This is an optimization exercise on Yosys and OpenROAD, whose aim is small area, not a production implementation.
Function was checked by simulation only, so behaviour that the tests miss may differ from the original.
Some runs may be left out. An edit can pass the tests and still lose a function that they never use.
Power figures rest on the tool's default switching activity, not on a simulated workload.

==> design/flow/design.v <==
module fredivider1(clk,rst,CLK);
input clk;
input rst;
output CLK;
integer a;
assign CLK=(a==125);
always@(posedge clk)
begin
	if(rst)
		a<=0;
	else if(a==249)
		a<=1;
	else
		a<=a+1;
end
endmodule
module fredivider2(clk,rst,CLK);
input clk;
input rst;
output CLK;
integer a;
assign CLK=(a==51);
always@(posedge clk)
begin
	if(rst)
		a<=0;
	else if(a==99)
		a<=1;
	else
		a<=a+1;
end
endmodule
module sweepkeyboard
(
	input	clk,rst,en,A,
	output reg[3:0] out
);
	reg		[1:0]state;
	parameter S0 = 0, S1 = 1, S2 = 2, S3 = 3;
	always @ (posedge clk ) 
	begin
		if (rst)
			state <= S0;
		else if (en)
			case (state)
				S0:
						state <=A?S0:S1;
				S1:
						state <=A?S1:S2;
				S2:
						state <=A?S2:S3;
				S3:
						state <=A?S3:S0;
			endcase
	end
	always @ (*)
	begin
			case (state)
				S0:
						out = 4'b1000;
				S1:
						out = 4'b0100;
				S2:
						out = 4'b0010;
				S3:
						out = 4'b0001;
			endcase
	end
endmodule
module acceptsignal(clk,rst,en,In,A,B);
input clk;
input rst;
input en;
input[3:0] In;
output reg A;
output B;
assign B=|In;
integer a;
reg b;
always@(posedge clk)
begin
if(rst)
begin
A<=0;
a=0;
end
else if(en)
begin
b=|In;
if(b!=0)
begin
a=a+1;
if (a<=1)
A<=0;
else
A<=1;
end
else
begin
A<=0;
a=0;
end
end
end
endmodule
module judgewhichkey(clk,rst,CLK,keyCols,keyRows,Key);
	input clk;
	input rst;
	input CLK;
	output[3:0] keyCols;
	input[3:0] keyRows;
	output reg[4:0] Key;
wire A;
wire B;
wire[0:7] X;
wire[3:0] keycols;
sweepkeyboard skb(clk,rst,CLK,B,keycols);
assign keyCols=keycols;
acceptsignal asg(clk,rst,CLK,keyRows,A,B);
 assign X[0:3]=keycols;
 assign X[4:7]=keyRows;
always@(*)
	begin
		if(A==1)
			begin
				case(X)
					8'b1000_1000:
					begin
						 Key=5'H1;
					end
					8'b0100_1000:
					begin
						 Key=5'H2;
					end
					8'b0010_1000:
					begin
						 Key=5'H3;
					end
					8'b1000_0100:
					begin
						 Key=5'H4;
					end
					8'b0100_0100:
					begin
						 Key=5'H5;
					end
					8'b0010_0100:
					begin
						 Key=5'H6;
					end
					8'b1000_0010:
					begin
						 Key=5'H7;
					end
					8'b0100_0010:
					begin
						 Key=5'H8;
					end
					8'b0010_0010:
					begin
						 Key=5'H9;
					end
					8'b1000_0001:
					begin
						 Key=5'H0;
					end 
					8'b0100_0001:
					begin
						 Key=5'b11100;
					end
					8'b0010_0001:
					begin
						 Key=5'b11110;
					end
					8'b0001_0001:
					begin
						 Key=5'b11000;
					end
					default:
					begin
						 Key=5'b11111;
					end
				endcase			
			end
		else 
			 Key=5'b11111;		
	end
endmodule
module mul2(in,out);
input[7:0] in;
output[7:0] out;
wire m;
assign m=&in;
wire step;
assign step=in[3]|(in[2]&(in[1]|in[0]));
assign out[7]=m;
assign out[6]=in[5]|m;
assign out[5]=in[4]|m;
assign out[4]=step|m;
assign out[3]=(in[3]&in[0])|(in[2]&(~in[1])&(~in[0]))|m;
assign out[2]=((~in[3])&(~in[2])&in[1])|((~in[3])&in[2]&in[1]&in[0])|(in[3]&(~(in[2]|in[1]|in[0])))|m;
assign out[1]=((~in[3])&(~in[2])&in[0])|((~in[3])&in[2]&in[1]&(~in[0]))|(in[3]&(~(in[2]|in[1]|in[0])))|m;
assign out[0]=m;
endmodule
module minus1
(
	input[7:0] in,
	output[7:0] out
);
wire zero;
assign zero=in[3]|in[2]|in[1]|in[0];
assign out[0]=~in[0];
assign out[1]=(~(in[0]^in[1]))&zero;
assign out[2]=((~in[3])&in[2]&(~in[1])&in[0])|((~in[3])&in[2]&in[1]&(~in[0]))|((~in[3])&in[2]&in[1]&in[0])|(in[3]&(~in[2])&(~in[1])&(~in[0]));
assign out[3]=(in[3]&(~in[2])&(~in[1])&in[0])|(~zero);
assign out[4]=in[6]|(in[5]&in[4]&zero)|(in[5]&(~in[4])&(~zero))|((~in[5])&in[4]&zero);
assign out[5]=in[6]|(in[5]&in[4])|(in[5]&(~in[4])&zero);
assign out[6]=0;
assign out[7]=0;
endmodule
module Move
(
	input	clk,
	input	rst,
	input	en,
	input[4:0] in,
	output reg[15:0] out
);
	wire In;
	wire Reset;
	wire Start;
	wire timing;
	wire zero;
	assign In=~(&in);
	assign Reset=in[4]&in[3]&in[2]&in[1]&(~in[0]);
	assign Start=in[4]&in[3]&in[2]&(~in[1])&(~in[0]);
	assign timing=in[4]&in[3]&(~in[2])&(~in[1])&(~in[0]);
	assign zero=|out[15:8];
	wire[7:0] buffer1;
	wire[7:0] temp1;
	assign temp1[3:0]=in[3:0];
	assign temp1[7:4]=out[3:0];
	mul2 MUL2(temp1,buffer1);
	wire[7:0] buffer2;
	minus1 MINUS1(out[15:8],buffer2);
	reg taketime;
	reg	[2:0]state;
	parameter S0 = 0, S1 = 1, S2 = 2, S3 = 3,S4 = 4;
	reg[15:0] buffer;
	reg judge;
	integer a;
	integer b;
always @ (posedge clk) 
if (rst)
begin
	state <= S2;
	taketime<=0;
	judge<=1;
	a<=0;
	b<=0;
end
else if (en)
begin
	   if(In==0&&taketime==0&&state[1]==0&&state[0]==0)
			begin
			if (b<500)
				begin
				b<=b+1;
				end
			else
			begin
				b<=0;
				state <= S2;
			end
			judge<=1;
			end
		else if(In==0&&taketime==0&&(~(state[1]==1&&state[0]==0)))
			begin
			b<=0;
			judge<=1;
			end
		else if(In==1&&judge==1&&timing==0&&Start==0&&Reset==0&&taketime==0)
			begin
			b<=0;
			case (state)
				S0:
					begin
						state <= S1;
						judge<=0;
						buffer[3:0]<=in[3:0];
						buffer[7:4]<=out[3:0];
						buffer[15:8]<=buffer1;
					end
				S1:
					begin
						state <= S1;
						judge<=0;
						if (out[3]==1||out[2]==1||out[1]==1)
							begin
							buffer<=16'b0100000000100000;
							state <= S4;
							end
						else
							begin
							buffer[3:0]<=in[3:0];
							buffer[7:4]<=temp1[7:4];
							buffer[15:8]<=buffer1;
							end
					end
				S2:
					begin
						state <= S2;
					end
			endcase
			end
		else if(In==1&&judge==1&&timing==1&&(~(state[1]==1&&state[0]==0)))
			begin
			b<=0;
			taketime<=1;
			state <= S3;
			end
		else if(In==0&&taketime==1)
			begin
			b<=0;
			if (zero==1)
				begin
				if (a<50)
					begin
					a<=a+1;
					end
				else
					begin
					buffer[15:8]<=buffer2;
					a<=0;
					end
				end
			else
				begin
				taketime<=0;
				state <= S0;
				end
			end
		else if(In==1&&judge==1&&Start==1&&taketime==0)
			begin
			b<=0;
			buffer<=0;
			state <= S0;
			end
		else if(In==1&&judge==1&&Reset==1&&taketime==0&&(~(state[1]==1&&state[0]==0)))
			begin
			b<=0;
			buffer<=0;
			state <= S0;
			end
		else if(In==1&&judge==0)
			begin
			b<=0;
			a<=0;
			case (state)
				S0:
					begin
						state <= S0;
					end
				S1:
					begin
						state <= S1;
					end
				S2:
					begin
						state <= S2;
					end
				S3:
					begin
						state <= S3;
					end
				S4:
					begin
						state <= S4;
					end
			endcase
			end
end
always@(*)	
begin
	case (state)
		S0:
			begin
				out=0;
			end				
		S1:
			begin
				out=buffer;
			end
		S2:
			begin
				out=16'b1111111111111111;
			end
		S3:
			begin
				out=buffer;
			end
		S4:
			begin
				out=16'b0100000000100000;
			end
		default:
			begin
				out=16'b1111111111111111;
			end
	endcase
end
endmodule
module twobitcounter(clk,rst,en,out);
input clk;
input rst;
input en;
output reg[1:0] out;
reg	[1:0]state;
parameter S0 = 0, S1 = 1, S2 = 2, S3 = 3;
always@(posedge clk)
	begin
		if(rst)
			state<=S0;
		else if(en)
		case(state)
			S0: state<=S1;
			S1: state<=S2;
			S2: state<=S3;
			S3: state<=S0;
		endcase
	end
always@(*)
	begin
		case(state)
			S0: out=2'b00;
			S1: out=2'b01;
			S2: out=2'b10;
			S3: out=2'b11;
		endcase
	end
endmodule
module Mux4bit41(D0,D1,D2,D3,sel,Y);
input[3:0] D0;
input[3:0] D1;
input[3:0] D2;
input[3:0] D3;
input[1:0] sel;
output reg[3:0] Y;
always@(sel or D0 or D1 or D2 or D3)
	begin
		case(sel)
			2'b00:  Y=D0;
			2'b01:  Y=D1;
			2'b10:  Y=D2;
			2'b11:  Y=D3;
		endcase
	end
endmodule
module displaydecoder(data,display8);
input[3:0] data;
output reg[7:0] display8;
always@(*)
	begin
		case(data)
		4'H0: display8=8'b11000000;
		4'H1: display8=8'b11111001;
		4'H2: display8=8'b10100100;
		4'H3: display8=8'b10110000;
		4'H4: display8=8'b10011001;
		4'H5: display8=8'b10010010;
		4'H6: display8=8'b10000010;
		4'H7: display8=8'b11111000;
		4'H8: display8=8'b10000000;
		4'H9: display8=8'b10011000;
		default: display8=8'b11111111;
		endcase
	end
endmodule
module twofourdecoder(in,out);
input[1:0] in;
output[3:0] out;
		assign out[0]=(!in[1])&(!in[0]);
		assign out[1]=(!in[1])&(in[0]);
		assign out[2]=(in[1])&(!in[0]);
		assign out[3]=(in[1])&(in[0]);
endmodule
module sweepdisplay(clk,rst,CLK,displaydata,display8,choosebit);
input clk;
input rst;
input CLK;
input[15:0] displaydata;
output[7:0] display8;
output[3:0] choosebit;
wire[1:0] sel;
wire[3:0] out1;
wire[3:0] out2;
wire[3:0] out3;
wire[3:0] out4;
wire[3:0] chosennum;
assign out4=displaydata[11:8];
assign out3=displaydata[15:12];
assign out2=displaydata[3:0];
assign out1=displaydata[7:4];
twobitcounter tbc(clk,rst,CLK,sel);
Mux4bit41 mux4b41(out1,out2,out3,out4,sel,chosennum);
displaydecoder dspd(chosennum,display8);
twofourdecoder tfd(sel,choosebit);
endmodule
module Final(CLK,rst,keyRows,keyCols,display8,bitchoose);
input CLK;
input rst;
input[3:0] keyRows;
output[3:0] keyCols;
output[7:0] display8;
output[3:0] bitchoose;
wire[15:0] out;
wire[4:0] Key;
wire CLK1;
wire CLK2;
fredivider1 fred1(CLK,rst,CLK1);
fredivider2 fred2(CLK,rst,CLK2);
judgewhichkey jwk(CLK,rst,CLK1,keyCols,keyRows,Key);
Move mb(CLK,rst,CLK1,Key,out);
sweepdisplay sd(CLK,rst,CLK2,out,display8,bitchoose);
endmodule
==> design/flow/run.sh <==
#!/bin/bash
# synth_recipe.tcl (not shown) runs the flow's synth.tcl, then flattens the netlist and writes it again
# the make line also repeats each setting of config.mk as NAME=value (left out here)
make -C /OpenROAD-flow-scripts/flow DESIGN_CONFIG=/design/flow/config.mk WORK_HOME=/design/flow/orfs CLKGATE_MAP_FILE= SYNTH_SCRIPT=/design/flow/synth_recipe.tcl finish
==> design/flow/config.mk <==
export PLATFORM = sky130hd
export DESIGN_NAME = Final
export DESIGN_NICKNAME = Final
export VERILOG_FILES = /design/flow/design.v
export SDC_FILE = /design/flow/constraint.sdc
export NUM_CORES = 4
export LEC_CHECK = 0
export CAP_MARGIN = 20
export CORE_MARGIN = 2
export CORE_UTILIZATION = 40
export SLEW_MARGIN = 20
==> design/flow/constraint.sdc <==
create_clock -name core_clock -period 10.0 [get_ports {CLK}]
set_input_delay 2.0000 -clock core_clock [delete_from_list [all_inputs] [get_ports {CLK}]]
set_output_delay 2.0000 -clock core_clock [all_outputs]
set_load 0.01 [all_outputs]
==> impl_metrics.toml, run 1 <==
[run_status]
status = "no timing/DRC/antenna violations"

[synthesis]
netlist-cell-type-count = 83
postSynthCellCount = 1361

[pwr]
vdd_drop_max_mv = 0.1148
p_leak_nw = 3.595
power_frac_seq_pct = 52.0
p_clk_share_pct = 45.7
power_report.internal_total_w = 0.001107

[clock_tree]
ctsHoldBuffers = 0
clk_pin_slew_ns = 0.07
tritoncts = "built"

[final_layout]
multi_input_area_sq_mm = 0.006344
multi_input_area_share_pct = 54.79
stdcell_area_sq_mm = 0.01158
final_cell_count_no_fill = 1684

[critical_path]
ff2ff_path_depth = 8
cp.depth = 9
criticalPathCategory = "reg2out"

[detailed_routing]
detail_route.vias_per_cell = 5.690
routedWlPerCell_microns = 14.90
drtPass1Iterations = 6
wl_met2_mm = 11.04

[timing]
min_period_ns = 5.714

[global_route]
grt_max_degree = 57
grt-busiest-layer = "met2"
run_1/pins.png
Drawn at 3 px/micron. Pins as bars across the die edge, other pins in gray.
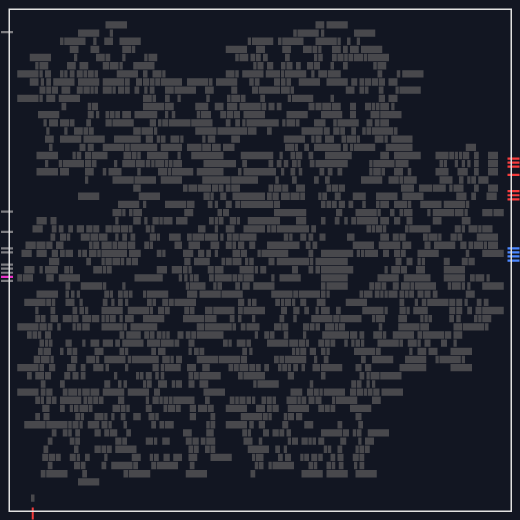
[`bitchoose`] blue | pins: 4 | direction: output | edge: right
[`rst`] magenta | pins: 1 | direction: input | edge: left
[`display8`] red | pins: 8 | direction: output | edge: 7 right, 1 bottom
all pins by edge: 11 right, 10 left, 1 bottom
die width: 166.8 microns
Die H: 166.8 microns
IO buf count: 20

run_1/port_nets.png
Drawn at 2 px/micron.
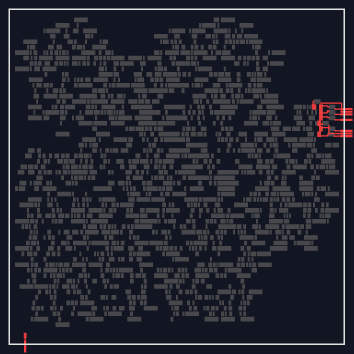
[`display8`] red | bits: 8 | direction: output | edge: 7 right, 1 bottom | end cells: 8 | wire: 82.2 microns

run_1/final_clocks.png
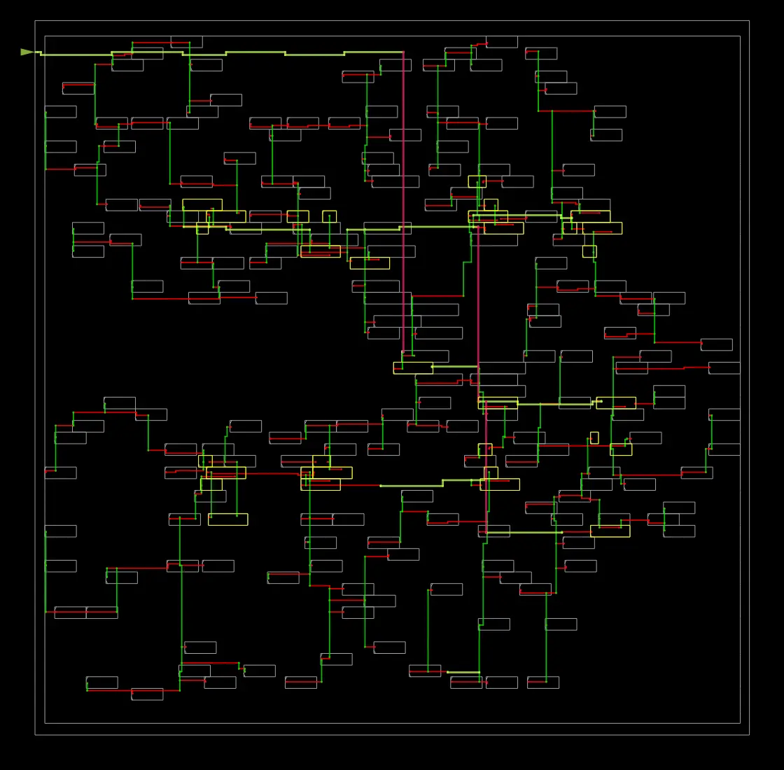
sequential cell count: 186
total CTS buffers: 17
CTS sink cnt: 186

run_1/density.png
Drawn at 2 px/micron. The die is cut into 17 by 17 equal tiles; dark blue is low, red is high, 0 to 100% covered.
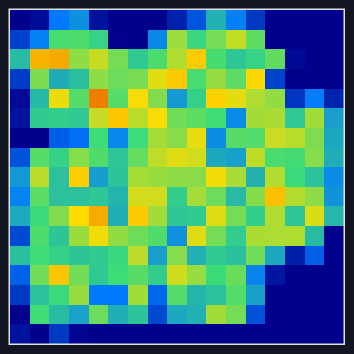

==> run 2: a larger rewrite; changed files in full <==
==> design/flow/design.v <==
module Final(CLK,rst,keyRows,keyCols,display8,bitchoose);
input CLK;
input rst;
input[3:0] keyRows;
output[3:0] keyCols;
output[7:0] display8;
output[3:0] bitchoose;
reg [7:0] c1;
wire en1 = &c1;
always @(posedge CLK)
	if (rst) c1 <= 8'd130;
	else c1 <= (c1 + 8'd1) | {5'b0, {3{en1}}};
reg [6:0] c2;
wire en2 = &c2;
always @(posedge CLK)
	if (rst) c2 <= 7'd76;
	else c2 <= (c2 + 7'd1) | {2'b0, en2, en2, en2, 1'b0, en2};
reg [1:0] ks;
wire B = |keyRows;
always @(posedge CLK)
	if (rst) ks <= 2'b00;
	else if (en1 && !B) ks <= {ks[0], ~ks[1]};
assign keyCols = {~ks[1]&~ks[0], ~ks[1]&ks[0], ks[1]&ks[0], ks[1]&~ks[0]};
reg p, A;
always @(posedge CLK)
	if (rst) begin p <= 1'b0; A <= 1'b0; end
	else if (en1) begin p <= B; A <= B & p; end
wire r3 = keyRows==4'b1000, r2 = keyRows==4'b0100, r1 = keyRows==4'b0010, r0 = keyRows==4'b0001;
wire c3 = keyCols[3], cc2 = keyCols[2], cc1 = keyCols[1], c0 = keyCols[0];
wire kStart  = A & cc2 & r0;
wire kReset  = A & cc1 & r0;
wire kTiming = A & c0 & r0;
wire kDigit  = A & (r3|r2|r1|(r0&c3)) & ~c0;
reg [3:0] dig;
always @(*)
	case ({ks, keyRows})
		6'b00_1000: dig = 4'd1;
		6'b01_1000: dig = 4'd2;
		6'b11_1000: dig = 4'd3;
		6'b00_0100: dig = 4'd4;
		6'b01_0100: dig = 4'd5;
		6'b11_0100: dig = 4'd6;
		6'b00_0010: dig = 4'd7;
		6'b01_0010: dig = 4'd8;
		6'b11_0010: dig = 4'd9;
		default:    dig = 4'd0;
	endcase
wire kAny = kStart | kReset | kTiming | kDigit;
localparam S0 = 3'd0, S1 = 3'd1, S2 = 3'd2, S3 = 3'd3, S4 = 3'd4;
reg [2:0] st;
reg judge;
reg [8:0] M;       
reg [5:0] a;       
reg [1:0] Lh;      
reg [3:0] Ll;      
wire [3:0] mu = {dig[2:0], 1'b0} - (dig >= 4'd5 ? 4'd10 : 4'd0);
wire [2:0] mt = {1'b0, Ll[0], 1'b0} + (dig >= 4'd5);
wire [2:0] mt0 = {2'b0, dig >= 4'd5};
wire mnz = |M[6:0];
wire [3:0] du = (M[3:0] == 4'd0) ? 4'd9 : M[3:0] - 4'd1;
wire [2:0] dt = (M[3:0] == 4'd0) ? M[6:4] - 3'd1 : M[6:4];
wire bend = (M == 9'd500);
always @(posedge CLK)
	if (rst) begin
		st <= S2; judge <= 1'b1; M <= 9'd0; a <= 6'd0;
	end else if (en1) begin
		case (st)
		S0: begin
			if (!kAny) begin
				if (bend) begin M <= 9'd0; st <= S2; end
				else M <= M + 9'd1;
			end else if (kDigit) begin
				st <= S1; judge <= 1'b0; Lh <= 2'd0; Ll <= dig; M <= {2'b0, mt0, mu};
			end else if (kTiming) begin
				st <= S3; M <= 9'd0;
			end else begin
				st <= S0; M <= 9'd0; Lh <= 2'd0; Ll <= 4'd0;
			end
		end
		S1: begin
			if (!kAny) judge <= 1'b1;
			else if (!judge) a <= 6'd0;
			else if (kDigit) begin
				judge <= 1'b0;
				if (Ll[3:1] != 3'd0) begin
					st <= S4; M <= 9'd0; Lh <= 2'd2; Ll <= 4'd0;
				end else begin
					Lh <= {1'b0, Ll[0]}; Ll <= dig; M <= {2'b0, mt, mu};
				end
			end else if (kTiming) st <= S3;
			else begin
				st <= S0; M <= 9'd0; Lh <= 2'd0; Ll <= 4'd0;
			end
		end
		S2: begin
			if (kStart) begin
				st <= S0; M <= 9'd0; Lh <= 2'd0; Ll <= 4'd0;
			end
		end
		S3: begin
			if (!kAny) begin
				if (mnz) begin
					if (a == 6'd50) begin a <= 6'd0; M <= {2'b0, dt, du}; end
					else a <= a + 6'd1;
				end else st <= S0;
			end
		end
		default: begin  
			if (!kAny) begin
				judge <= 1'b1;
				if (bend) begin M <= 9'd0; st <= S2; end
				else M <= M + 9'd1;
			end else if (!judge) begin
				a <= 6'd0; M <= 9'd0;
			end else if (kDigit) M <= 9'd0;
			else if (kTiming) begin
				st <= S3; M <= {2'b0, 3'd4, 4'd0};
			end else begin
				st <= S0; M <= 9'd0; Lh <= 2'd0; Ll <= 4'd0;
			end
		end
		endcase
	end
reg [1:0] ds;
always @(posedge CLK)
	if (rst) ds <= 2'b00;
	else if (en2) ds <= {ds[0], ~ds[1]};
assign bitchoose = {ds[1]&~ds[0], ds[1]&ds[0], ~ds[1]&ds[0], ~ds[1]&~ds[0]};
reg [3:0] code;
always @(*)
	if (st == S2) code = 4'd15;
	else if (st == S0) code = 4'd0;
	else if (st == S4) code = (ds == 2'b11) ? 4'd4 : (ds == 2'b00) ? 4'd2 : 4'd0;
	else case (ds)
		2'b00: code = {2'b0, Lh};
		2'b01: code = Ll;
		2'b11: code = {1'b0, M[6:4]};
		default: code = M[3:0];
	endcase
reg [7:0] seg;
always @(*)
	case (code)
		4'd0: seg = 8'b11000000;
		4'd1: seg = 8'b11111001;
		4'd2: seg = 8'b10100100;
		4'd3: seg = 8'b10110000;
		4'd4: seg = 8'b10011001;
		4'd5: seg = 8'b10010010;
		4'd6: seg = 8'b10000010;
		4'd7: seg = 8'b11111000;
		4'd8: seg = 8'b10000000;
		4'd9: seg = 8'b10011000;
		default: seg = 8'b11111111;
	endcase
assign display8 = seg;
endmodule
run_2/density.png
Drawn at 4 px/micron. The die is cut into 10 by 10 equal tiles; dark blue is low, red is high, 0 to 100% covered.
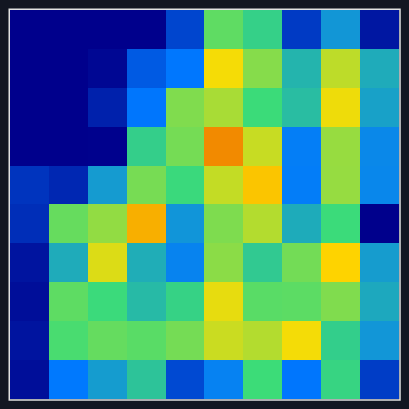
fullest tile: 84%
emptiest ninth of the die: upper left
tiles over 75% full: 4.0%
densest ninth of the die: center
nearly empty tiles: 13%
mean over tiles: 38%

==> run 2 against run 1 <==
Register-to-register slack better by 0.74 ns. Utilization shrank 0.97 points. Clock skew is 0.0042 ns lower. Non-clock buffer count decreased by 5. Final cell count down 68%. First-iteration DRC count down 73%. Synthesized cell count shrank 68%. Critical endpoint is now display8[4]. Routed wire length shrank 66%. Cell area shrank 68%. Power decreased by 76%. Area after synthesis is 67% lower.
==> impl_metrics.toml, run 2 <==
[pwr]
p_clk_share_pct = 38.4
powerDensity_mw_per_mm2 = 92.69
power_report.internal_total_w = 0.0002630
switching_share_pct = 24.02
p_leak_nw = 1.201
power_frac_seq_pct = 55.5
pg_comb_w = 0.0000212
power.group.top = "sequential cells"
vdd_drop_max_mv = 0.05593

[synthesis]
synth_ff_type = "dfxtp_1"
postSynthCellCount = 429
netlist-cell-type-count = 74

[final_layout]
top_register = "M"
multi_input_area_sq_mm = 0.002226
buffers = 23
final_cell_count_no_fill = 538
clk_share_pct = 2.814
multi_input_area_share_pct = 59.60
stdcell_area_sq_mm = 0.003735
reg_top3 = "M x9, c1 x8, c2 x7"

[floorplan]
die_height_microns = 97.34
start_util_pct = 40.55
die_w_microns = 97.34

[detailed_routing]
drtPass1Iterations = 5
routedWlPerCell_microns = 16.01
detail_route.vias_per_cell = 6.000
wl_met2_mm = 3.856
drc_errors = 0

[hold_path]
min_path_type = "reg2reg"

[clock_tree]
clk_pin_slew_ns = 0.10
cts_sinks = 46
ctsHoldBuffers = 0
cts_made_buffers = 5
tritoncts = "built"

[place]
place_area_sq_mm = 0.003625
hpwl_mm = 6.334
portBuffers = 20

[run_status]
status = "no timing/DRC/antenna violations"

[global_route]
grt_max_degree = 38
grt-busiest-layer = "met2"

[critical_path]
ff2ff_path_depth = 7
worstPathRequired_ns = 8.00
cp_max_fo = 8
cp.depth = 7
criticalPathCategory = "reg2out"

[timing]
min_period_ns = 5.047
drv_slew = 0
fin_skew_ns = 0.01449
run_2/port_nets.png
Drawn at 4 px/micron.
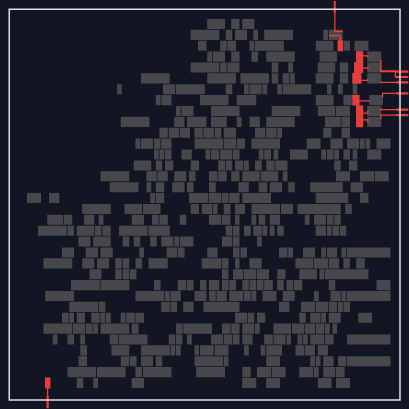
[`display8`] red | bits: 8 | direction: output | edge: 6 right, 1 top, 1 bottom | end cells: 8 | wire: 65.6 microns
I/O pin cnt: 22

run_2/pins.png
Drawn at 4 px/micron. Pins as bars across the die edge, other pins in gray.
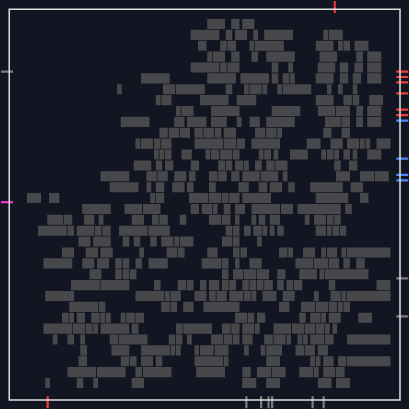

## Run 3: files that changed since run 2, shown whole
==> design/flow/design.v <==
module Final(CLK,rst,keyRows,keyCols,display8,bitchoose);
input CLK;
input rst;
input[3:0] keyRows;
output[3:0] keyCols;
output[7:0] display8;
output[3:0] bitchoose;
reg [7:0] c1;
wire en1 = (~c1[1] & ~c1[2] & ~c1[3] & ~c1[4] & ~c1[5] & ~c1[6] & ~c1[7]);
always @(posedge CLK)
	if (rst) c1 <= 8'd176;
	else c1 <= {c1[6:0], c1[7] ^ c1[0] ^ (c1[1] & c1[3])};
reg [6:0] c2;
wire en2 = (~c2[1] & ~c2[2] & ~c2[4] & ~c2[5] & ~c2[6]);
always @(posedge CLK)
	if (rst) c2 <= 7'd95;
	else c2 <= {c2[5:0], c2[6] ^ (c2[0] & c2[3])};
reg [1:0] ks;
wire B = |keyRows;
always @(posedge CLK)
	if (rst) ks <= 2'b00;
	else if (en1 && !B) ks <= {ks[0], ~ks[1]};
assign keyCols = {~ks[1]&~ks[0], ~ks[1]&ks[0], ks[1]&ks[0], ks[1]&~ks[0]};
reg p, A;
always @(posedge CLK)
	if (rst) begin p <= 1'b0; A <= 1'b0; end
	else if (en1) begin p <= B; A <= B & p; end
wire r3 = keyRows==4'b1000, r2 = keyRows==4'b0100, r1 = keyRows==4'b0010, r0 = keyRows==4'b0001;
wire kStart  = A & keyCols[2] & r0;
wire kReset  = A & keyCols[1] & r0;
wire kTiming = A & keyCols[0] & r0;
wire kDigit  = A & (r3|r2|r1|(r0&keyCols[3])) & ~keyCols[0];
wire kSR = kStart | kReset;
wire kAny = kSR | kTiming | kDigit;
reg [3:0] dig;
always @(*)
	case ({ks, keyRows})
		6'b00_1000: dig = 4'd1;
		6'b01_1000: dig = 4'd2;
		6'b11_1000: dig = 4'd3;
		6'b00_0100: dig = 4'd4;
		6'b01_0100: dig = 4'd5;
		6'b11_0100: dig = 4'd6;
		6'b00_0010: dig = 4'd7;
		6'b01_0010: dig = 4'd8;
		6'b11_0010: dig = 4'd9;
		default:    dig = 4'd0;
	endcase
wire ge5 = (dig >= 4'd5);
wire [3:0] mu = {dig[2:0], 1'b0} - (ge5 ? 4'd10 : 4'd0);
localparam S0 = 3'd0, S1 = 3'd1, S2 = 3'd2, S3 = 3'd3, S4 = 3'd4;
reg [2:0] st;
reg judge;         
reg [8:0] M;       
reg [5:0] a;       
reg [1:0] Lh;      
reg [3:0] Ll;      
wire isS0 = st == S0, isS1 = st == S1, isS2 = st == S2, isS3 = st == S3, isS4 = st == S4;
wire bend = (M[0] & M[1] & ~M[2] & ~M[3] & ~M[4] & ~M[5] & M[6] & ~M[7] & ~M[8]);
wire aend = (a[0] & a[1] & a[2] & a[5]);
wire [8:0] bstep = {M[7:0], ~(M[8] ^ M[4])};
wire [5:0] astep = {a[4:0], ~(a[5] ^ a[0])};
wire mnz = |M[6:0];
wire [3:0] du = (M[3:0] == 4'd0) ? 4'd9 : M[3:0] - 4'd1;
wire [2:0] dt = (M[3:0] == 4'd0) ? M[6:4] - 3'd1 : M[6:4];
wire lp = isS1 & Ll[0];
always @(posedge CLK)
	if (rst) begin
		st <= S2; a <= 6'd0;
	end else if (en1) begin
		case (st)
		S0: begin
			if (!kAny) begin
				if (bend) st <= S2;
				M <= bstep;
			end else if (kDigit) begin
				st <= S1; judge <= 1'b0; Lh <= 2'd0; Ll <= dig; M <= {2'b0, 2'b0, ge5, mu};
			end else if (kTiming) begin
				st <= S3; M <= 9'd0;
			end else begin
				M <= 9'd0; Lh <= 2'd0; Ll <= 4'd0;
			end
		end
		S1: begin
			if (!kAny) judge <= 1'b1;
			else if (!judge) a <= 6'd0;
			else if (kDigit) begin
				judge <= 1'b0;
				if (Ll[3:1] != 3'd0) begin
					st <= S4; M <= 9'd0; Lh <= 2'd2; Ll <= 4'd0;
				end else begin
					Lh <= {1'b0, Ll[0]}; Ll <= dig; M <= {2'b0, 1'b0, Ll[0], ge5, mu};
				end
			end else if (kTiming) st <= S3;
			else begin
				st <= S0; M <= 9'd0; Lh <= 2'd0; Ll <= 4'd0;
			end
		end
		S2: begin
			if (kStart) begin
				st <= S0; M <= 9'd0; Lh <= 2'd0; Ll <= 4'd0;
			end
		end
		S3: begin
			if (!kAny) begin
				if (mnz) begin
					if (aend) begin a <= 6'd0; M <= {2'b0, dt, du}; end
					else a <= astep;
				end else st <= S0;
			end
		end
		default: begin  
			if (!kAny) begin
				judge <= 1'b1;
				if (bend) st <= S2;
				M <= bstep;
			end else if (!judge) begin
				a <= 6'd0; M <= 9'd0;
			end else if (kDigit) M <= 9'd0;
			else if (kTiming) begin
				st <= S3; M <= {2'b0, 3'd4, 4'd0};
			end else begin
				st <= S0; M <= 9'd0; Lh <= 2'd0; Ll <= 4'd0;
			end
		end
		endcase
	end
reg [1:0] ds;
always @(posedge CLK)
	if (rst) ds <= 2'b00;
	else if (en2) ds <= {ds[0], ~ds[1]};
assign bitchoose = {ds[1]&~ds[0], ds[1]&ds[0], ~ds[1]&ds[0], ~ds[1]&~ds[0]};
wire [3:0] dsel = ds[1] ? (ds[0] ? {1'b0, M[6:4]} : M[3:0]) : (ds[0] ? Ll : {2'b0, Lh});
wire [3:0] code = isS0 ? 4'd0 : (isS4 & ds[1]) ? {1'b0, ds[0], 2'b0} : dsel;
reg [7:0] seg;
always @(*)
	case (code)
		4'd0: seg = 8'b11000000;
		4'd1: seg = 8'b11111001;
		4'd2: seg = 8'b10100100;
		4'd3: seg = 8'b10110000;
		4'd4: seg = 8'b10011001;
		4'd5: seg = 8'b10010010;
		4'd6: seg = 8'b10000010;
		4'd7: seg = 8'b11111000;
		4'd8: seg = 8'b10000000;
		4'd9: seg = 8'b10011000;
		default: seg = 8'b11111111;
	endcase
assign display8 = seg | {8{isS2}};
endmodule
==> design/flow/config.mk <==
export PLATFORM = sky130hd
export DESIGN_NAME = Final
export DESIGN_NICKNAME = Final
export VERILOG_FILES = /design/flow/design.v
export SDC_FILE = /design/flow/constraint.sdc
export NUM_CORES = 4
export LEC_CHECK = 0
export ABC_AREA = 1
export CAP_MARGIN = 20
export CORE_MARGIN = 2
export CORE_UTILIZATION = 60
export SLEW_MARGIN = 20
run_3/pins.png
Drawn at 6 px/micron. Pins as bars across the die edge, other pins in gray.
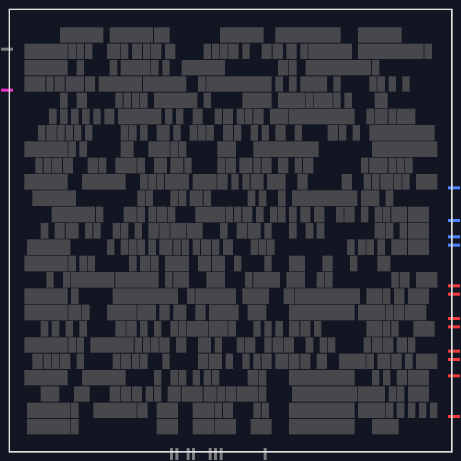
[`display8`] red | pins: 8 | direction: output | edge: right
[`rst`] magenta | pins: 1 | direction: input | edge: left
[`bitchoose`] blue | pins: 4 | direction: output | edge: right
all pins by edge: 12 right, 8 bottom, 2 left
die width: 73.53 microns
Die H: 73.53 microns

run_3/final_placement.png
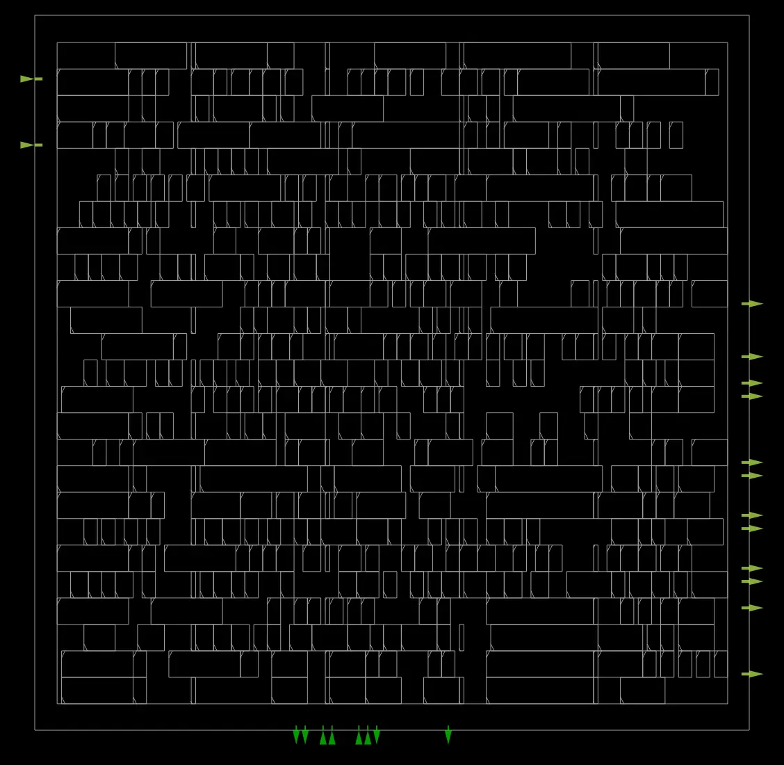
fill count: 436
# rows: 25
Core ar.: 0.004692 sq mm
Seq area share: 33.62%

==> run 3 against run 2 <==
Via count shrank 15%. Synthesized cell count shrank 2.1%. Combinational power shrank about 30%. Power shrank 7.2%. Area after synthesis shrank 17%. Critical path type unchanged.
==> impl_metrics.toml, run 3 <==
[synthesis]
postSynthCellCount = 420
synth_ff_type = "dfxtp_1"
netlist-cell-type-count = 41

[detailed_routing]
drc_errors = 0
detail_route.vias_per_cell = 5.530
drtPass1Iterations = 5
wl_met2_mm = 3.226

[critical_path]
ff2ff_path_depth = 6

[pwr]
switching_share_pct = 21.86
pg_comb_w = 0.0000148
vdd_drop_max_mv = 0.09829
power.group.top = "sequential cells"
p_clk_share_pct = 34.0
power_report.internal_total_w = 0.0002511
power_frac_seq_pct = 61.4
p_leak_nw = 1.481
powerDensity_mw_per_mm2 = 99.94

[clock_tree]
cts_made_buffers = 5
cts_sinks = 46
ctsHoldBuffers = 0

[floorplan]
start_util_pct = 61.81

[place]
hpwl_mm = 5.173

[global_route]
grt-busiest-layer = "met2"

[final_layout]
top_register = "M"

[run_status]
status = "no timing/DRC/antenna violations"
run_3/zoom.png
Window x 6 to 31, y 43 to 68 microns. Cells in gray, sequential cells in the stronger gray; small squares are vias.
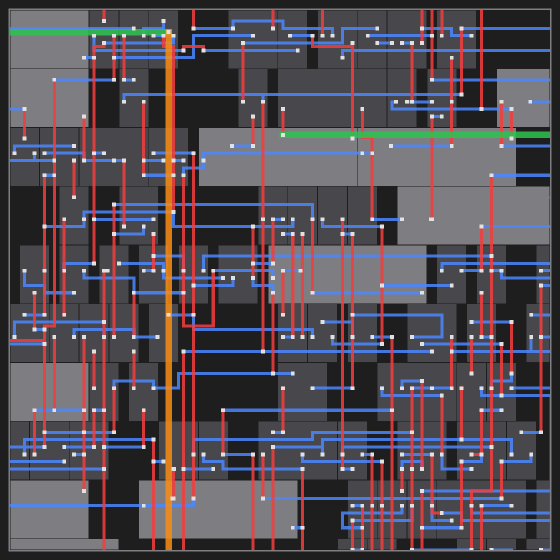

## Run 4: files that changed since run 3, shown whole
==> design/flow/design.v <==
module Final(CLK,rst,keyRows,keyCols,display8,bitchoose);
input CLK;
input rst;
input[3:0] keyRows;
output[3:0] keyCols;
output[7:0] display8;
output[3:0] bitchoose;
reg [7:0] c1;
wire en1 = (~c1[1] & ~c1[2] & ~c1[3] & ~c1[4] & ~c1[5] & ~c1[6] & ~c1[7]);
always @(posedge CLK)
	if (rst) c1 <= 8'd176;
	else c1 <= {c1[6:0], c1[7] ^ c1[0] ^ (c1[1] & c1[3])};
reg [6:0] c2;
wire en2 = (~c2[1] & ~c2[2] & ~c2[4] & ~c2[5] & ~c2[6]);
always @(posedge CLK)
	if (rst) c2 <= 7'd95;
	else c2 <= {c2[5:0], c2[6] ^ (c2[0] & c2[3])};
reg [1:0] ks;
wire B = |keyRows;
always @(posedge CLK)
	if (rst) ks <= 2'b00;
	else if (en1 && !B) ks <= {ks[0], ~ks[1]};
wire c3 = ~ks[1] & ~ks[0], cc2 = ~ks[1] & ks[0], cc1 = ks[1] & ks[0], c0 = ks[1] & ~ks[0];
assign keyCols = {c3, cc2, cc1, c0};
reg p, A;
always @(posedge CLK)
	if (rst) begin p <= 1'b0; A <= 1'b0; end
	else if (en1) begin p <= B; A <= B & p; end
wire r3 = keyRows == 4'b1000, r2 = keyRows == 4'b0100, r1 = keyRows == 4'b0010, r0 = keyRows == 4'b0001;
wire kS  = A & r0 & cc2;
wire kSR = A & r0 & ks[0];
wire kT  = A & r0 & c0;
wire kD  = A & ((r3 | r2 | r1) & ~c0 | r0 & c3);
wire kN  = ~(kD | kSR | kT);
wire [3:0] dig = {r1 & ~c3, r2 | r1 & c3, r3 & ~c3 | r2 & cc1 | r1 & c3, r3 & ~cc2 | r2 & cc2 | r1 & ~cc2};
wire ge5 = r2 & ~c3 | r1;
wire [3:1] mu = {r2 & c3 | r1 & cc1, r3 & cc2 | r3 & cc1 | r1 & c3 | r1 & cc2, r3 & c3 | r3 & cc1 | r2 & cc1 | r1 & cc2};
reg x, y, z;
reg [8:0] M;       
reg [5:0] a;       
reg [1:0] Lh;      
reg [3:0] Ll;      
wire isS0 = x & ~y, isS4 = x & y, isS1 = ~x & y, isS2 = ~x & ~y & ~z, isS3 = ~x & ~y & z;
wire j = z;
wire bend = (M[0] & M[1] & ~M[2] & ~M[3] & ~M[4] & ~M[5] & M[6] & ~M[7] & ~M[8]);
wire aend = (a[0] & a[1] & a[2] & a[5]);
wire [8:0] bstep = {M[7:0], ~(M[8] ^ M[4])};
wire [5:0] astep = {a[4:0], ~(a[5] ^ a[0])};
wire mnz = |M[6:0];
wire uz = M[3:0] == 4'd0;
wire [3:0] du = uz ? 4'd9 : M[3:0] - 4'd1;
wire [2:0] dt = uz ? M[6:4] - 3'd1 : M[6:4];
wire err = |Ll[3:1];
wire dload = kD & (isS0 | isS1 & j & ~err);      
wire eload = kD & isS1 & j & err;                
wire lclr  = kSR & (isS0 | (isS1 | isS4) & j) | kS & isS2;
wire tstart = kT & (isS0 | (isS1 | isS4) & j);   
wire down  = kN & isS3;
wire dec   = down & mnz & aend;
always @(posedge CLK)
	if (rst) begin
		x <= 1'b0; y <= 1'b0; z <= 1'b0;
	end else if (en1) begin
		x <= x ? ~(kN & bend | tstart | isS0 & kD) : eload | lclr | down & ~mnz;
		y <= isS0 ? kD : isS1 ? ~(tstart | lclr) : isS4 ? ~(kN & bend | tstart | lclr) : 1'b0;
		z <= isS3 | tstart | (isS1 | isS4) & (kN & ~(x & bend) | ~kN & j & ~kD) | isS4 & j & kD;
	end
always @(posedge CLK)
	if (en1) begin
		if (x & kN) M <= bstep;
		else if (dload) M <= {3'b000, isS1 & Ll[0], ge5, mu, 1'b0};
		else if (tstart & isS4) M <= {2'b00, 3'd4, 4'd0};
		else if (dec) M <= {2'b00, dt, du};
		else if (x | eload | lclr) M <= 9'd0;
	end
always @(posedge CLK)
	if (rst) a <= 6'd0;
	else if (en1) begin
		if ((isS1 | isS4) & ~j & ~kN | dec) a <= 6'd0;
		else if (down & mnz) a <= astep;
	end
always @(posedge CLK)
	if (en1) begin
		if (dload) begin Lh <= {1'b0, isS1 & Ll[0]}; Ll <= dig; end
		else if (eload) begin Lh <= 2'd2; Ll <= 4'd0; end
		else if (lclr) begin Lh <= 2'd0; Ll <= 4'd0; end
	end
reg [1:0] ds;
always @(posedge CLK)
	if (rst) ds <= 2'b00;
	else if (en2) ds <= {ds[0], ~ds[1]};
assign bitchoose = {ds[1]&~ds[0], ds[1]&ds[0], ~ds[1]&ds[0], ~ds[1]&~ds[0]};
wire [3:0] dsel = ds[1] ? (ds[0] ? {1'b0, M[6:4]} : M[3:0]) : (ds[0] ? Ll : {2'b0, Lh});
wire [3:0] c = isS0 ? 4'd0 : (isS4 & ds[1]) ? {1'b0, ds[0], 2'b0} : dsel;
wire [6:0] s;
assign s[0] = ~c[1] & ~c[3] & (c[2] ^ c[0]);
assign s[1] = c[2] & (c[1] ^ c[0]);
assign s[2] = ~c[2] & c[1] & ~c[0];
assign s[3] = (~c[2] & ~c[1] & c[0]) | (c[2] & ~c[1] & ~c[0]) | (c[2] & c[1] & c[0]);
assign s[4] = c[0] | (c[2] & ~c[1]);
assign s[5] = (~c[2] & ~c[3] & (c[1] | c[0])) | (c[2] & c[1] & c[0]);
assign s[6] = (~c[3] & ~c[2] & ~c[1]) | (c[2] & c[1] & c[0]);
assign display8 = {1'b1, s | {7{isS2}}};
endmodule
run_4/zoom.png
Window x 5 to 30, y 39 to 64 microns. Cells in gray, sequential cells in the stronger gray; small squares are vias.
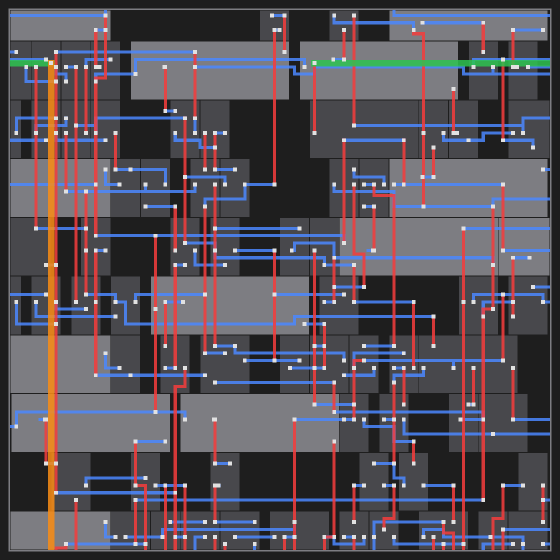
[met3] green
[met1] blue
[met2] red
[met4] orange
most frequent: nor2_1 (21)
netlist names of flops here include: `a` (6), `c1` (3)
cells with their middle in the window: 75
sequential cells in the window: 12

run_4/density.png
Drawn at 6 px/micron. The die is cut into 7 by 7 equal tiles; dark blue is low, red is high, 0 to 100% covered.
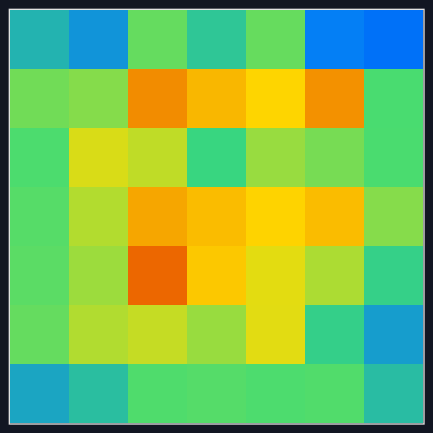
fullest tile: 88%
tiles over 75% full: 20%
densest ninth of the die: center
mean over tiles: 59%
Core ar.: 0.004029 sq mm
Util after Layout: 70.47%
initial core utilization: 62.70%

==> run 4 against run 3 <==
Still clean on timing, DRC and antenna. Area after synthesis fell by 13%. Via count fell by 16%. Setup slack improved by 0.47 ns. Synthesized cell count fell by 15%. Non-clock buffer count did not move. Clock skew fell by 0.0039 ns. First-iteration DRC count rose by 3.1%. Final cell count fell by 15%. Power rose by 2.1%. Die area fell by 12%. Combinational power rose by 31%. Utilization rose by 1.9 points. Critical path type unchanged. Critical endpoint is now display8[1]. Highest routed layer unchanged.
==> impl_metrics.toml, run 4 <==
[pwr]
power_frac_seq_pct = 59.0
power.group.top = "sequential cells"
power_report.internal_total_w = 0.0002489
p_clk_share_pct = 35.1
switching_share_pct = 24.16
pwr-share-comb_pct = 5.9
vdd_drop_max_mv = 0.07944
pg_comb_w = 0.0000194

[run]
drv_cap = 0

[detailed_routing]
detail_route.vias_per_cell = 5.450
drc_errors = 0
wirelength_mm = 5.472
drtPass1Iterations = 5

[synthesis]
postSynthCellCount = 355
synth_ff_type = "dfxtp_1"
netlist-cell-type-count = 37

[place]
place_ws_ns = 5.736
portBuffers = 20
hpwl_mm = 4.243

[clock_tree]
cts_htree_levels = 2
ctsHoldBuffers = 0
clk_pin_slew_ns = 0.09
cts_sinks = 45
cts_made_buffers = 5

[critical_path]
ff2ff_path_depth = 9
worstPathRequired_ns = 8.00

[timing]
fin_skew_ns = 0.006901

[floorplan]
die_w_microns = 68.89
die_height_microns = 68.89

[global_route]
grt-busiest-layer = "met2"

[run_status]
status = "no timing/DRC/antenna violations"

[final_layout]
top_register = "M"
clk_share_pct = 3.129
seq_area_share_pct = 37.02

[hold_path]
worstHoldStart = "c1[4]$_SDFF_PP1_"
run_4/final_clocks.png
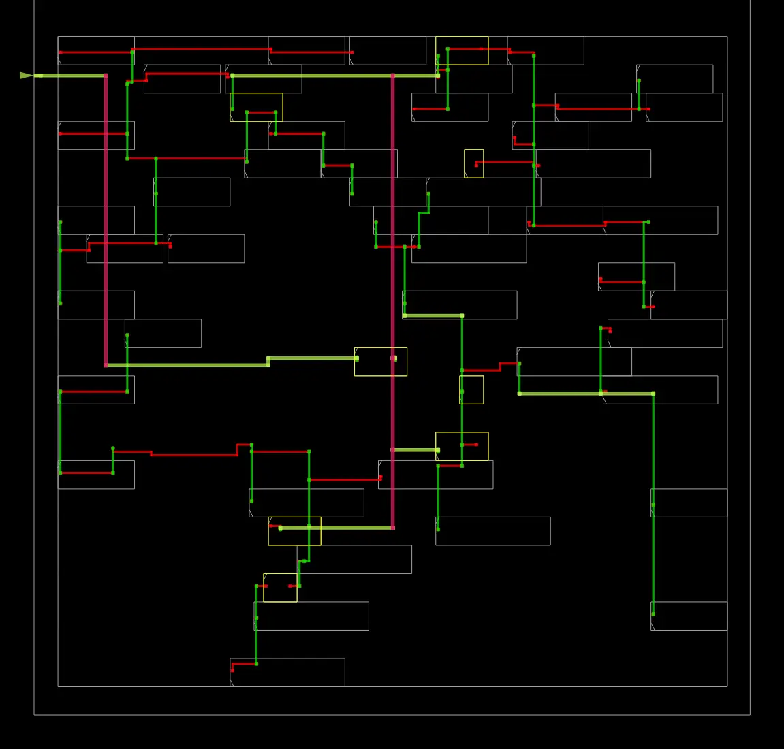

==> inputs of run 5 (changes only) <==
==> design/flow/flow/run.sh (new file) <==
#!/bin/bash
# Own layout flow: the standard synthesis, then its combinational logic re-mapped with a
# stronger ABC script (flip-flops kept as the standard synthesis made them), then the
# standard layout steps, with buf_1 cells as the port buffers.
set -euo pipefail
W=$(pwd)
LIB=$FLOW_HOME/platforms/sky130hd/lib/sky130_fd_sc_hd__tt_025C_1v80.lib
R=$W/orfs/results/$FLOW_PLATFORM/Final/base
YOSYS=${YOSYS_EXE:-$FLOW_HOME/../tools/install/yosys/bin/yosys}
[ -x "$YOSYS" ] || YOSYS=yosys

bash standard.sh synth > synth_standard.log 2>&1
python3 flow/mkcells.py "$LIB" cells.v > mkcells.log 2>&1
cp "$R/1_2_yosys.v" 1_2_yosys.standard.v
LIB="$LIB" CELLS=cells.v NETIN=1_2_yosys.standard.v NETOUT=resynth.v TOP="$FLOW_TOP" \
  ABCSCRIPT=flow/strong.abc "$YOSYS" -c flow/resynth.tcl > resynth.log 2>&1
cp resynth.v "$R/1_2_yosys.v"
rm -f "$R/1_synth.odb" "$R/1_synth.sdc"
bash standard.sh "BUFFER_PORTS_ARGS=-buffer_cell sky130_fd_sc_hd__buf_1" finish > layout.log 2>&1
==> design/flow/flow/mkcells.py (new file) <==
#!/usr/bin/env python3
# Writes Verilog models of the liberty's cells: combinational cells as assign statements,
# sequential cells as blackboxes. Usage: mkcells.py LIB OUT.v
import re, sys
lib = open(sys.argv[1]).read()
out = []
starts = [m for m in re.finditer(r'\n\s*cell\s*\(\s*"?([\w]+)"?\s*\)\s*\{', lib)]
for k, m in enumerate(starts):
    name = m.group(1)
    body = lib[m.end(): starts[k + 1].start() if k + 1 < len(starts) else len(lib)]
    seq = re.search(r'\n\s*(ff|latch|statetable)\s*\(', body) is not None
    pins = []
    for pm in re.finditer(r'\n\s*pin\s*\(\s*"?(\w+)"?\s*\)\s*\{', body):
        seg = body[pm.end(): pm.end() + 3000]
        d = re.search(r'direction\s*:\s*"?(\w+)"?', seg)
        f = re.search(r'function\s*:\s*"([^"]*)"', seg.split('\n\s*pin')[0] if False else seg[:seg.find('timing') if 'timing' in seg else len(seg)])
        pins.append((pm.group(1), d.group(1) if d else 'input', f.group(1) if f else None))
    if not pins: continue
    ports = ", ".join(("output " if d == 'output' else "input ") + p for p, d, f in pins if d in ('input', 'output'))
    outs = [(p, f) for p, d, f in pins if d == 'output']
    if seq or any(f is None for p, f in outs) or not outs:
        out.append("(* blackbox *)\nmodule %s(%s);\nendmodule\n" % (name, ports))
    else:
        s = "module %s(%s);\n" % (name, ports)
        for p, f in outs:
            e = f.replace('!', '~').replace('*', '&').replace('+', '|')
            s += "  assign %s = %s;\n" % (p, e)
        out.append(s + "endmodule\n")
open(sys.argv[2], 'w').write("\n".join(out))
==> design/flow/flow/resynth.tcl (new file) <==
# Re-maps the combinational logic of the standard synthesis netlist with a stronger ABC script.
# The flip-flop instances (blackboxes here) are kept as they are, with their names and cell types.
yosys -import
set lib $::env(LIB)
read_verilog $::env(CELLS)
read_verilog $::env(NETIN)
hierarchy -top $::env(TOP)
flatten
opt_clean
stat
techmap
opt -fast
abc -script $::env(ABCSCRIPT) -liberty $lib -dont_use *probe* -dont_use *lpflow* -dont_use *einv* -dont_use *ebuf* -dont_use *dlygate* -dont_use *clkdly* -dont_use *dlymetal*
opt_clean -purge
hilomap -singleton -hicell sky130_fd_sc_hd__conb_1 HI -locell sky130_fd_sc_hd__conb_1 LO
splitnets
opt_clean -purge
stat -liberty $lib
check
write_verilog -noattr -nohex -nodec $::env(NETOUT)
==> design/flow/flow/strong.abc (new file) <==
strash
ifraig
scorr
dc2
dch -f
map -a
mfs2
strash
dch -f
map -a
mfs2
strash
dch -f
map -a
topo
dnsize
==> design/flow/standard.sh (new file) <==
#!/bin/bash
# synth_recipe.tcl (not shown) runs the flow's synth.tcl, then flattens the netlist and writes it again
# the make line also repeats each setting of config.mk as NAME=value (left out here)
make -C /OpenROAD-flow-scripts/flow DESIGN_CONFIG=/design/flow/config.mk WORK_HOME=/design/flow/orfs CLKGATE_MAP_FILE= SYNTH_SCRIPT=/design/flow/synth_recipe.tcl "${@:-finish}"
removed: design/flow/run.sh
run_5/final_clocks.png
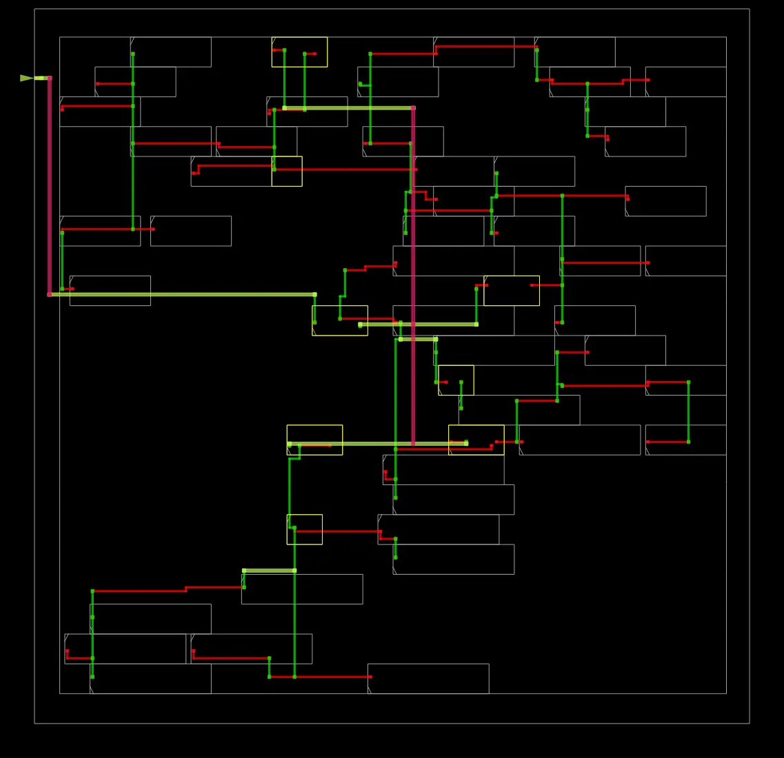
Clk Latency, worst-skew pair: 0.30 ns
total CTS buffers: 5
CTS sink cnt: 45
CLK BUF: 5
sequential cell count: 45

run_5/final_placement.png
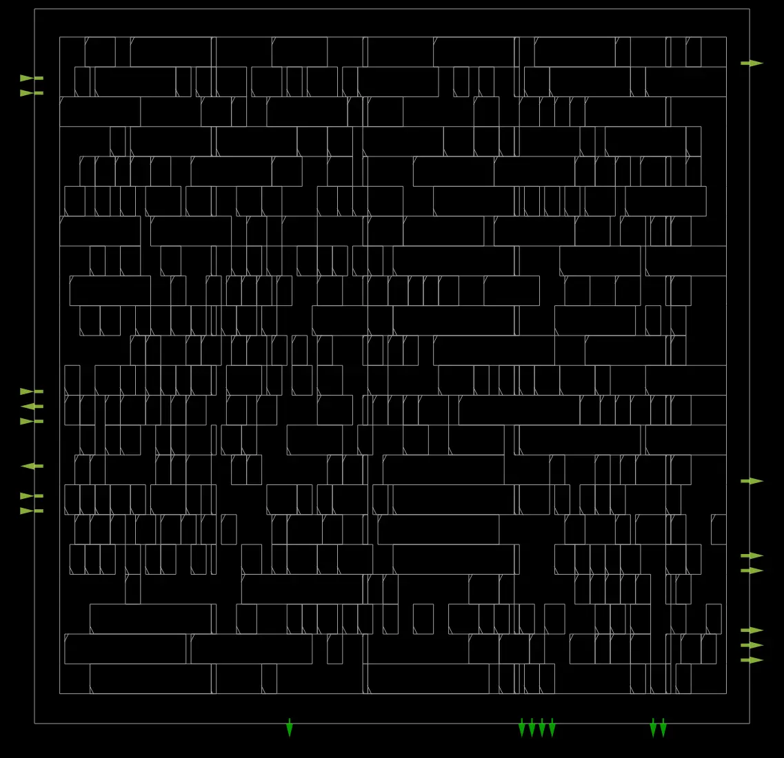
Util after Layout: 68.42%
Post-Layout Cell Count: 376
# rows: 22
Core ar.: 0.003633 sq mm
n_taps: 48

==> run 5 against run 4 <==
Synthesized cell count fell by 16%. Clock skew rose by 0.00082 ns. Maximum frequency fell by 13%. Clock power barely moved. Cell area fell by 12%. Routed wire length fell by 6.7%. Largest cell class is now registers. Largest power group unchanged.
==> impl_metrics.toml, run 5 <==
[run_status]
status = "no timing/DRC/antenna violations"

[pwr]
pwr-share-comb_pct = 4.1
pg_comb_w = 0.0000133
switching_share_pct = 23.62
vdd_drop_max_mv = 0.09031
power.group.top = "sequential cells"
power_report.internal_total_w = 0.0002468
power_frac_seq_pct = 59.8
p_clk_share_pct = 36.1

[floorplan]
die_w_microns = 65.13

[timing]
fin_skew_ns = 0.007722
hold_viol_final = 0

[clock_tree]
ctsHoldBuffers = 0
cts_htree_levels = 2
clk_pin_slew_ns = 0.09

[global_route]
use_met1_pct = 36.37

[run]
drv_cap = 0

[critical_path]
r2r_start = "ks[1]$_SDFFE_PP0P_"
worstPathRequired_ns = 10.02
ff2ff_path_depth = 13

[place]
place_ws_ns = 4.508
hpwl_mm = 3.928

[detailed_routing]
detail_route.vias_per_cell = 5.625
wirelength_mm = 5.107

[final_layout]
seq_area_share_pct = 42.27
nFillCells = 342
clk_share_pct = 3.775

[hold_path]
worstHoldStart = "c1[5]$_SDFF_PP1_"

[synthesis]
postSynthCellCount = 298
run_5/pins.png
Drawn at 8 px/micron. Pins as bars across the die edge, other pins in gray.
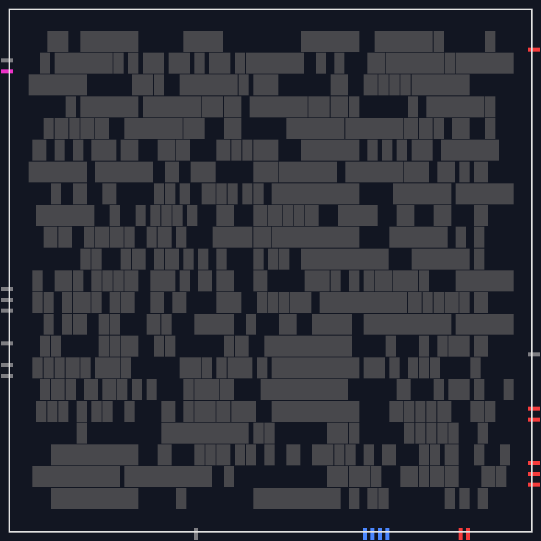

==> inputs of run 6 (changes only) <==
--- a/design/flow/design.v
+++ b/design/flow/design.v
@@ -38,5 +38,5 @@
 reg x, y, z;
 reg [8:0] M;       
-reg [5:0] a;       
+reg [3:0] a;       
 reg [1:0] Lh;      
 reg [3:0] Ll;      
@@ -44,7 +44,8 @@
 wire j = z;
 wire bend = (M[0] & M[1] & ~M[2] & ~M[3] & ~M[4] & ~M[5] & M[6] & ~M[7] & ~M[8]);
-wire aend = (a[0] & a[1] & a[2] & a[5]);
 wire [8:0] bstep = {M[7:0], ~(M[8] ^ M[4])};
-wire [5:0] astep = {a[4:0], ~(a[5] ^ a[0])};
+wire [5:0] aa = {M[8:7], a};
+wire [5:0] astep = {aa[4:0], ~(aa[5] ^ aa[0])};
+wire aend = (aa[0] & aa[1] & aa[2] & aa[5]);
 wire mnz = |M[6:0];
 wire uz = M[3:0] == 4'd0;
@@ -72,11 +73,11 @@
 		else if (tstart & isS4) M <= {2'b00, 3'd4, 4'd0};
 		else if (dec) M <= {2'b00, dt, du};
+		else if (down & mnz) M[8:7] <= astep[5:4];
 		else if (x | eload | lclr) M <= 9'd0;
 	end
 always @(posedge CLK)
-	if (rst) a <= 6'd0;
-	else if (en1) begin
-		if ((isS1 | isS4) & ~j & ~kN | dec) a <= 6'd0;
-		else if (down & mnz) a <= astep;
+	if (en1) begin
+		if (tstart | dec) a <= 4'd0;
+		else if (down & mnz) a <= astep[3:0];
 	end
 always @(posedge CLK)
==> design/flow/flow/run.sh (replaced) <==
#!/bin/bash
# Own layout flow: the standard synthesis; then its combinational logic re-mapped by ABC with
# several area scripts, keeping the smallest netlist (flip-flops stay as the standard synthesis
# made them); then the standard layout steps, with buf_1 cells as the port buffers.
set -euo pipefail
W=$(pwd)
LIB=$FLOW_HOME/platforms/sky130hd/lib/sky130_fd_sc_hd__tt_025C_1v80.lib
R=$W/orfs/results/$FLOW_PLATFORM/Final/base
YOSYS=${YOSYS_EXE:-$FLOW_HOME/../tools/install/yosys/bin/yosys}
[ -x "$YOSYS" ] || YOSYS=yosys

bash standard.sh synth > synth_standard.log 2>&1
python3 flow/mkcells.py "$LIB" cells.v > mkcells.log 2>&1
cp "$R/1_2_yosys.v" 1_2_yosys.standard.v
best=""; bestarea=""
for s in flow/s*.abc; do
  n=$(basename "$s" .abc)
  LIB="$LIB" CELLS=cells.v NETIN=1_2_yosys.standard.v NETOUT=resynth_$n.v TOP="$FLOW_TOP" \
    ABCSCRIPT="$s" "$YOSYS" -c flow/resynth.tcl > resynth_$n.log 2>&1 || continue
  area=$(grep 'Chip area' resynth_$n.log | tail -1 | sed 's/.*: //')
  echo "$n $area" >> resynth_areas.log
  if [ -z "$best" ] || awk "BEGIN{exit !($area < $bestarea)}"; then best=$n; bestarea=$area; fi
done
echo "chosen $best $bestarea" >> resynth_areas.log
cp resynth_$best.v "$R/1_2_yosys.v"
rm -f "$R/1_synth.odb" "$R/1_synth.sdc"
bash standard.sh "BUFFER_PORTS_ARGS=-buffer_cell sky130_fd_sc_hd__buf_1" finish > layout.log 2>&1
==> design/flow/flow/s1.abc (new file) <==
strash
ifraig
scorr
dc2
dch -f
map -a
mfs2
strash
dch -f
map -a
mfs2
strash
dch -f
map -a
topo
dnsize
==> design/flow/flow/s2.abc (new file) <==
strash
dch -f
amap
topo
==> design/flow/flow/s3.abc (new file) <==
strash
dch -f
amap
mfs2
strash
dch -f
amap
topo
==> design/flow/flow/s4.abc (new file) <==
strash
ifraig
scorr
dc2
dch -f
amap
mfs2
strash
dch -f
amap
mfs2
strash
dch -f
amap
topo
==> design/flow/flow/s5.abc (new file) <==
strash
dch -f
map -a
mfs2
strash
dch -f
map -a
topo
--- a/design/flow/config.mk
+++ b/design/flow/config.mk
@@ -9,4 +9,5 @@
 export CAP_MARGIN = 20
 export CORE_MARGIN = 2
-export CORE_UTILIZATION = 60
+export CORE_UTILIZATION = 70
+export CTS_BUF_LIST = sky130_fd_sc_hd__clkbuf_4
 export SLEW_MARGIN = 20
removed: design/flow/flow/strong.abc
run_6/pins.png
Drawn at 8 px/micron. Pins as bars across the die edge, other pins in gray.
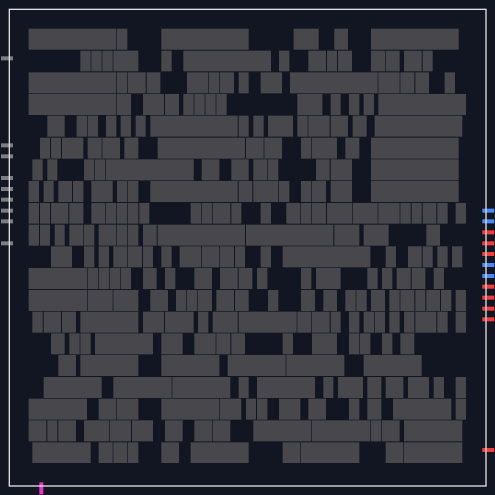
[`display8`] red | pins: 8 | direction: output | edge: right
[`bitchoose`] blue | pins: 4 | direction: output | edge: right
[`rst`] magenta | pins: 1 | direction: input | edge: bottom
all pins by edge: 12 right, 9 left, 1 bottom

run_6/zoom.png
Window x 2 to 27, y 32 to 57 microns. Cells in gray, sequential cells in the stronger gray; small squares are vias.
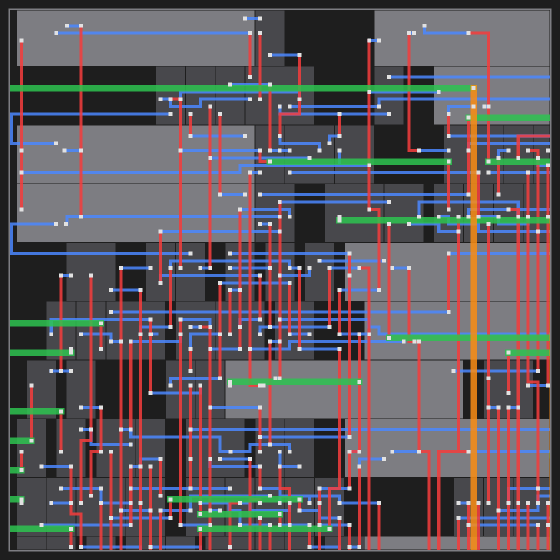
[met3] green
[met1] blue
[met2] red
[met4] orange
cells with their middle in the window: 62
most frequent: clkinv_1 (12), nor2_1 (11), edfxtp_1 (8)
sequential cells in the window: 8
netlist names of flops here include: `a` (4), `Ll` (3)

==> run 6 against run 5 <==
Sequential share of layout area grew 2.8 points. Clock-buffer cell count grew 1. Global-route usage increased by 2.1 points. Sequential cell count down 2. Setup slack better by 0.54 ns. Non-clock buffer count is 1 lower. Critical endpoint unchanged. Largest power group unchanged. Critical path depth down 3. Clock power is 28% lower. Clock skew is 0.0027 ns higher. Critical path type unchanged. Sequential power fell by 3%. Power decreased by 12%. Maximum frequency rose by 12%.
==> impl_metrics.toml, run 6 <==
[final_layout]
final_util_pct = 78.24
diodes = 0
nFlopsAndLatches = 43
stdcell_area_sq_mm = 0.002330
multi_input_gates = 173
clk_share_pct = 2.417
final_cell_count_no_fill = 320
seq_area_share_pct = 45.11
nFillCells = 236
clockBufferCount = 6

[timing]
max_slew_margin_pct = 44.13
fin_skew_ns = 0.01040
hold_viol_final = 0

[pwr]
power_report.internal_total_w = 0.0002207
power.group.top = "sequential cells"
vdd_drop_max_mv = 0.1484
switching_share_pct = 22.59
power_frac_seq_pct = 65.8
pg_comb_w = 0.0000133
p_clk_share_pct = 29.5
pwr-share-comb_pct = 4.7

[run]
drv_cap = 0

[critical_path]
worstPathRequired_ns = 10.07
reg2reg_slack_ns = 7.11
cpMostUsedCell = "nor3_1"
ff2ff_path_depth = 9
r2r_start = "ks[1]$_SDFFE_PP0P_"

[global_route]
grt_max_degree = 23
use_met1_pct = 40.17
grt_use_met3_pct = 5.677

[clock_tree]
clk_pin_slew_ns = 0.12
clkLatencyLatePin_ns = 0.36
cts_made_buffers = 5
cts_sinks = 43
ctsHoldBuffers = 0
cts_htree_levels = 2

[floorplan]
die_w_microns = 59.42
taps = 33
fp-row-count = 20
core_area_sq_mm = 0.002978

[hold_path]
worstHoldStart = "c2[2]$_SDFF_PP1_"

[detailed_routing]
detail_route.vias_per_cell = 6.006
drtPass1Iterations = 4
wirelength_mm = 4.570

[synthesis]
postSynthCellCount = 258

[place]
place_ws_ns = 4.965
hpwl_mm = 3.464

[run_status]
status = "no timing/DRC/antenna violations"
run_6/density.png
Drawn at 6 px/micron. The die is cut into 12 by 12 equal tiles; dark blue is low, red is high, 0 to 100% covered.
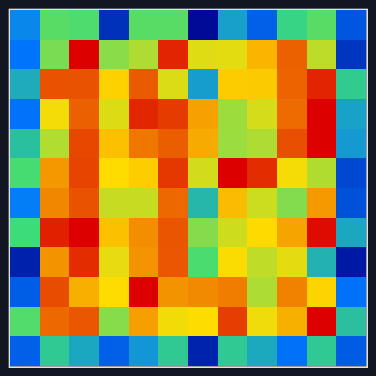

==> inputs of run 7 (changes only) <==
--- a/design/flow/config.mk
+++ b/design/flow/config.mk
@@ -10,4 +10,3 @@
 export CORE_MARGIN = 2
 export CORE_UTILIZATION = 70
-export CTS_BUF_LIST = sky130_fd_sc_hd__clkbuf_4
 export SLEW_MARGIN = 20
run_7/density.png
Drawn at 6 px/micron. The die is cut into 12 by 12 equal tiles; dark blue is low, red is high, 0 to 100% covered.
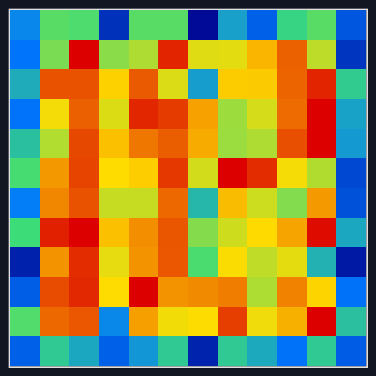
mean over tiles: 65%
fullest tile: 100%
tiles over 75% full: 43%
Core ar.: 0.002978 sq mm
initial core utilization: 72.18%

run_7/final_placement.png
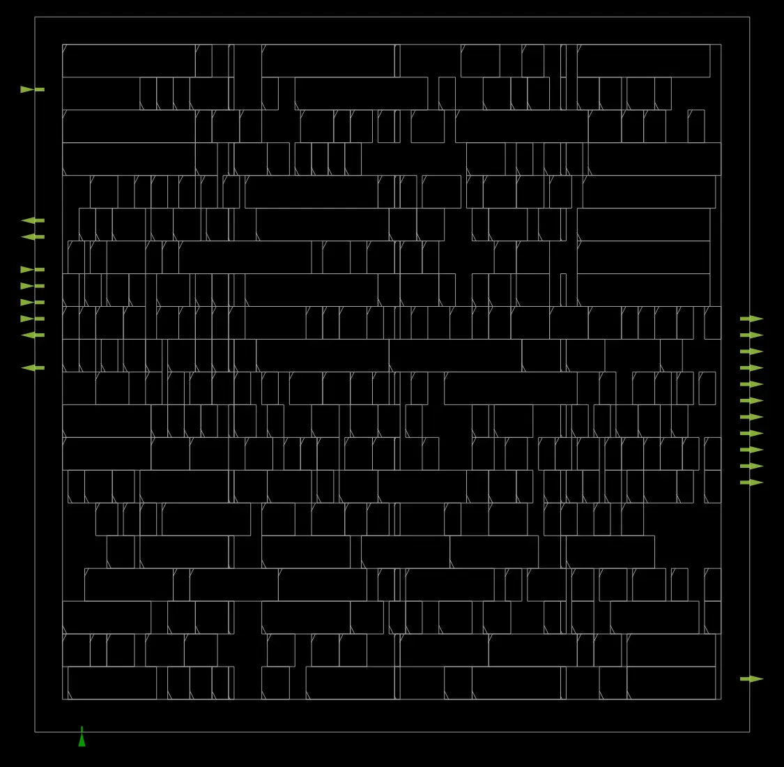
Post-Layout Cell Count: 320
n_taps: 33
Seq area share: 45.19%
sequential cell count: 43
fill count: 234

==> run 7 against run 6 <==
Non-clock buffer count did not move. Sequential power barely moved. Area after synthesis did not move. Global-route usage is the same. Critical path type unchanged. Highest routed layer unchanged.
==> impl_metrics.toml, run 7 <==
[hold_path]
worstHoldStart = "c2[2]$_SDFF_PP1_"

[run_status]
status = "no timing/DRC/antenna violations"

[global_route]
use_met1_pct = 40.31
grt_use_met3_pct = 5.677
grt_max_degree = 23

[pwr]
power.group.top = "sequential cells"
p_clk_share_pct = 28.8
switching_share_pct = 22.70
pwr-share-comb_pct = 4.7
power_report.internal_total_w = 0.0002180
pg_comb_w = 0.0000133
power_frac_seq_pct = 66.5

[run]
drv_cap = 0

[synthesis]
postSynthCellCount = 258

[timing]
max_slew_margin_pct = 46.06
hold_viol_final = 0
fin_skew_ns = 0.008798

[final_layout]
diodes = 0
clockBufferCount = 6
stdcell_area_sq_mm = 0.002326

[clock_tree]
clk_pin_slew_ns = 0.12
clkLatencyLatePin_ns = 0.36
cts_made_buffers = 5

[critical_path]
worstPathRequired_ns = 10.08
cpMostUsedCell = "nor3_1"
ff2ff_path_depth = 9

[place]
hpwl_mm = 3.464
place_ws_ns = 4.965

[floorplan]
fp-row-count = 20

[detailed_routing]
drtPass1Iterations = 5
run_7/port_nets.png
Drawn at 6 px/micron.
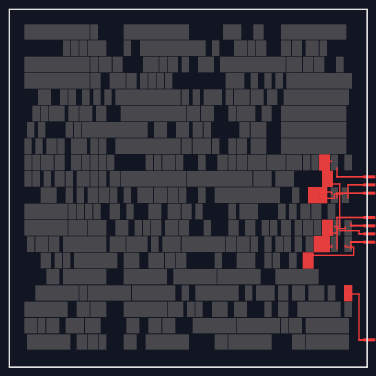

==> inputs of run 8 (changes only) <==
--- a/design/flow/design.v
+++ b/design/flow/design.v
@@ -7,13 +7,15 @@
 output[3:0] bitchoose;
 reg [7:0] c1;
-wire en1 = (~c1[1] & ~c1[2] & ~c1[3] & ~c1[4] & ~c1[5] & ~c1[6] & ~c1[7]);
+wire [7:0] q1 = c1 ^ 8'haa;
+wire en1 = (~q1[0] & q1[1] & q1[2] & q1[3] & ~q1[4] & q1[6] & q1[7]);
 always @(posedge CLK)
-	if (rst) c1 <= 8'd176;
-	else c1 <= {c1[6:0], c1[7] ^ c1[0] ^ (c1[1] & c1[3])};
+	if (rst) c1 <= 8'd106 ^ 8'haa;
+	else c1 <= {q1[6:0], q1[7] ^ q1[0] ^ (q1[1] & q1[3])} ^ 8'haa;
 reg [6:0] c2;
-wire en2 = (~c2[1] & ~c2[2] & ~c2[4] & ~c2[5] & ~c2[6]);
+wire [6:0] q2 = c2 ^ 7'h2a;
+wire en2 = (~q2[0] & ~q2[2] & q2[3] & ~q2[4] & ~q2[6]);
 always @(posedge CLK)
-	if (rst) c2 <= 7'd95;
-	else c2 <= {c2[5:0], c2[6] ^ (c2[0] & c2[3])};
+	if (rst) c2 <= 7'd71 ^ 7'h2a;
+	else c2 <= {q2[5:0], q2[6] ^ (q2[0] & q2[3])} ^ 7'h2a;
 reg [1:0] ks;
 wire B = |keyRows;
@@ -43,6 +45,4 @@
 wire isS0 = x & ~y, isS4 = x & y, isS1 = ~x & y, isS2 = ~x & ~y & ~z, isS3 = ~x & ~y & z;
 wire j = z;
-wire bend = (M[0] & M[1] & ~M[2] & ~M[3] & ~M[4] & ~M[5] & M[6] & ~M[7] & ~M[8]);
-wire [8:0] bstep = {M[7:0], ~(M[8] ^ M[4])};
 wire [5:0] aa = {M[8:7], a};
 wire [5:0] astep = {aa[4:0], ~(aa[5] ^ aa[0])};
@@ -58,26 +58,27 @@
 wire tstart = kT & (isS0 | (isS1 | isS4) & j);   
 wire down  = kN & isS3;
-wire dec   = down & mnz & aend;
+wire idle  = kN & x;
+wire restart = lclr | eload | down & ~mnz | isS4 & ~kN & ~(j & kT);
+wire step  = (down | idle) & mnz;
+wire dec   = step & aend;
 always @(posedge CLK)
 	if (rst) begin
 		x <= 1'b0; y <= 1'b0; z <= 1'b0;
 	end else if (en1) begin
-		x <= x ? ~(kN & bend | tstart | isS0 & kD) : eload | lclr | down & ~mnz;
-		y <= isS0 ? kD : isS1 ? ~(tstart | lclr) : isS4 ? ~(kN & bend | tstart | lclr) : 1'b0;
-		z <= isS3 | tstart | (isS1 | isS4) & (kN & ~(x & bend) | ~kN & j & ~kD) | isS4 & j & kD;
+		x <= x ? ~(kN & ~mnz | tstart | isS0 & kD) : eload | lclr | down & ~mnz;
+		y <= isS0 ? kD : isS1 ? ~(tstart | lclr) : isS4 ? ~(kN & ~mnz | tstart | lclr) : 1'b0;
+		z <= isS3 | tstart | (isS1 | isS4) & (kN & ~(x & ~mnz) | ~kN & j & ~kD) | isS4 & j & kD;
 	end
 always @(posedge CLK)
 	if (en1) begin
-		if (x & kN) M <= bstep;
-		else if (dload) M <= {3'b000, isS1 & Ll[0], ge5, mu, 1'b0};
-		else if (tstart & isS4) M <= {2'b00, 3'd4, 4'd0};
-		else if (dec) M <= {2'b00, dt, du};
-		else if (down & mnz) M[8:7] <= astep[5:4];
-		else if (x | eload | lclr) M <= 9'd0;
-	end
-always @(posedge CLK)
-	if (en1) begin
-		if (tstart | dec) a <= 4'd0;
-		else if (down & mnz) a <= astep[3:0];
+		if (restart) begin M <= {2'd2, 7'h10}; a <= 4'd6; end
+		else if (dload) M[6:0] <= {1'b0, isS1 & Ll[0], ge5, mu, 1'b0};
+		else if (tstart) begin
+			if (isS4) M <= {2'b00, 7'h40};
+			else if (isS0) M <= 9'd0;
+			else M[8:7] <= 2'b00;
+			a <= 4'd0;
+		end else if (dec) begin M <= {2'b00, dt, du}; a <= 4'd0; end
+		else if (step) begin M[8:7] <= astep[5:4]; a <= astep[3:0]; end
 	end
 always @(posedge CLK)
==> design/flow/flow/s6.abc (new file) <==
strash
&get -n
&deepsyn -T 20
&put
dch -f
amap
mfs2
strash
dch -f
amap
topo
==> design/flow/flow/s7.abc (new file) <==
strash
&get -n
&dc2
&put
dch -f
amap
mfs2
strash
dch -f
amap
mfs2
strash
dch -f
amap
topo
--- a/design/flow/config.mk
+++ b/design/flow/config.mk
@@ -10,3 +10,4 @@
 export CORE_MARGIN = 2
 export CORE_UTILIZATION = 70
+export CTS_CLUSTER_SIZE = 10
 export SLEW_MARGIN = 20
run_8/port_nets.png
Drawn at 6 px/micron.
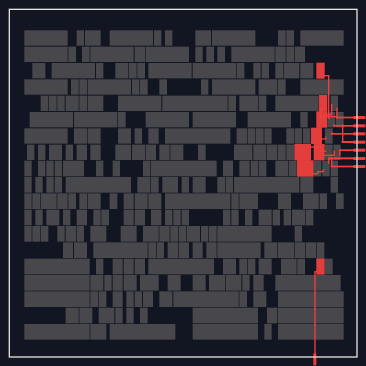
[`display8`] red | bits: 8 | direction: output | edge: 7 right, 1 bottom | end cells: 8 | wire: 72.3 microns

==> run 8 against run 7 <==
Utilization grew 2.6 points. Routed wire length decreased by 3.8%. Power grew 12%. Clock skew fell by 0.0022 ns. Area after synthesis fell by 6.1%. Clock-buffer cell count up 2. Maximum frequency decreased by 7.2%. Clock power is 39% higher. Non-clock buffer count is 1 lower. Sequential cell count unchanged.
==> impl_metrics.toml, run 8 <==
[pwr]
powerDensity_mw_per_mm2 = 142.0
pwr-share-comb_pct = 4.5
power.group.top = "sequential cells"
pg_comb_w = 0.0000142
p_leak_nw = 0.7640
power_report.internal_total_w = 0.0002492
power_frac_seq_pct = 59.9
switching_share_pct = 21.16

[timing]
max_slew_margin_pct = 44.24
fin_skew_ns = 0.006637

[final_layout]
stdcell_area_sq_mm = 0.002226
top_register = "M"
nFlopsAndLatches = 43
diodes = 0
nFillCells = 197
clockBufferCount = 8
final_cell_count_no_fill = 302
seq_area_share_pct = 47.22

[global_route]
use_met1_pct = 38.58
grt_max_degree = 16
grt_use_met3_pct = 6.920
grt-busiest-layer = "met2"

[floorplan]
core_area_sq_mm = 0.002758
fp-row-count = 19

[clock_tree]
clk_pin_slew_ns = 0.12
cts_made_buffers = 5
clkLatencyLatePin_ns = 0.35

[detailed_routing]
postRouteAntennaNets = 0

[critical_path]
worstPathRequired_ns = 10.07
ff2ff_path_depth = 11
cpMostUsedCell = "nor2_1"
path_cells = "buf_1, nor2_1, o21ai_0, a2111oi_1, nand4_1, nor2_1, a21oi_1, o31ai_1, nor2_1, clkinv_1, nor2_1, a221oi_1, o21a_1"
start_kind = "primary input"

[place]
hpwl_mm = 3.344
place_ws_ns = 4.452

[synthesis]
postSynthCellCount = 243

[run_status]
status = "no timing/DRC/antenna violations"

[hold_path]
worstHoldStart = "c2[5]$_SDFF_PP1_"
run_8/pins.png
Drawn at 8 px/micron. Pins as bars across the die edge, other pins in gray.
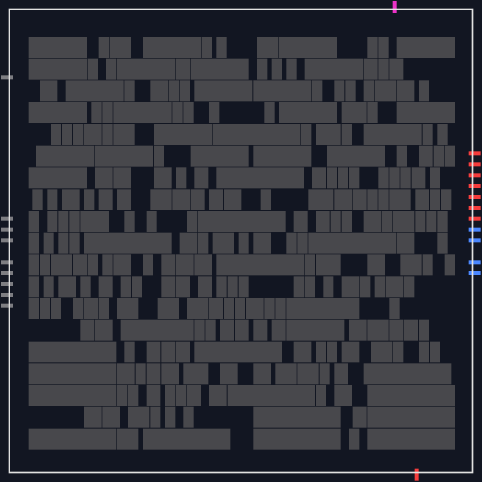
[`bitchoose`] blue | pins: 4 | direction: output | edge: right
[`display8`] red | pins: 8 | direction: output | edge: 7 right, 1 bottom
[`rst`] magenta | pins: 1 | direction: input | edge: top
all pins by edge: 11 right, 9 left, 1 bottom, 1 top
Die H: 57.71 microns
die width: 57.71 microns

run_8/zoom.png
Window x 2 to 27, y 31 to 56 microns. Cells in gray, sequential cells in the stronger gray; small squares are vias.
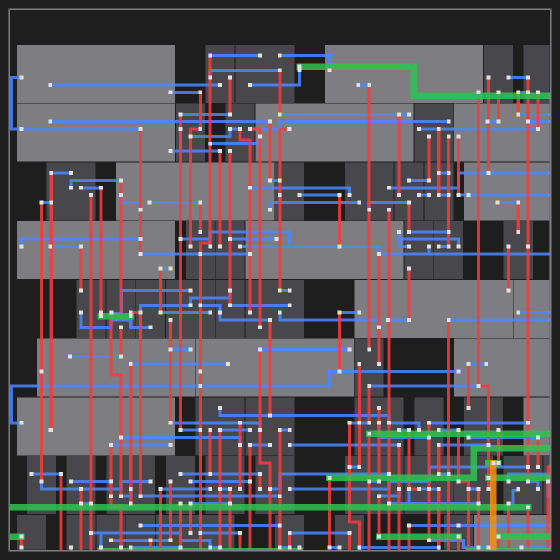

==> inputs of run 9 (changes only) <==
==> design/flow/flow/s6_2.abc (new file) <==
strash
&get -n
&deepsyn -T 20 -S 2
&put
dch -f
amap
mfs2
strash
dch -f
amap
topo
==> design/flow/flow/s6_3.abc (new file) <==
strash
&get -n
&deepsyn -T 20 -S 3
&put
dch -f
amap
mfs2
strash
dch -f
amap
topo
==> design/flow/flow/s6_4.abc (new file) <==
strash
&get -n
&deepsyn -T 20 -S 4
&put
dch -f
amap
mfs2
strash
dch -f
amap
topo
--- a/design/flow/config.mk
+++ b/design/flow/config.mk
@@ -8,6 +8,5 @@
 export ABC_AREA = 1
 export CAP_MARGIN = 20
-export CORE_MARGIN = 2
-export CORE_UTILIZATION = 70
-export CTS_CLUSTER_SIZE = 10
+export CORE_AREA = 2.3 2.72 57.04 57.12
+export DIE_AREA = 0 0 59.415 59.415
 export SLEW_MARGIN = 20
run_9/zoom.png
Window x 2 to 27, y 32 to 57 microns. Cells in gray, sequential cells in the stronger gray; small squares are vias.
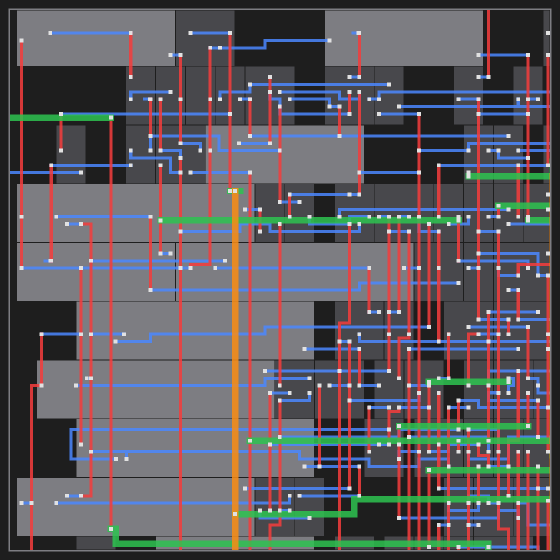
[met2] red
[met4] orange
[met1] blue
[met3] green
netlist names of flops here include: `a` (4), `M` (2), `ks` (2)
sequential cells in the window: 10
cells with their middle in the window: 57
most frequent: nor2_1 (13), clkinv_1 (7), edfxtp_1 (6)

==> run 9 against run 8 <==
Die area rose by 6.0%. Hold slack got worse by 0.0021 ns. Clock skew rose by 0.0021 ns. Critical endpoint unchanged.
==> impl_metrics.toml, run 9 <==
[synthesis]
postSynthCellCount = 242

[pwr]
p_leak_nw = 0.7265
power.group.top = "sequential cells"
power_report.internal_total_w = 0.0002335
switching_share_pct = 20.45

[final_layout]
nFlopsAndLatches = 43
final_cell_count_no_fill = 305
seq_area_share_pct = 47.48
top_register = "M"
stdcell_area_sq_mm = 0.002213
diodes = 0

[critical_path]
ff2ff_path_depth = 13
worstPathRequired_ns = 10.06
start_kind = "primary input"

[global_route]
grt_max_degree = 15
grt_use_met3_pct = 4.585
use_met1_pct = 33.90
grt-busiest-layer = "met2"

[place]
hpwl_mm = 3.179
place_ws_ns = 4.771

[floorplan]
fp-row-count = 20
core_area_sq_mm = 0.002978

[run_status]
status = "no timing/DRC/antenna violations"

[timing]
max_slew_margin_pct = 44.45

[hold_path]
worstHoldStart = "c2[5]$_SDFF_PP1_"

[clock_tree]
cts_made_buffers = 5
run_9/final_clocks.png
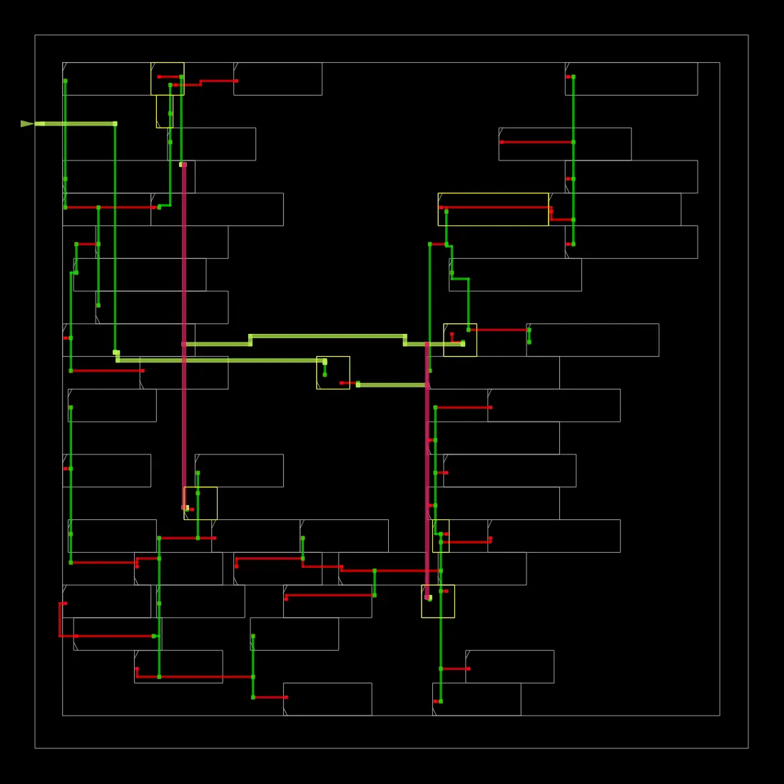
Clk Latency, worst-skew pair: 0.35 ns
Fin Clk Skew: 0.008746 ns
CTS sink cnt: 43
CLK BUF: 8

run_9/density.png
Drawn at 6 px/micron. The die is cut into 12 by 12 equal tiles; dark blue is low, red is high, 0 to 100% covered.
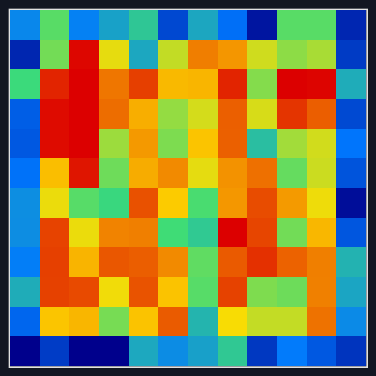

==> inputs of run 10 (changes only) <==
--- a/design/flow/flow/run.sh
+++ b/design/flow/flow/run.sh
@@ -25,3 +25,4 @@
 cp resynth_$best.v "$R/1_2_yosys.v"
 rm -f "$R/1_synth.odb" "$R/1_synth.sdc"
-bash standard.sh "BUFFER_PORTS_ARGS=-buffer_cell sky130_fd_sc_hd__buf_1" finish > layout.log 2>&1
+bash standard.sh "BUFFER_PORTS_ARGS=-buffer_cell sky130_fd_sc_hd__buf_1" \
+  "CTS_ARGS=-sink_clustering_enable -repair_clock_nets -dont_use_dummy_load" finish > layout.log 2>&1
--- a/design/flow/config.mk
+++ b/design/flow/config.mk
@@ -10,3 +10,4 @@
 export CORE_AREA = 2.3 2.72 57.04 57.12
 export DIE_AREA = 0 0 59.415 59.415
+export GPL_TIMING_DRIVEN = 0
 export SLEW_MARGIN = 20
run_10/density.png
Drawn at 6 px/micron. The die is cut into 12 by 12 equal tiles; dark blue is low, red is high, 0 to 100% covered.
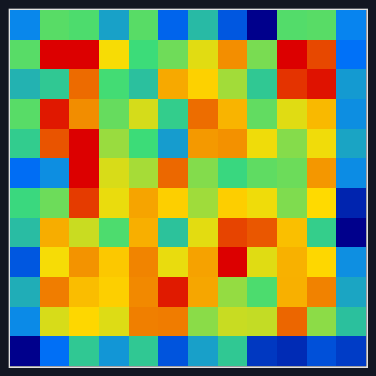
fullest tile: 100%
tiles over 75% full: 35%
mean over tiles: 60%
nearly empty tiles: 2.1%

run_10/zoom.png
Window x 2 to 27, y 32 to 57 microns. Cells in gray, sequential cells in the stronger gray; small squares are vias.
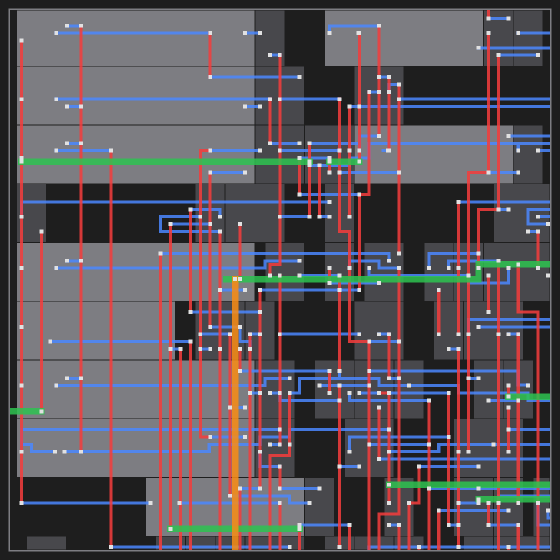
[met3] green
[met4] orange
[met1] blue
[met2] red
sequential cells in the window: 10
cells with their middle in the window: 48
most frequent: nor2_1 (9), edfxtp_1 (6)
netlist names of flops here include: `a` (4), `M` (2), `ks` (2)

==> run 10 against run 9 <==
Clock-buffer cell count decreased by 3. Clock power decreased by 25%. Routed wire length decreased by 1.9%. Critical path type unchanged. Setup slack got worse by 0.30 ns. Register-to-register slack got worse by 0.08 ns. Power decreased by 8.0%. Via count decreased by 1.9%.
==> impl_metrics.toml, run 10 <==
[timing]
max_slew_margin_pct = 42.01
fin_skew_ns = 0.02559
rsz0062_at_grt = "false"
post-route-period-util_pct = 52.13
drv_slew = 0

[synthesis]
synth_warnings = 1
syn_area_sq_mm = 0.002012
postSynthCellCount = 242

[detailed_routing]
route.met3.wl_microns = 193
postRouteAntennaNets = 0

[critical_path]
worstPathRequired_ns = 10.04
slowest_stage = "a2111oi_2"
start_kind = "primary input"
r2r-end = "M[4]$_SDFFCE_PP1P_"
ff2ff_path_depth = 11
worst_setup_path_end_kind = "register"
cp-endpoint = "M[4]$_SDFFCE_PP1P_"

[final_layout]
final_common_cell = "nor2_1"
final_util_pct = 72.94
final_cell_count_no_fill = 300
seq_area_share_pct = 48.39
diodes = 0
clockBufferCount = 5
top_register = "M"
nFlopsAndLatches = 43
stdcell_area_sq_mm = 0.002172

[pwr]
power_report.internal_total_w = 0.0002138
vdd_drop_max_mv = 0.1046
p_leak_nw = 0.7014
power.group.top = "sequential cells"
pwr-share-comb_pct = 4.2
powerDensity_mw_per_mm2 = 124.3
switching_share_pct = 20.81

[floorplan]
core_area_sq_mm = 0.002978
fp-row-count = 20

[hold_path]
holdPathStages = 1
worstHoldStart = "c2[1]$_SDFF_PP0_"

[place]
hpwl_mm = 3.135
place_ws_ns = 4.509

[global_route]
grt-busiest-layer = "met2"
use_met1_pct = 30.28
grt_use_met3_pct = 8.079
overflow = 0
grt_pass1_vias = 1553
grt_max_degree = 15

[clock_tree]
cts_made_buffers = 5
cts_sinks = 43
ctsHoldBuffers = 0
clkLatencyLatePin_ns = 0.35
clk_pin_slew_ns = 0.12

[run_status]
status = "no timing/DRC/antenna violations"
run_10/port_nets.png
Drawn at 6 px/micron.
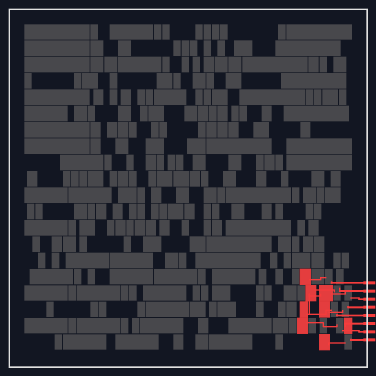

==> inputs of run 11 (changes only) <==
--- a/design/flow/design.v
+++ b/design/flow/design.v
@@ -70,16 +70,20 @@
 		z <= isS3 | tstart | (isS1 | isS4) & (kN & ~(x & ~mnz) | ~kN & j & ~kD) | isS4 & j & kD;
 	end
-always @(posedge CLK)
-	if (en1) begin
-		if (restart) begin M <= {2'd2, 7'h10}; a <= 4'd6; end
-		else if (dload) M[6:0] <= {1'b0, isS1 & Ll[0], ge5, mu, 1'b0};
-		else if (tstart) begin
-			if (isS4) M <= {2'b00, 7'h40};
-			else if (isS0) M <= 9'd0;
-			else M[8:7] <= 2'b00;
-			a <= 4'd0;
-		end else if (dec) begin M <= {2'b00, dt, du}; a <= 4'd0; end
-		else if (step) begin M[8:7] <= astep[5:4]; a <= astep[3:0]; end
-	end
+wire t_rs = en1 & restart;
+wire t_dl = en1 & dload;
+wire t_ts = en1 & tstart;
+wire t_st = en1 & step;
+wire t_dc = t_st & aend;
+wire mkeep = ~(t_rs | t_dl | t_ts & x | t_dc);
+wire akeep = ~(t_rs | t_ts | t_st);
+wire [5:0] p10 = 6'd38;
+always @(posedge CLK) begin
+	M[6:0] <= M[6:0] & {7{mkeep}}
+		| {1'b0, 1'b0, t_rs, 4'b0000}
+		| {1'b0, isS1 & Ll[0], ge5, mu, 1'b0} & {7{t_dl}}
+		| {t_ts & x & y, 6'b000000}
+		| {dt, du} & {7{t_dc}};
+	{M[8:7], a} <= aa & {6{akeep}} | p10 & {6{t_rs}} | astep & {6{t_st & ~aend}};
+end
 always @(posedge CLK)
 	if (en1) begin
run_11/port_nets.png
Drawn at 6 px/micron.
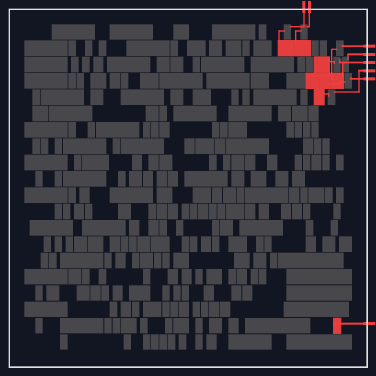
[`display8`] red | bits: 8 | direction: output | edge: 6 right, 2 top | end cells: 8 | wire: 61.0 microns

==> run 11 against run 10 <==
Still clean. Synthesized cell count increased by 3.3%. Area after synthesis decreased by 3.3%. Clock skew increased by 0.0031 ns. Sequential share of layout area decreased by 4.7 points. Sequential power about the same. Largest power group unchanged.
==> impl_metrics.toml, run 11 <==
[final_layout]
nFlopsAndLatches = 43
final_common_cell = "nor2_1"
final_cell_count_no_fill = 308
final_util_pct = 70.76
stdcell_area_sq_mm = 0.002107
seq_area_share_pct = 43.71
top_register = "M"
clockBufferCount = 5
nFillCells = 269

[critical_path]
cp-endpoint = "M[5]$_DFF_P_"
worst_setup_path_end_kind = "register"
start_kind = "primary input"
r2r-end = "M[5]$_DFF_P_"
slowest_stage = "a2111oi_1"
ff2ff_path_depth = 14
worstPathRequired_ns = 10.28

[pwr]
vdd_drop_max_mv = 0.1162
power_report.internal_total_w = 0.0002130
power.group.top = "sequential cells"
switching_share_pct = 22.82
pwr-share-comb_pct = 6.8
powerDensity_mw_per_mm2 = 131.0

[run_status]
status = "no timing/DRC/antenna violations"

[place]
hpwl_mm = 3.205
place_ws_ns = 3.966

[global_route]
grt-busiest-layer = "met2"
grt_max_degree = 14
grt_use_met3_pct = 8.515
use_met1_pct = 33.79
grt_pass1_vias = 1556

[timing]
rsz0062_at_grt = "false"
fin_skew_ns = 0.02866
post-route-period-util_pct = 55.71
max_slew_margin_pct = 47.32
drv_slew = 0

[clock_tree]
clk_pin_slew_ns = 0.12
cts_made_buffers = 5
ctsHoldBuffers = 0
cts_root_buf = "clkbuf_4"
cts_sinks = 43

[floorplan]
core_area_sq_mm = 0.002978
fp-row-count = 20

[detailed_routing]
drtPass1Iterations = 4

[synthesis]
postSynthCellCount = 250
synth_warnings = 1

[hold_path]
holdPathStages = 1
run_11/pins.png
Drawn at 8 px/micron. Pins as bars across the die edge, other pins in gray.
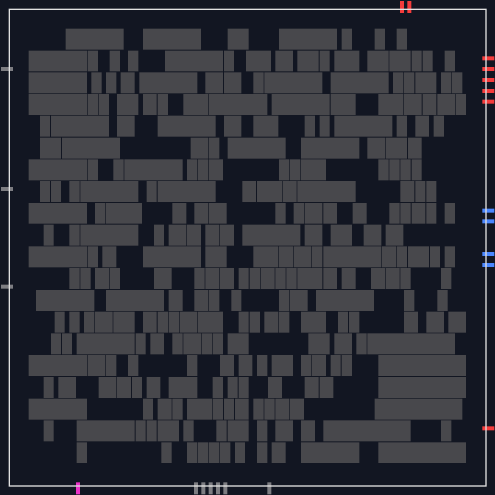
[`rst`] magenta | pins: 1 | direction: input | edge: bottom
[`display8`] red | pins: 8 | direction: output | edge: 6 right, 2 top
[`bitchoose`] blue | pins: 4 | direction: output | edge: right
all pins by edge: 10 right, 7 bottom, 3 left, 2 top
die width: 59.42 microns
Die H: 59.42 microns

==> inputs of run 12 (changes only) <==
==> design/flow/flow/run.sh (replaced) <==
#!/bin/bash
# Own layout flow: the standard synthesis; then its combinational logic re-mapped by ABC with
# several area scripts (run 4 at a time), keeping the smallest netlist (flip-flops stay as the
# standard synthesis made them); then the standard layout steps, with buf_1 cells as the port
# buffers and no dummy clock loads.
set -euo pipefail
W=$(pwd)
LIB=$FLOW_HOME/platforms/sky130hd/lib/sky130_fd_sc_hd__tt_025C_1v80.lib
R=$W/orfs/results/$FLOW_PLATFORM/Final/base
YOSYS=${YOSYS_EXE:-$FLOW_HOME/../tools/install/yosys/bin/yosys}
[ -x "$YOSYS" ] || YOSYS=yosys
export LIB YOSYS W

bash standard.sh synth > synth_standard.log 2>&1
python3 flow/mkcells.py "$LIB" cells.v > mkcells.log 2>&1
cp "$R/1_2_yosys.v" 1_2_yosys.standard.v
resynth() {
  n=$(basename "$1" .abc)
  LIB="$LIB" CELLS=cells.v NETIN=1_2_yosys.standard.v NETOUT=resynth_$n.v TOP="$FLOW_TOP" \
    ABCSCRIPT="$1" "$YOSYS" -c flow/resynth.tcl > resynth_$n.log 2>&1 || true
}
export -f resynth
ls flow/s*.abc | xargs -P 4 -I{} bash -c 'resynth {}'
best=""; bestarea=""
for s in flow/s*.abc; do
  n=$(basename "$s" .abc)
  [ -s resynth_$n.v ] || continue
  area=$(grep 'Chip area' resynth_$n.log | tail -1 | sed 's/.*: //')
  [ -n "$area" ] || continue
  echo "$n $area" >> resynth_areas.log
  if [ -z "$best" ] || awk "BEGIN{exit !($area < $bestarea)}"; then best=$n; bestarea=$area; fi
done
echo "chosen $best $bestarea" >> resynth_areas.log
cp resynth_$best.v "$R/1_2_yosys.v"
rm -f "$R/1_synth.odb" "$R/1_synth.sdc"
bash standard.sh "BUFFER_PORTS_ARGS=-buffer_cell sky130_fd_sc_hd__buf_1" \
  "CTS_ARGS=-sink_clustering_enable -repair_clock_nets -dont_use_dummy_load" finish > layout.log 2>&1
==> design/flow/flow/s6_5.abc (new file) <==
strash
&get -n
&deepsyn -T 20 -S 5
&put
dch -f
amap
mfs2
strash
dch -f
amap
topo
==> design/flow/flow/s6_6.abc (new file) <==
strash
&get -n
&deepsyn -T 20 -S 6
&put
dch -f
amap
mfs2
strash
dch -f
amap
topo
==> design/flow/flow/s6_7.abc (new file) <==
strash
&get -n
&deepsyn -T 20 -S 7
&put
dch -f
amap
mfs2
strash
dch -f
amap
topo
==> design/flow/flow/s6_8.abc (new file) <==
strash
&get -n
&deepsyn -T 20 -S 8
&put
dch -f
amap
mfs2
strash
dch -f
amap
topo
run_12/zoom.png
Window x 2 to 27, y 32 to 57 microns. Cells in gray, sequential cells in the stronger gray; small squares are vias.
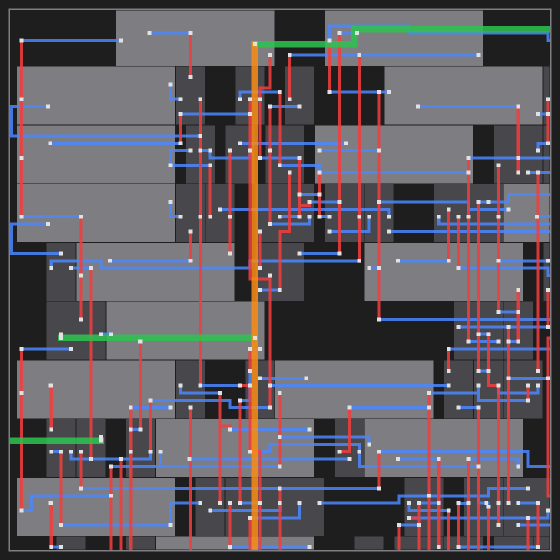
[met3] green
[met2] red
[met4] orange
[met1] blue
sequential cells in the window: 15
netlist names of flops here include: `c2` (7), `c1` (5), `a` (2)
cells with their middle in the window: 47
most frequent: dfxtp_1 (15), nand2_1 (9), nor2_1 (6)

run_12/density.png
Drawn at 6 px/micron. The die is cut into 12 by 12 equal tiles; dark blue is low, red is high, 0 to 100% covered.
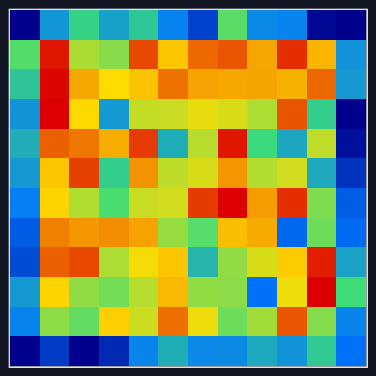
nearly empty tiles: 4.2%
mean over tiles: 59%
fullest tile: 100%

==> run 12 against run 11 <==
Clock power about the same. Clock skew stayed put. Utilization stayed put. Critical endpoint unchanged.
==> impl_metrics.toml, run 12 <==
[run_status]
status = "no timing/DRC/antenna violations"

[pwr]
vdd_drop_max_mv = 0.1162
power.group.top = "sequential cells"
powerDensity_mw_per_mm2 = 131.0

[global_route]
use_met1_pct = 33.79
grt_max_degree = 14
grt-busiest-layer = "met2"
grt_pass1_vias = 1556

[critical_path]
start_kind = "primary input"
worstPathRequired_ns = 10.28
worst_setup_path_end_kind = "register"
slowest_stage = "a2111oi_1"
ff2ff_path_depth = 14
cp-endpoint = "M[5]$_DFF_P_"

[final_layout]
seq_area_share_pct = 43.71
final_common_cell = "nor2_1"
top_register = "M"
final_util_pct = 70.76
clockBufferCount = 5

[clock_tree]
clk_pin_slew_ns = 0.12
cts_made_buffers = 5
cts_sinks = 43
cts_root_buf = "clkbuf_4"
ctsHoldBuffers = 0

[synthesis]
postSynthCellCount = 250

[floorplan]
core_area_sq_mm = 0.002978
die_height_microns = 59.42

[timing]
rsz0062_at_grt = "false"
fin_skew_ns = 0.02866

[hold_path]
holdPathStages = 1

[place]
place_ws_ns = 3.966
run_12/final_placement.png
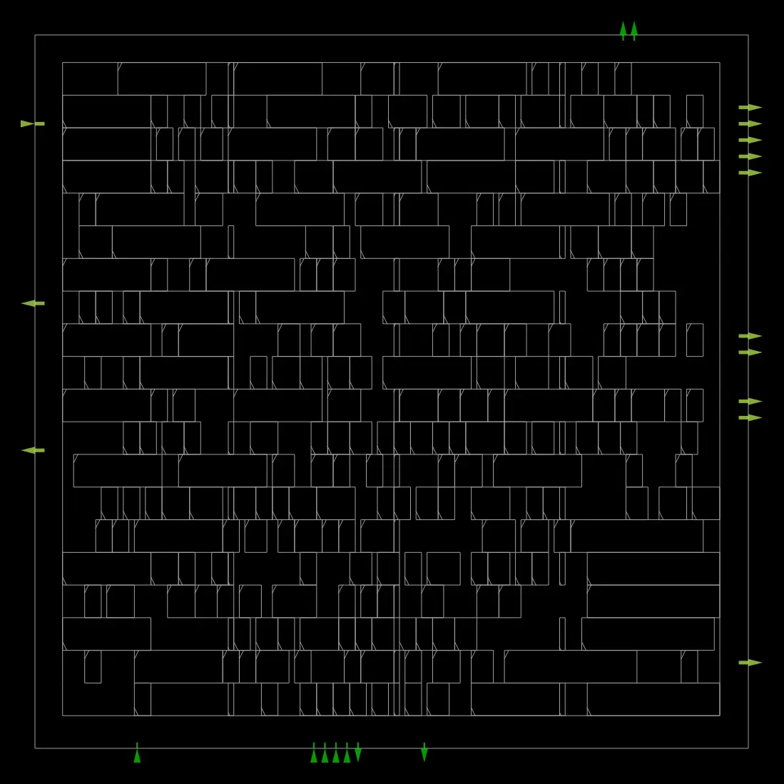

==> inputs of run 13 (changes only) <==
--- a/design/flow/design.v
+++ b/design/flow/design.v
@@ -39,6 +39,8 @@
 wire [3:1] mu = {r2 & c3 | r1 & cc1, r3 & cc2 | r3 & cc1 | r1 & c3 | r1 & cc2, r3 & c3 | r3 & cc1 | r2 & cc1 | r1 & cc2};
 reg x, y, z;
-reg [8:0] M;       
-reg [3:0] a;       
+reg [8:0] Ms;
+wire [8:0] M = Ms ^ {2'b11, 7'h7f};       
+reg [3:0] as;
+wire [3:0] a = as ^ 4'hf;       
 reg [1:0] Lh;      
 reg [3:0] Ll;      
@@ -79,10 +81,10 @@
 wire [5:0] p10 = 6'd38;
 always @(posedge CLK) begin
-	M[6:0] <= M[6:0] & {7{mkeep}}
+	Ms[6:0] <= (M[6:0] & {7{mkeep}}
 		| {1'b0, 1'b0, t_rs, 4'b0000}
 		| {1'b0, isS1 & Ll[0], ge5, mu, 1'b0} & {7{t_dl}}
 		| {t_ts & x & y, 6'b000000}
-		| {dt, du} & {7{t_dc}};
-	{M[8:7], a} <= aa & {6{akeep}} | p10 & {6{t_rs}} | astep & {6{t_st & ~aend}};
+		| {dt, du} & {7{t_dc}}) ^ 7'h7f;
+	{Ms[8:7], as} <= (aa & {6{akeep}} | p10 & {6{t_rs}} | astep & {6{t_st & ~aend}}) ^ 6'h3f;
 end
 always @(posedge CLK)
@@ -97,6 +99,8 @@
 	else if (en2) ds <= {ds[0], ~ds[1]};
 assign bitchoose = {ds[1]&~ds[0], ds[1]&ds[0], ~ds[1]&ds[0], ~ds[1]&~ds[0]};
-wire [3:0] dsel = ds[1] ? (ds[0] ? {1'b0, M[6:4]} : M[3:0]) : (ds[0] ? Ll : {2'b0, Lh});
-wire [3:0] c = isS0 ? 4'd0 : (isS4 & ds[1]) ? {1'b0, ds[0], 2'b0} : dsel;
+wire mdig = ~isS4 & ~isS0, ldig = ~isS0;
+wire [3:0] c = {4{bitchoose[0] & ldig}} & {2'b0, Lh} | {4{bitchoose[1] & ldig}} & Ll
+	| {4{bitchoose[2] & mdig}} & {1'b0, M[6:4]} | {4{bitchoose[3] & mdig}} & M[3:0]
+	| {1'b0, bitchoose[2] & isS4, 2'b00};
 wire [6:0] s;
 assign s[0] = ~c[1] & ~c[3] & (c[2] ^ c[0]);
==> design/flow/flow/s8_1.abc (new file) <==
strash
&get -n
&deepsyn -T 40 -S 1
&put
dch -f
amap
mfs2
strash
dch -f
amap
mfs2
strash
dch -f
amap
topo
==> design/flow/flow/s8_2.abc (new file) <==
strash
&get -n
&deepsyn -T 40 -S 2
&put
dch -f
amap
mfs2
strash
dch -f
amap
mfs2
strash
dch -f
amap
topo
run_13/final_placement.png
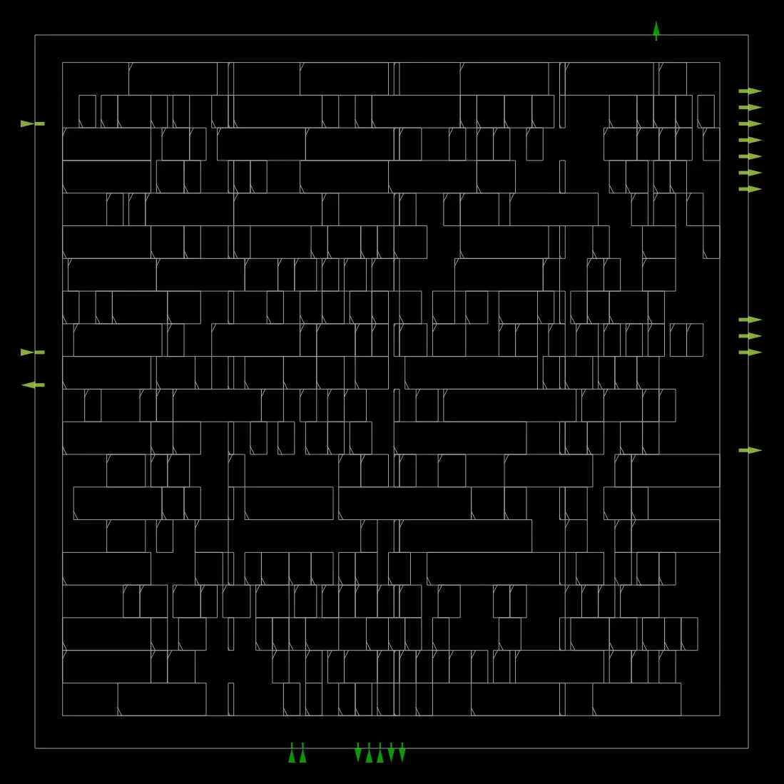
Util after Layout: 69.41%
fill count: 268
Seq area share: 44.55%

==> run 13 against run 12 <==
Global-route usage is 2.0 points lower. Die area stayed put. Via count is 1.7% lower. First-iteration DRC count is 33% higher. Synthesized cell count is 1.6% lower. Sequential power hardly changed. Clock skew is 0.0055 ns higher. Critical path type unchanged. Utilization is 1.3 points lower. Hold slack worse by 0.0061 ns. Cell area is 1.9% lower.
==> impl_metrics.toml, run 13 <==
[global_route]
grt_pass1_vias = 1496
grt-busiest-layer = "met2"
use_met1_pct = 30.33
grt_max_degree = 16

[pwr]
powerDensity_mw_per_mm2 = 132.1
power.group.top = "sequential cells"
vdd_drop_max_mv = 0.1270
p_clk_share_pct = 26.1

[final_layout]
clockBufferCount = 5
final_common_cell = "nor2_1"
top_register = "Ms"

[critical_path]
slowest_stage = "o31ai_1"
start_kind = "primary input"
cp-endpoint = "Ms[5]$_DFF_P_"
worst_setup_path_end_kind = "register"
worstPathRequired_ns = 10.22

[detailed_routing]
drc_errors = 0

[synthesis]
syn_area_per_cell_sq_um = 7.751
postSynthCellCount = 246

[place]
place_ws_ns = 4.549

[clock_tree]
cts_made_buffers = 5
cts_root_buf = "clkbuf_4"
clk_pin_slew_ns = 0.12
cts_sinks = 43

[hold_path]
hold_end = "c2[2]$_SDFF_PP1_"
holdPathStages = 1

[timing]
fin_skew_ns = 0.03420
rsz0062_at_grt = "false"

[floorplan]
die_height_microns = 59.42
core_area_sq_mm = 0.002978

[run_status]
status = "no timing/DRC/antenna violations"
run_13/pins.png
Drawn at 8 px/micron. Pins as bars across the die edge, other pins in gray.
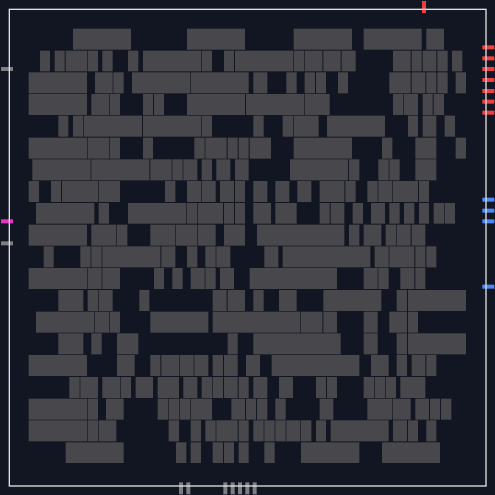
[`rst`] magenta | pins: 1 | direction: input | edge: left
[`bitchoose`] blue | pins: 4 | direction: output | edge: right
[`display8`] red | pins: 8 | direction: output | edge: 7 right, 1 top

run_13/port_nets.png
Drawn at 6 px/micron.
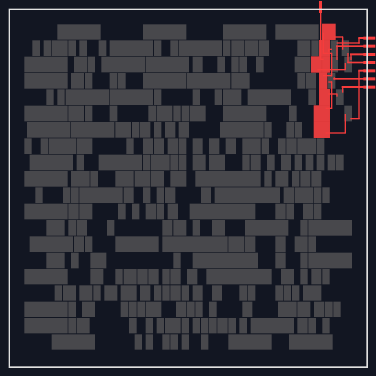

==> inputs of run 14 (changes only) <==
--- a/design/flow/design.v
+++ b/design/flow/design.v
@@ -43,6 +43,8 @@
 reg [3:0] as;
 wire [3:0] a = as ^ 4'hf;       
-reg [1:0] Lh;      
-reg [3:0] Ll;      
+reg Lhs;
+wire Lh = ~Lhs;    
+reg [3:0] Lls;
+wire [3:0] Ll = Lls ^ 4'hf;      
 wire isS0 = x & ~y, isS4 = x & y, isS1 = ~x & y, isS2 = ~x & ~y & ~z, isS3 = ~x & ~y & z;
 wire j = z;
@@ -88,10 +90,9 @@
 	{Ms[8:7], as} <= (aa & {6{akeep}} | p10 & {6{t_rs}} | astep & {6{t_st & ~aend}}) ^ 6'h3f;
 end
-always @(posedge CLK)
-	if (en1) begin
-		if (dload) begin Lh <= {1'b0, isS1 & Ll[0]}; Ll <= dig; end
-		else if (eload) begin Lh <= 2'd2; Ll <= 4'd0; end
-		else if (lclr) begin Lh <= 2'd0; Ll <= 4'd0; end
-	end
+wire lkeep = ~(en1 & (dload | eload | lclr));
+always @(posedge CLK) begin
+	Lhs <= ~(Lh & lkeep | t_dl & isS1 & Ll[0]);
+	Lls <= (Ll & {4{lkeep}} | dig & {4{t_dl}} | {en1 & eload, 1'b0, en1 & eload, 1'b0}) ^ 4'hf;
+end
 reg [1:0] ds;
 always @(posedge CLK)
@@ -100,5 +101,6 @@
 assign bitchoose = {ds[1]&~ds[0], ds[1]&ds[0], ~ds[1]&ds[0], ~ds[1]&~ds[0]};
 wire mdig = ~isS4 & ~isS0, ldig = ~isS0;
-wire [3:0] c = {4{bitchoose[0] & ldig}} & {2'b0, Lh} | {4{bitchoose[1] & ldig}} & Ll
+wire le = Ll[3] & Ll[1];
+wire [3:0] c = {4{bitchoose[0] & ldig}} & {2'b0, le, Lh} | {4{bitchoose[1] & ldig}} & {Ll[3] & ~le, Ll[2], Ll[1] & ~le, Ll[0]}
 	| {4{bitchoose[2] & mdig}} & {1'b0, M[6:4]} | {4{bitchoose[3] & mdig}} & M[3:0]
 	| {1'b0, bitchoose[2] & isS4, 2'b00};
--- a/design/flow/flow/run.sh
+++ b/design/flow/flow/run.sh
@@ -3,5 +3,5 @@
 # several area scripts (run 4 at a time), keeping the smallest netlist (flip-flops stay as the
 # standard synthesis made them); then the standard layout steps, with buf_1 cells as the port
-# buffers and no dummy clock loads.
+# buffers no dummy clock loads and clkbuf_8 clock leaves.
 set -euo pipefail
 W=$(pwd)
@@ -35,3 +35,3 @@
 rm -f "$R/1_synth.odb" "$R/1_synth.sdc"
 bash standard.sh "BUFFER_PORTS_ARGS=-buffer_cell sky130_fd_sc_hd__buf_1" \
-  "CTS_ARGS=-sink_clustering_enable -repair_clock_nets -dont_use_dummy_load" finish > layout.log 2>&1
+  "CTS_ARGS=-sink_clustering_enable -repair_clock_nets -dont_use_dummy_load -root_buf sky130_fd_sc_hd__clkbuf_4 -buf_list sky130_fd_sc_hd__clkbuf_8" finish > layout.log 2>&1
==> design/flow/flow/s6_10.abc (new file) <==
strash
&get -n
&deepsyn -T 20 -S 10
&put
dch -f
amap
mfs2
strash
dch -f
amap
topo
==> design/flow/flow/s6_11.abc (new file) <==
strash
&get -n
&deepsyn -T 20 -S 11
&put
dch -f
amap
mfs2
strash
dch -f
amap
topo
==> design/flow/flow/s6_12.abc (new file) <==
strash
&get -n
&deepsyn -T 20 -S 12
&put
dch -f
amap
mfs2
strash
dch -f
amap
topo
==> design/flow/flow/s6_9.abc (new file) <==
strash
&get -n
&deepsyn -T 20 -S 9
&put
dch -f
amap
mfs2
strash
dch -f
amap
topo
==> design/flow/flow/s8_3.abc (new file) <==
strash
&get -n
&deepsyn -T 40 -S 3
&put
dch -f
amap
mfs2
strash
dch -f
amap
mfs2
strash
dch -f
amap
topo
==> design/flow/flow/s8_4.abc (new file) <==
strash
&get -n
&deepsyn -T 40 -S 4
&put
dch -f
amap
mfs2
strash
dch -f
amap
mfs2
strash
dch -f
amap
topo
run_14/port_nets.png
Drawn at 6 px/micron.
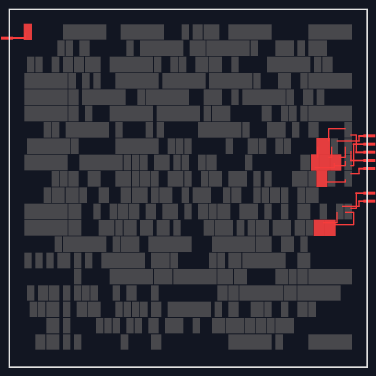
[`display8`] red | bits: 8 | direction: output | edge: 7 right, 1 left | end cells: 8 | wire: 67.0 microns

run_14/final_placement.png
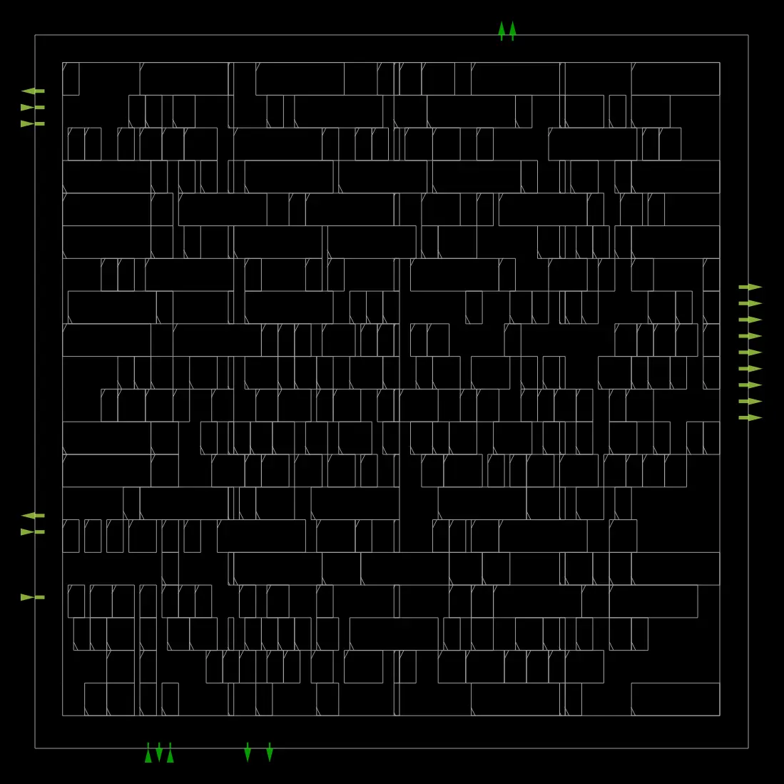
Post-Layout Cell Count: 312
fill count: 271

==> run 14 against run 13 <==
Still clean on timing, DRC and antenna. Area after synthesis fell by 1.6%. Final cell count rose by 2.6%. Global-route usage fell by 0.12 points. Register-to-register slack improved by 0.18 ns. Clock power barely moved. Sequential share of layout area fell by 3.1 points. Cell area fell by 1.8%. Maximum frequency rose by 9.7%.
==> impl_metrics.toml, run 14 <==
[run_status]
status = "no timing/DRC/antenna violations"

[detailed_routing]
drtPass1Iterations = 4
detail_route.vias_per_cell = 5.737
drc_errors = 0
vias = 1790

[place]
portBuffers = 20
place_area_sq_mm = 0.001993

[global_route]
grt_max_degree = 14
use_met1_pct = 31.75
grt_pass1_vias = 1515
grt-busiest-layer = "met2"

[pwr]
vdd_drop_max_mv = 0.1118
power.group.top = "sequential cells"
p_clk_share_pct = 27.6

[clock_tree]
cts_root_buf = "clkbuf_4"
cts_made_buffers = 5
clk_pin_slew_ns = 0.11

[timing]
fin_skew_ns = 0.02349
rsz0062_at_grt = "false"

[final_layout]
final_common_cell = "nor2_1"
seq_area_share_pct = 41.40
stdcell_area_sq_mm = 0.002031
clockBufferCount = 5
top_register = "Ms"
final_util_pct = 68.19

[critical_path]
cp-endpoint = "Ms[3]$_DFF_P_"
criticalPathCategory = "in2reg"
worst_setup_path_end_kind = "register"
slowest_stage = "o21ai_0"
worstPathRequired_ns = 10.23
start_kind = "primary input"

[floorplan]
die_height_microns = 59.42
core_area_sq_mm = 0.002978

[hold_path]
holdPathStages = 1
hold_end = "c1[6]$_SDFF_PP1_"

[synthesis]
syn_area_per_cell_sq_um = 7.389
postSynthCellCount = 254

==> notes/layouts.md <==
Pictures saved along the way, in no particular order.

Clock routing.
panel A
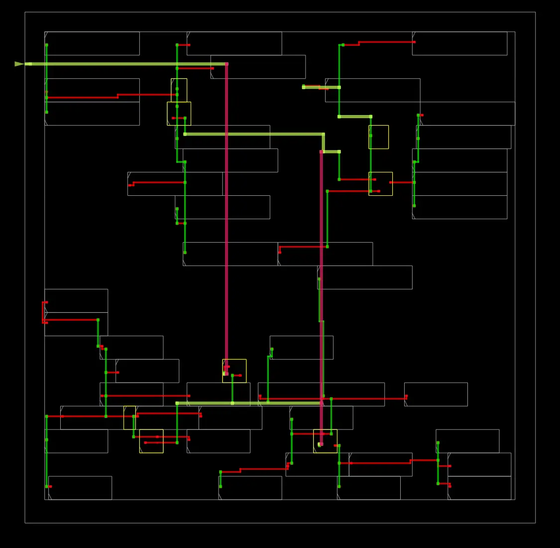
panel B
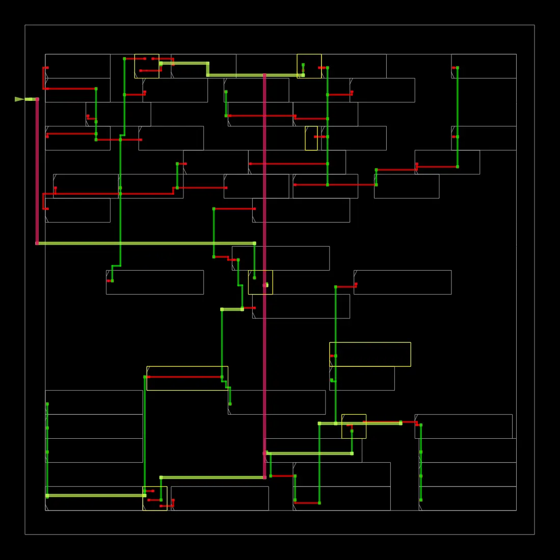
panel C
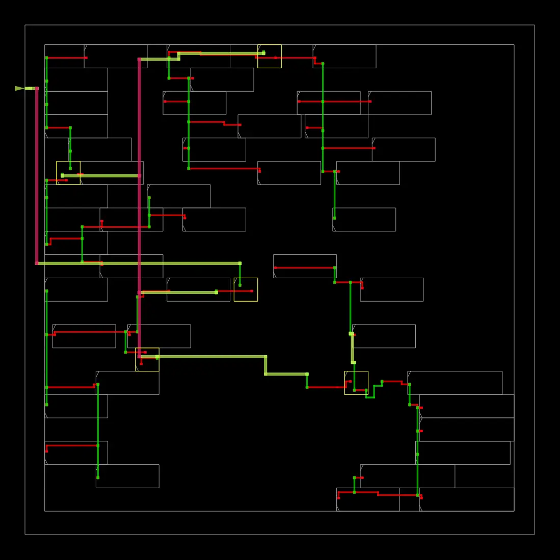
panel D
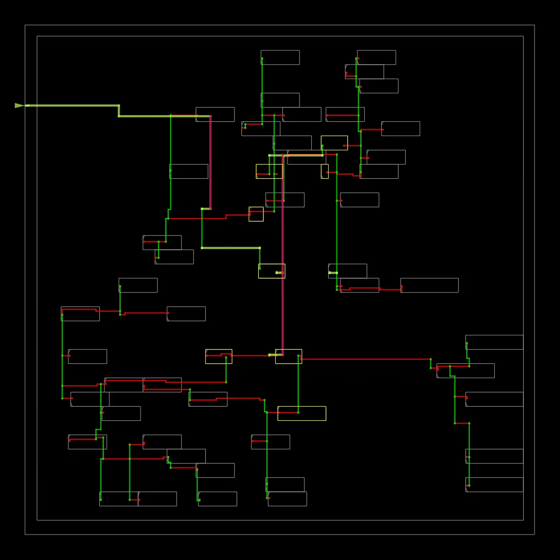
panel E
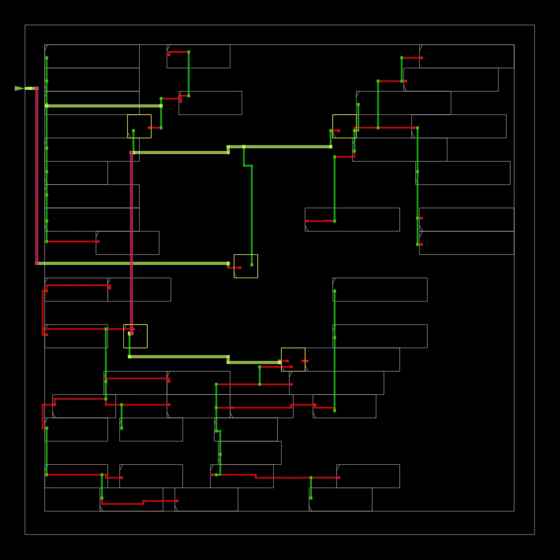
panel F
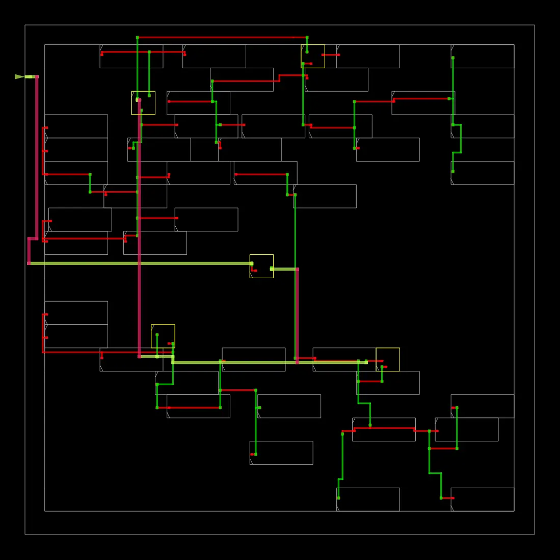
Run 7 is panel A.
Run 10 is panel E.
Run 14 is panel F.
Run 11 is panel C.
Run 2 is panel D.
Run 8 is panel B.


==> gallery <==
I/O pins on the die edge.
image #1
Drawn at 6 px/micron. Pins as bars across the die edge, other pins in gray.
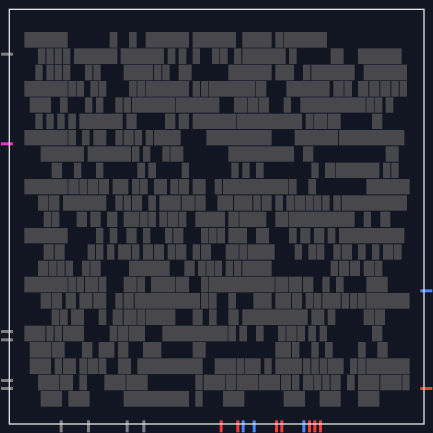
image #2
Drawn at 8 px/micron. Pins as bars across the die edge, other pins in gray.
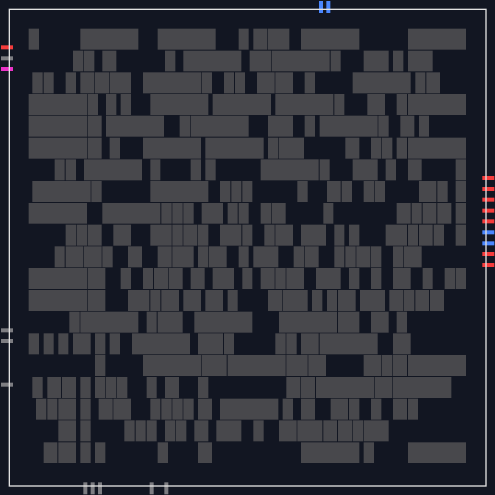
image #3
Drawn at 8 px/micron. Pins as bars across the die edge, other pins in gray.
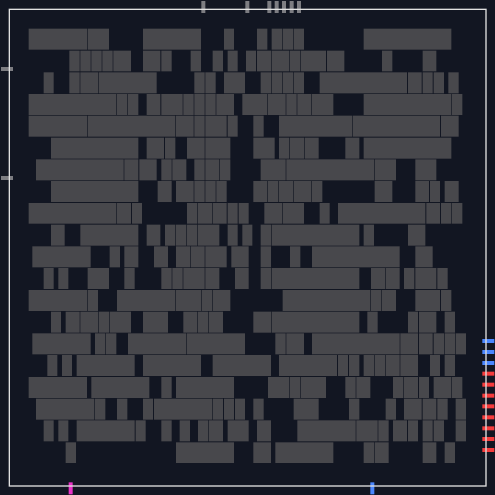
image #4
Drawn at 8 px/micron. Pins as bars across the die edge, other pins in gray.
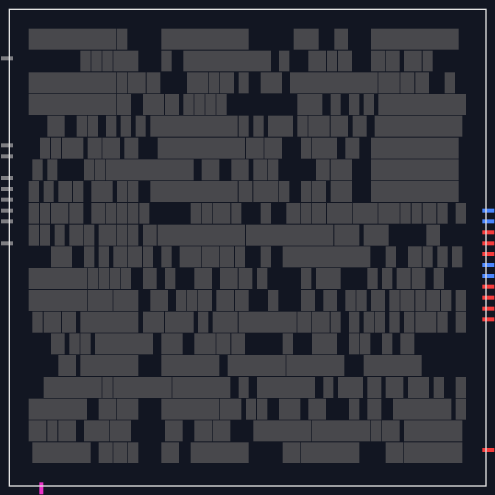
image #2: run 14
image #3: run 9
image #1: run 4
image #4: run 7
The one with the largest die is image #1.

## static timing again, ports no longer ideal
How much do the figures lean on ideal ports? The routed layouts below were timed once more, with nothing changed but the port constraints. Step 1 sets driving cells, clkbuf_16 on the clock port and buf_2 on the other inputs (assumed; they add their load-dependent delay and slew). Step 2 also shifts input and output timing later by t, the mid clock arrival at the registers, as if the neighbouring blocks saw the same clock. a / b / c = ideal / step 1 / step 2; a / b = the first two.
run	t, ns	setup slack, ns	worst register clock-pin slew, ns
run 1	0.478	4.286 / 4.238 / 4.073	0.08 / 0.08
run 2	0.328	4.953 / 4.924 / 4.922	0.10 / 0.10
run 3	0.324	4.944 / 4.917 / 5.240	0.09 / 0.09
run 4	0.327	5.413 / 5.385 / 5.712	0.09 / 0.09
run 5	0.324	4.750 / 4.754 / 4.431	0.09 / 0.09
run 6	0.377	5.292 / 5.297 / 4.920	0.12 / 0.12
run 7	0.379	5.293 / 5.300 / 4.921	0.12 / 0.12
run 8	0.371	4.928 / 4.930 / 4.558	0.12 / 0.12
run 9	0.364	5.086 / 5.088 / 4.723	0.11 / 0.11
run 10	0.358	4.787 / 4.787 / 4.429	0.12 / 0.12
run 11	0.364	4.429 / 4.431 / 4.067	0.12 / 0.12
run 12	0.364	4.429 / 4.431 / 4.067	0.12 / 0.12
run 13	0.351	4.841 / 4.838 / 4.487	0.12 / 0.12
run 14	0.361	5.298 / 5.295 / 4.934	0.11 / 0.11
After both steps every run listed still meets setup and hold.
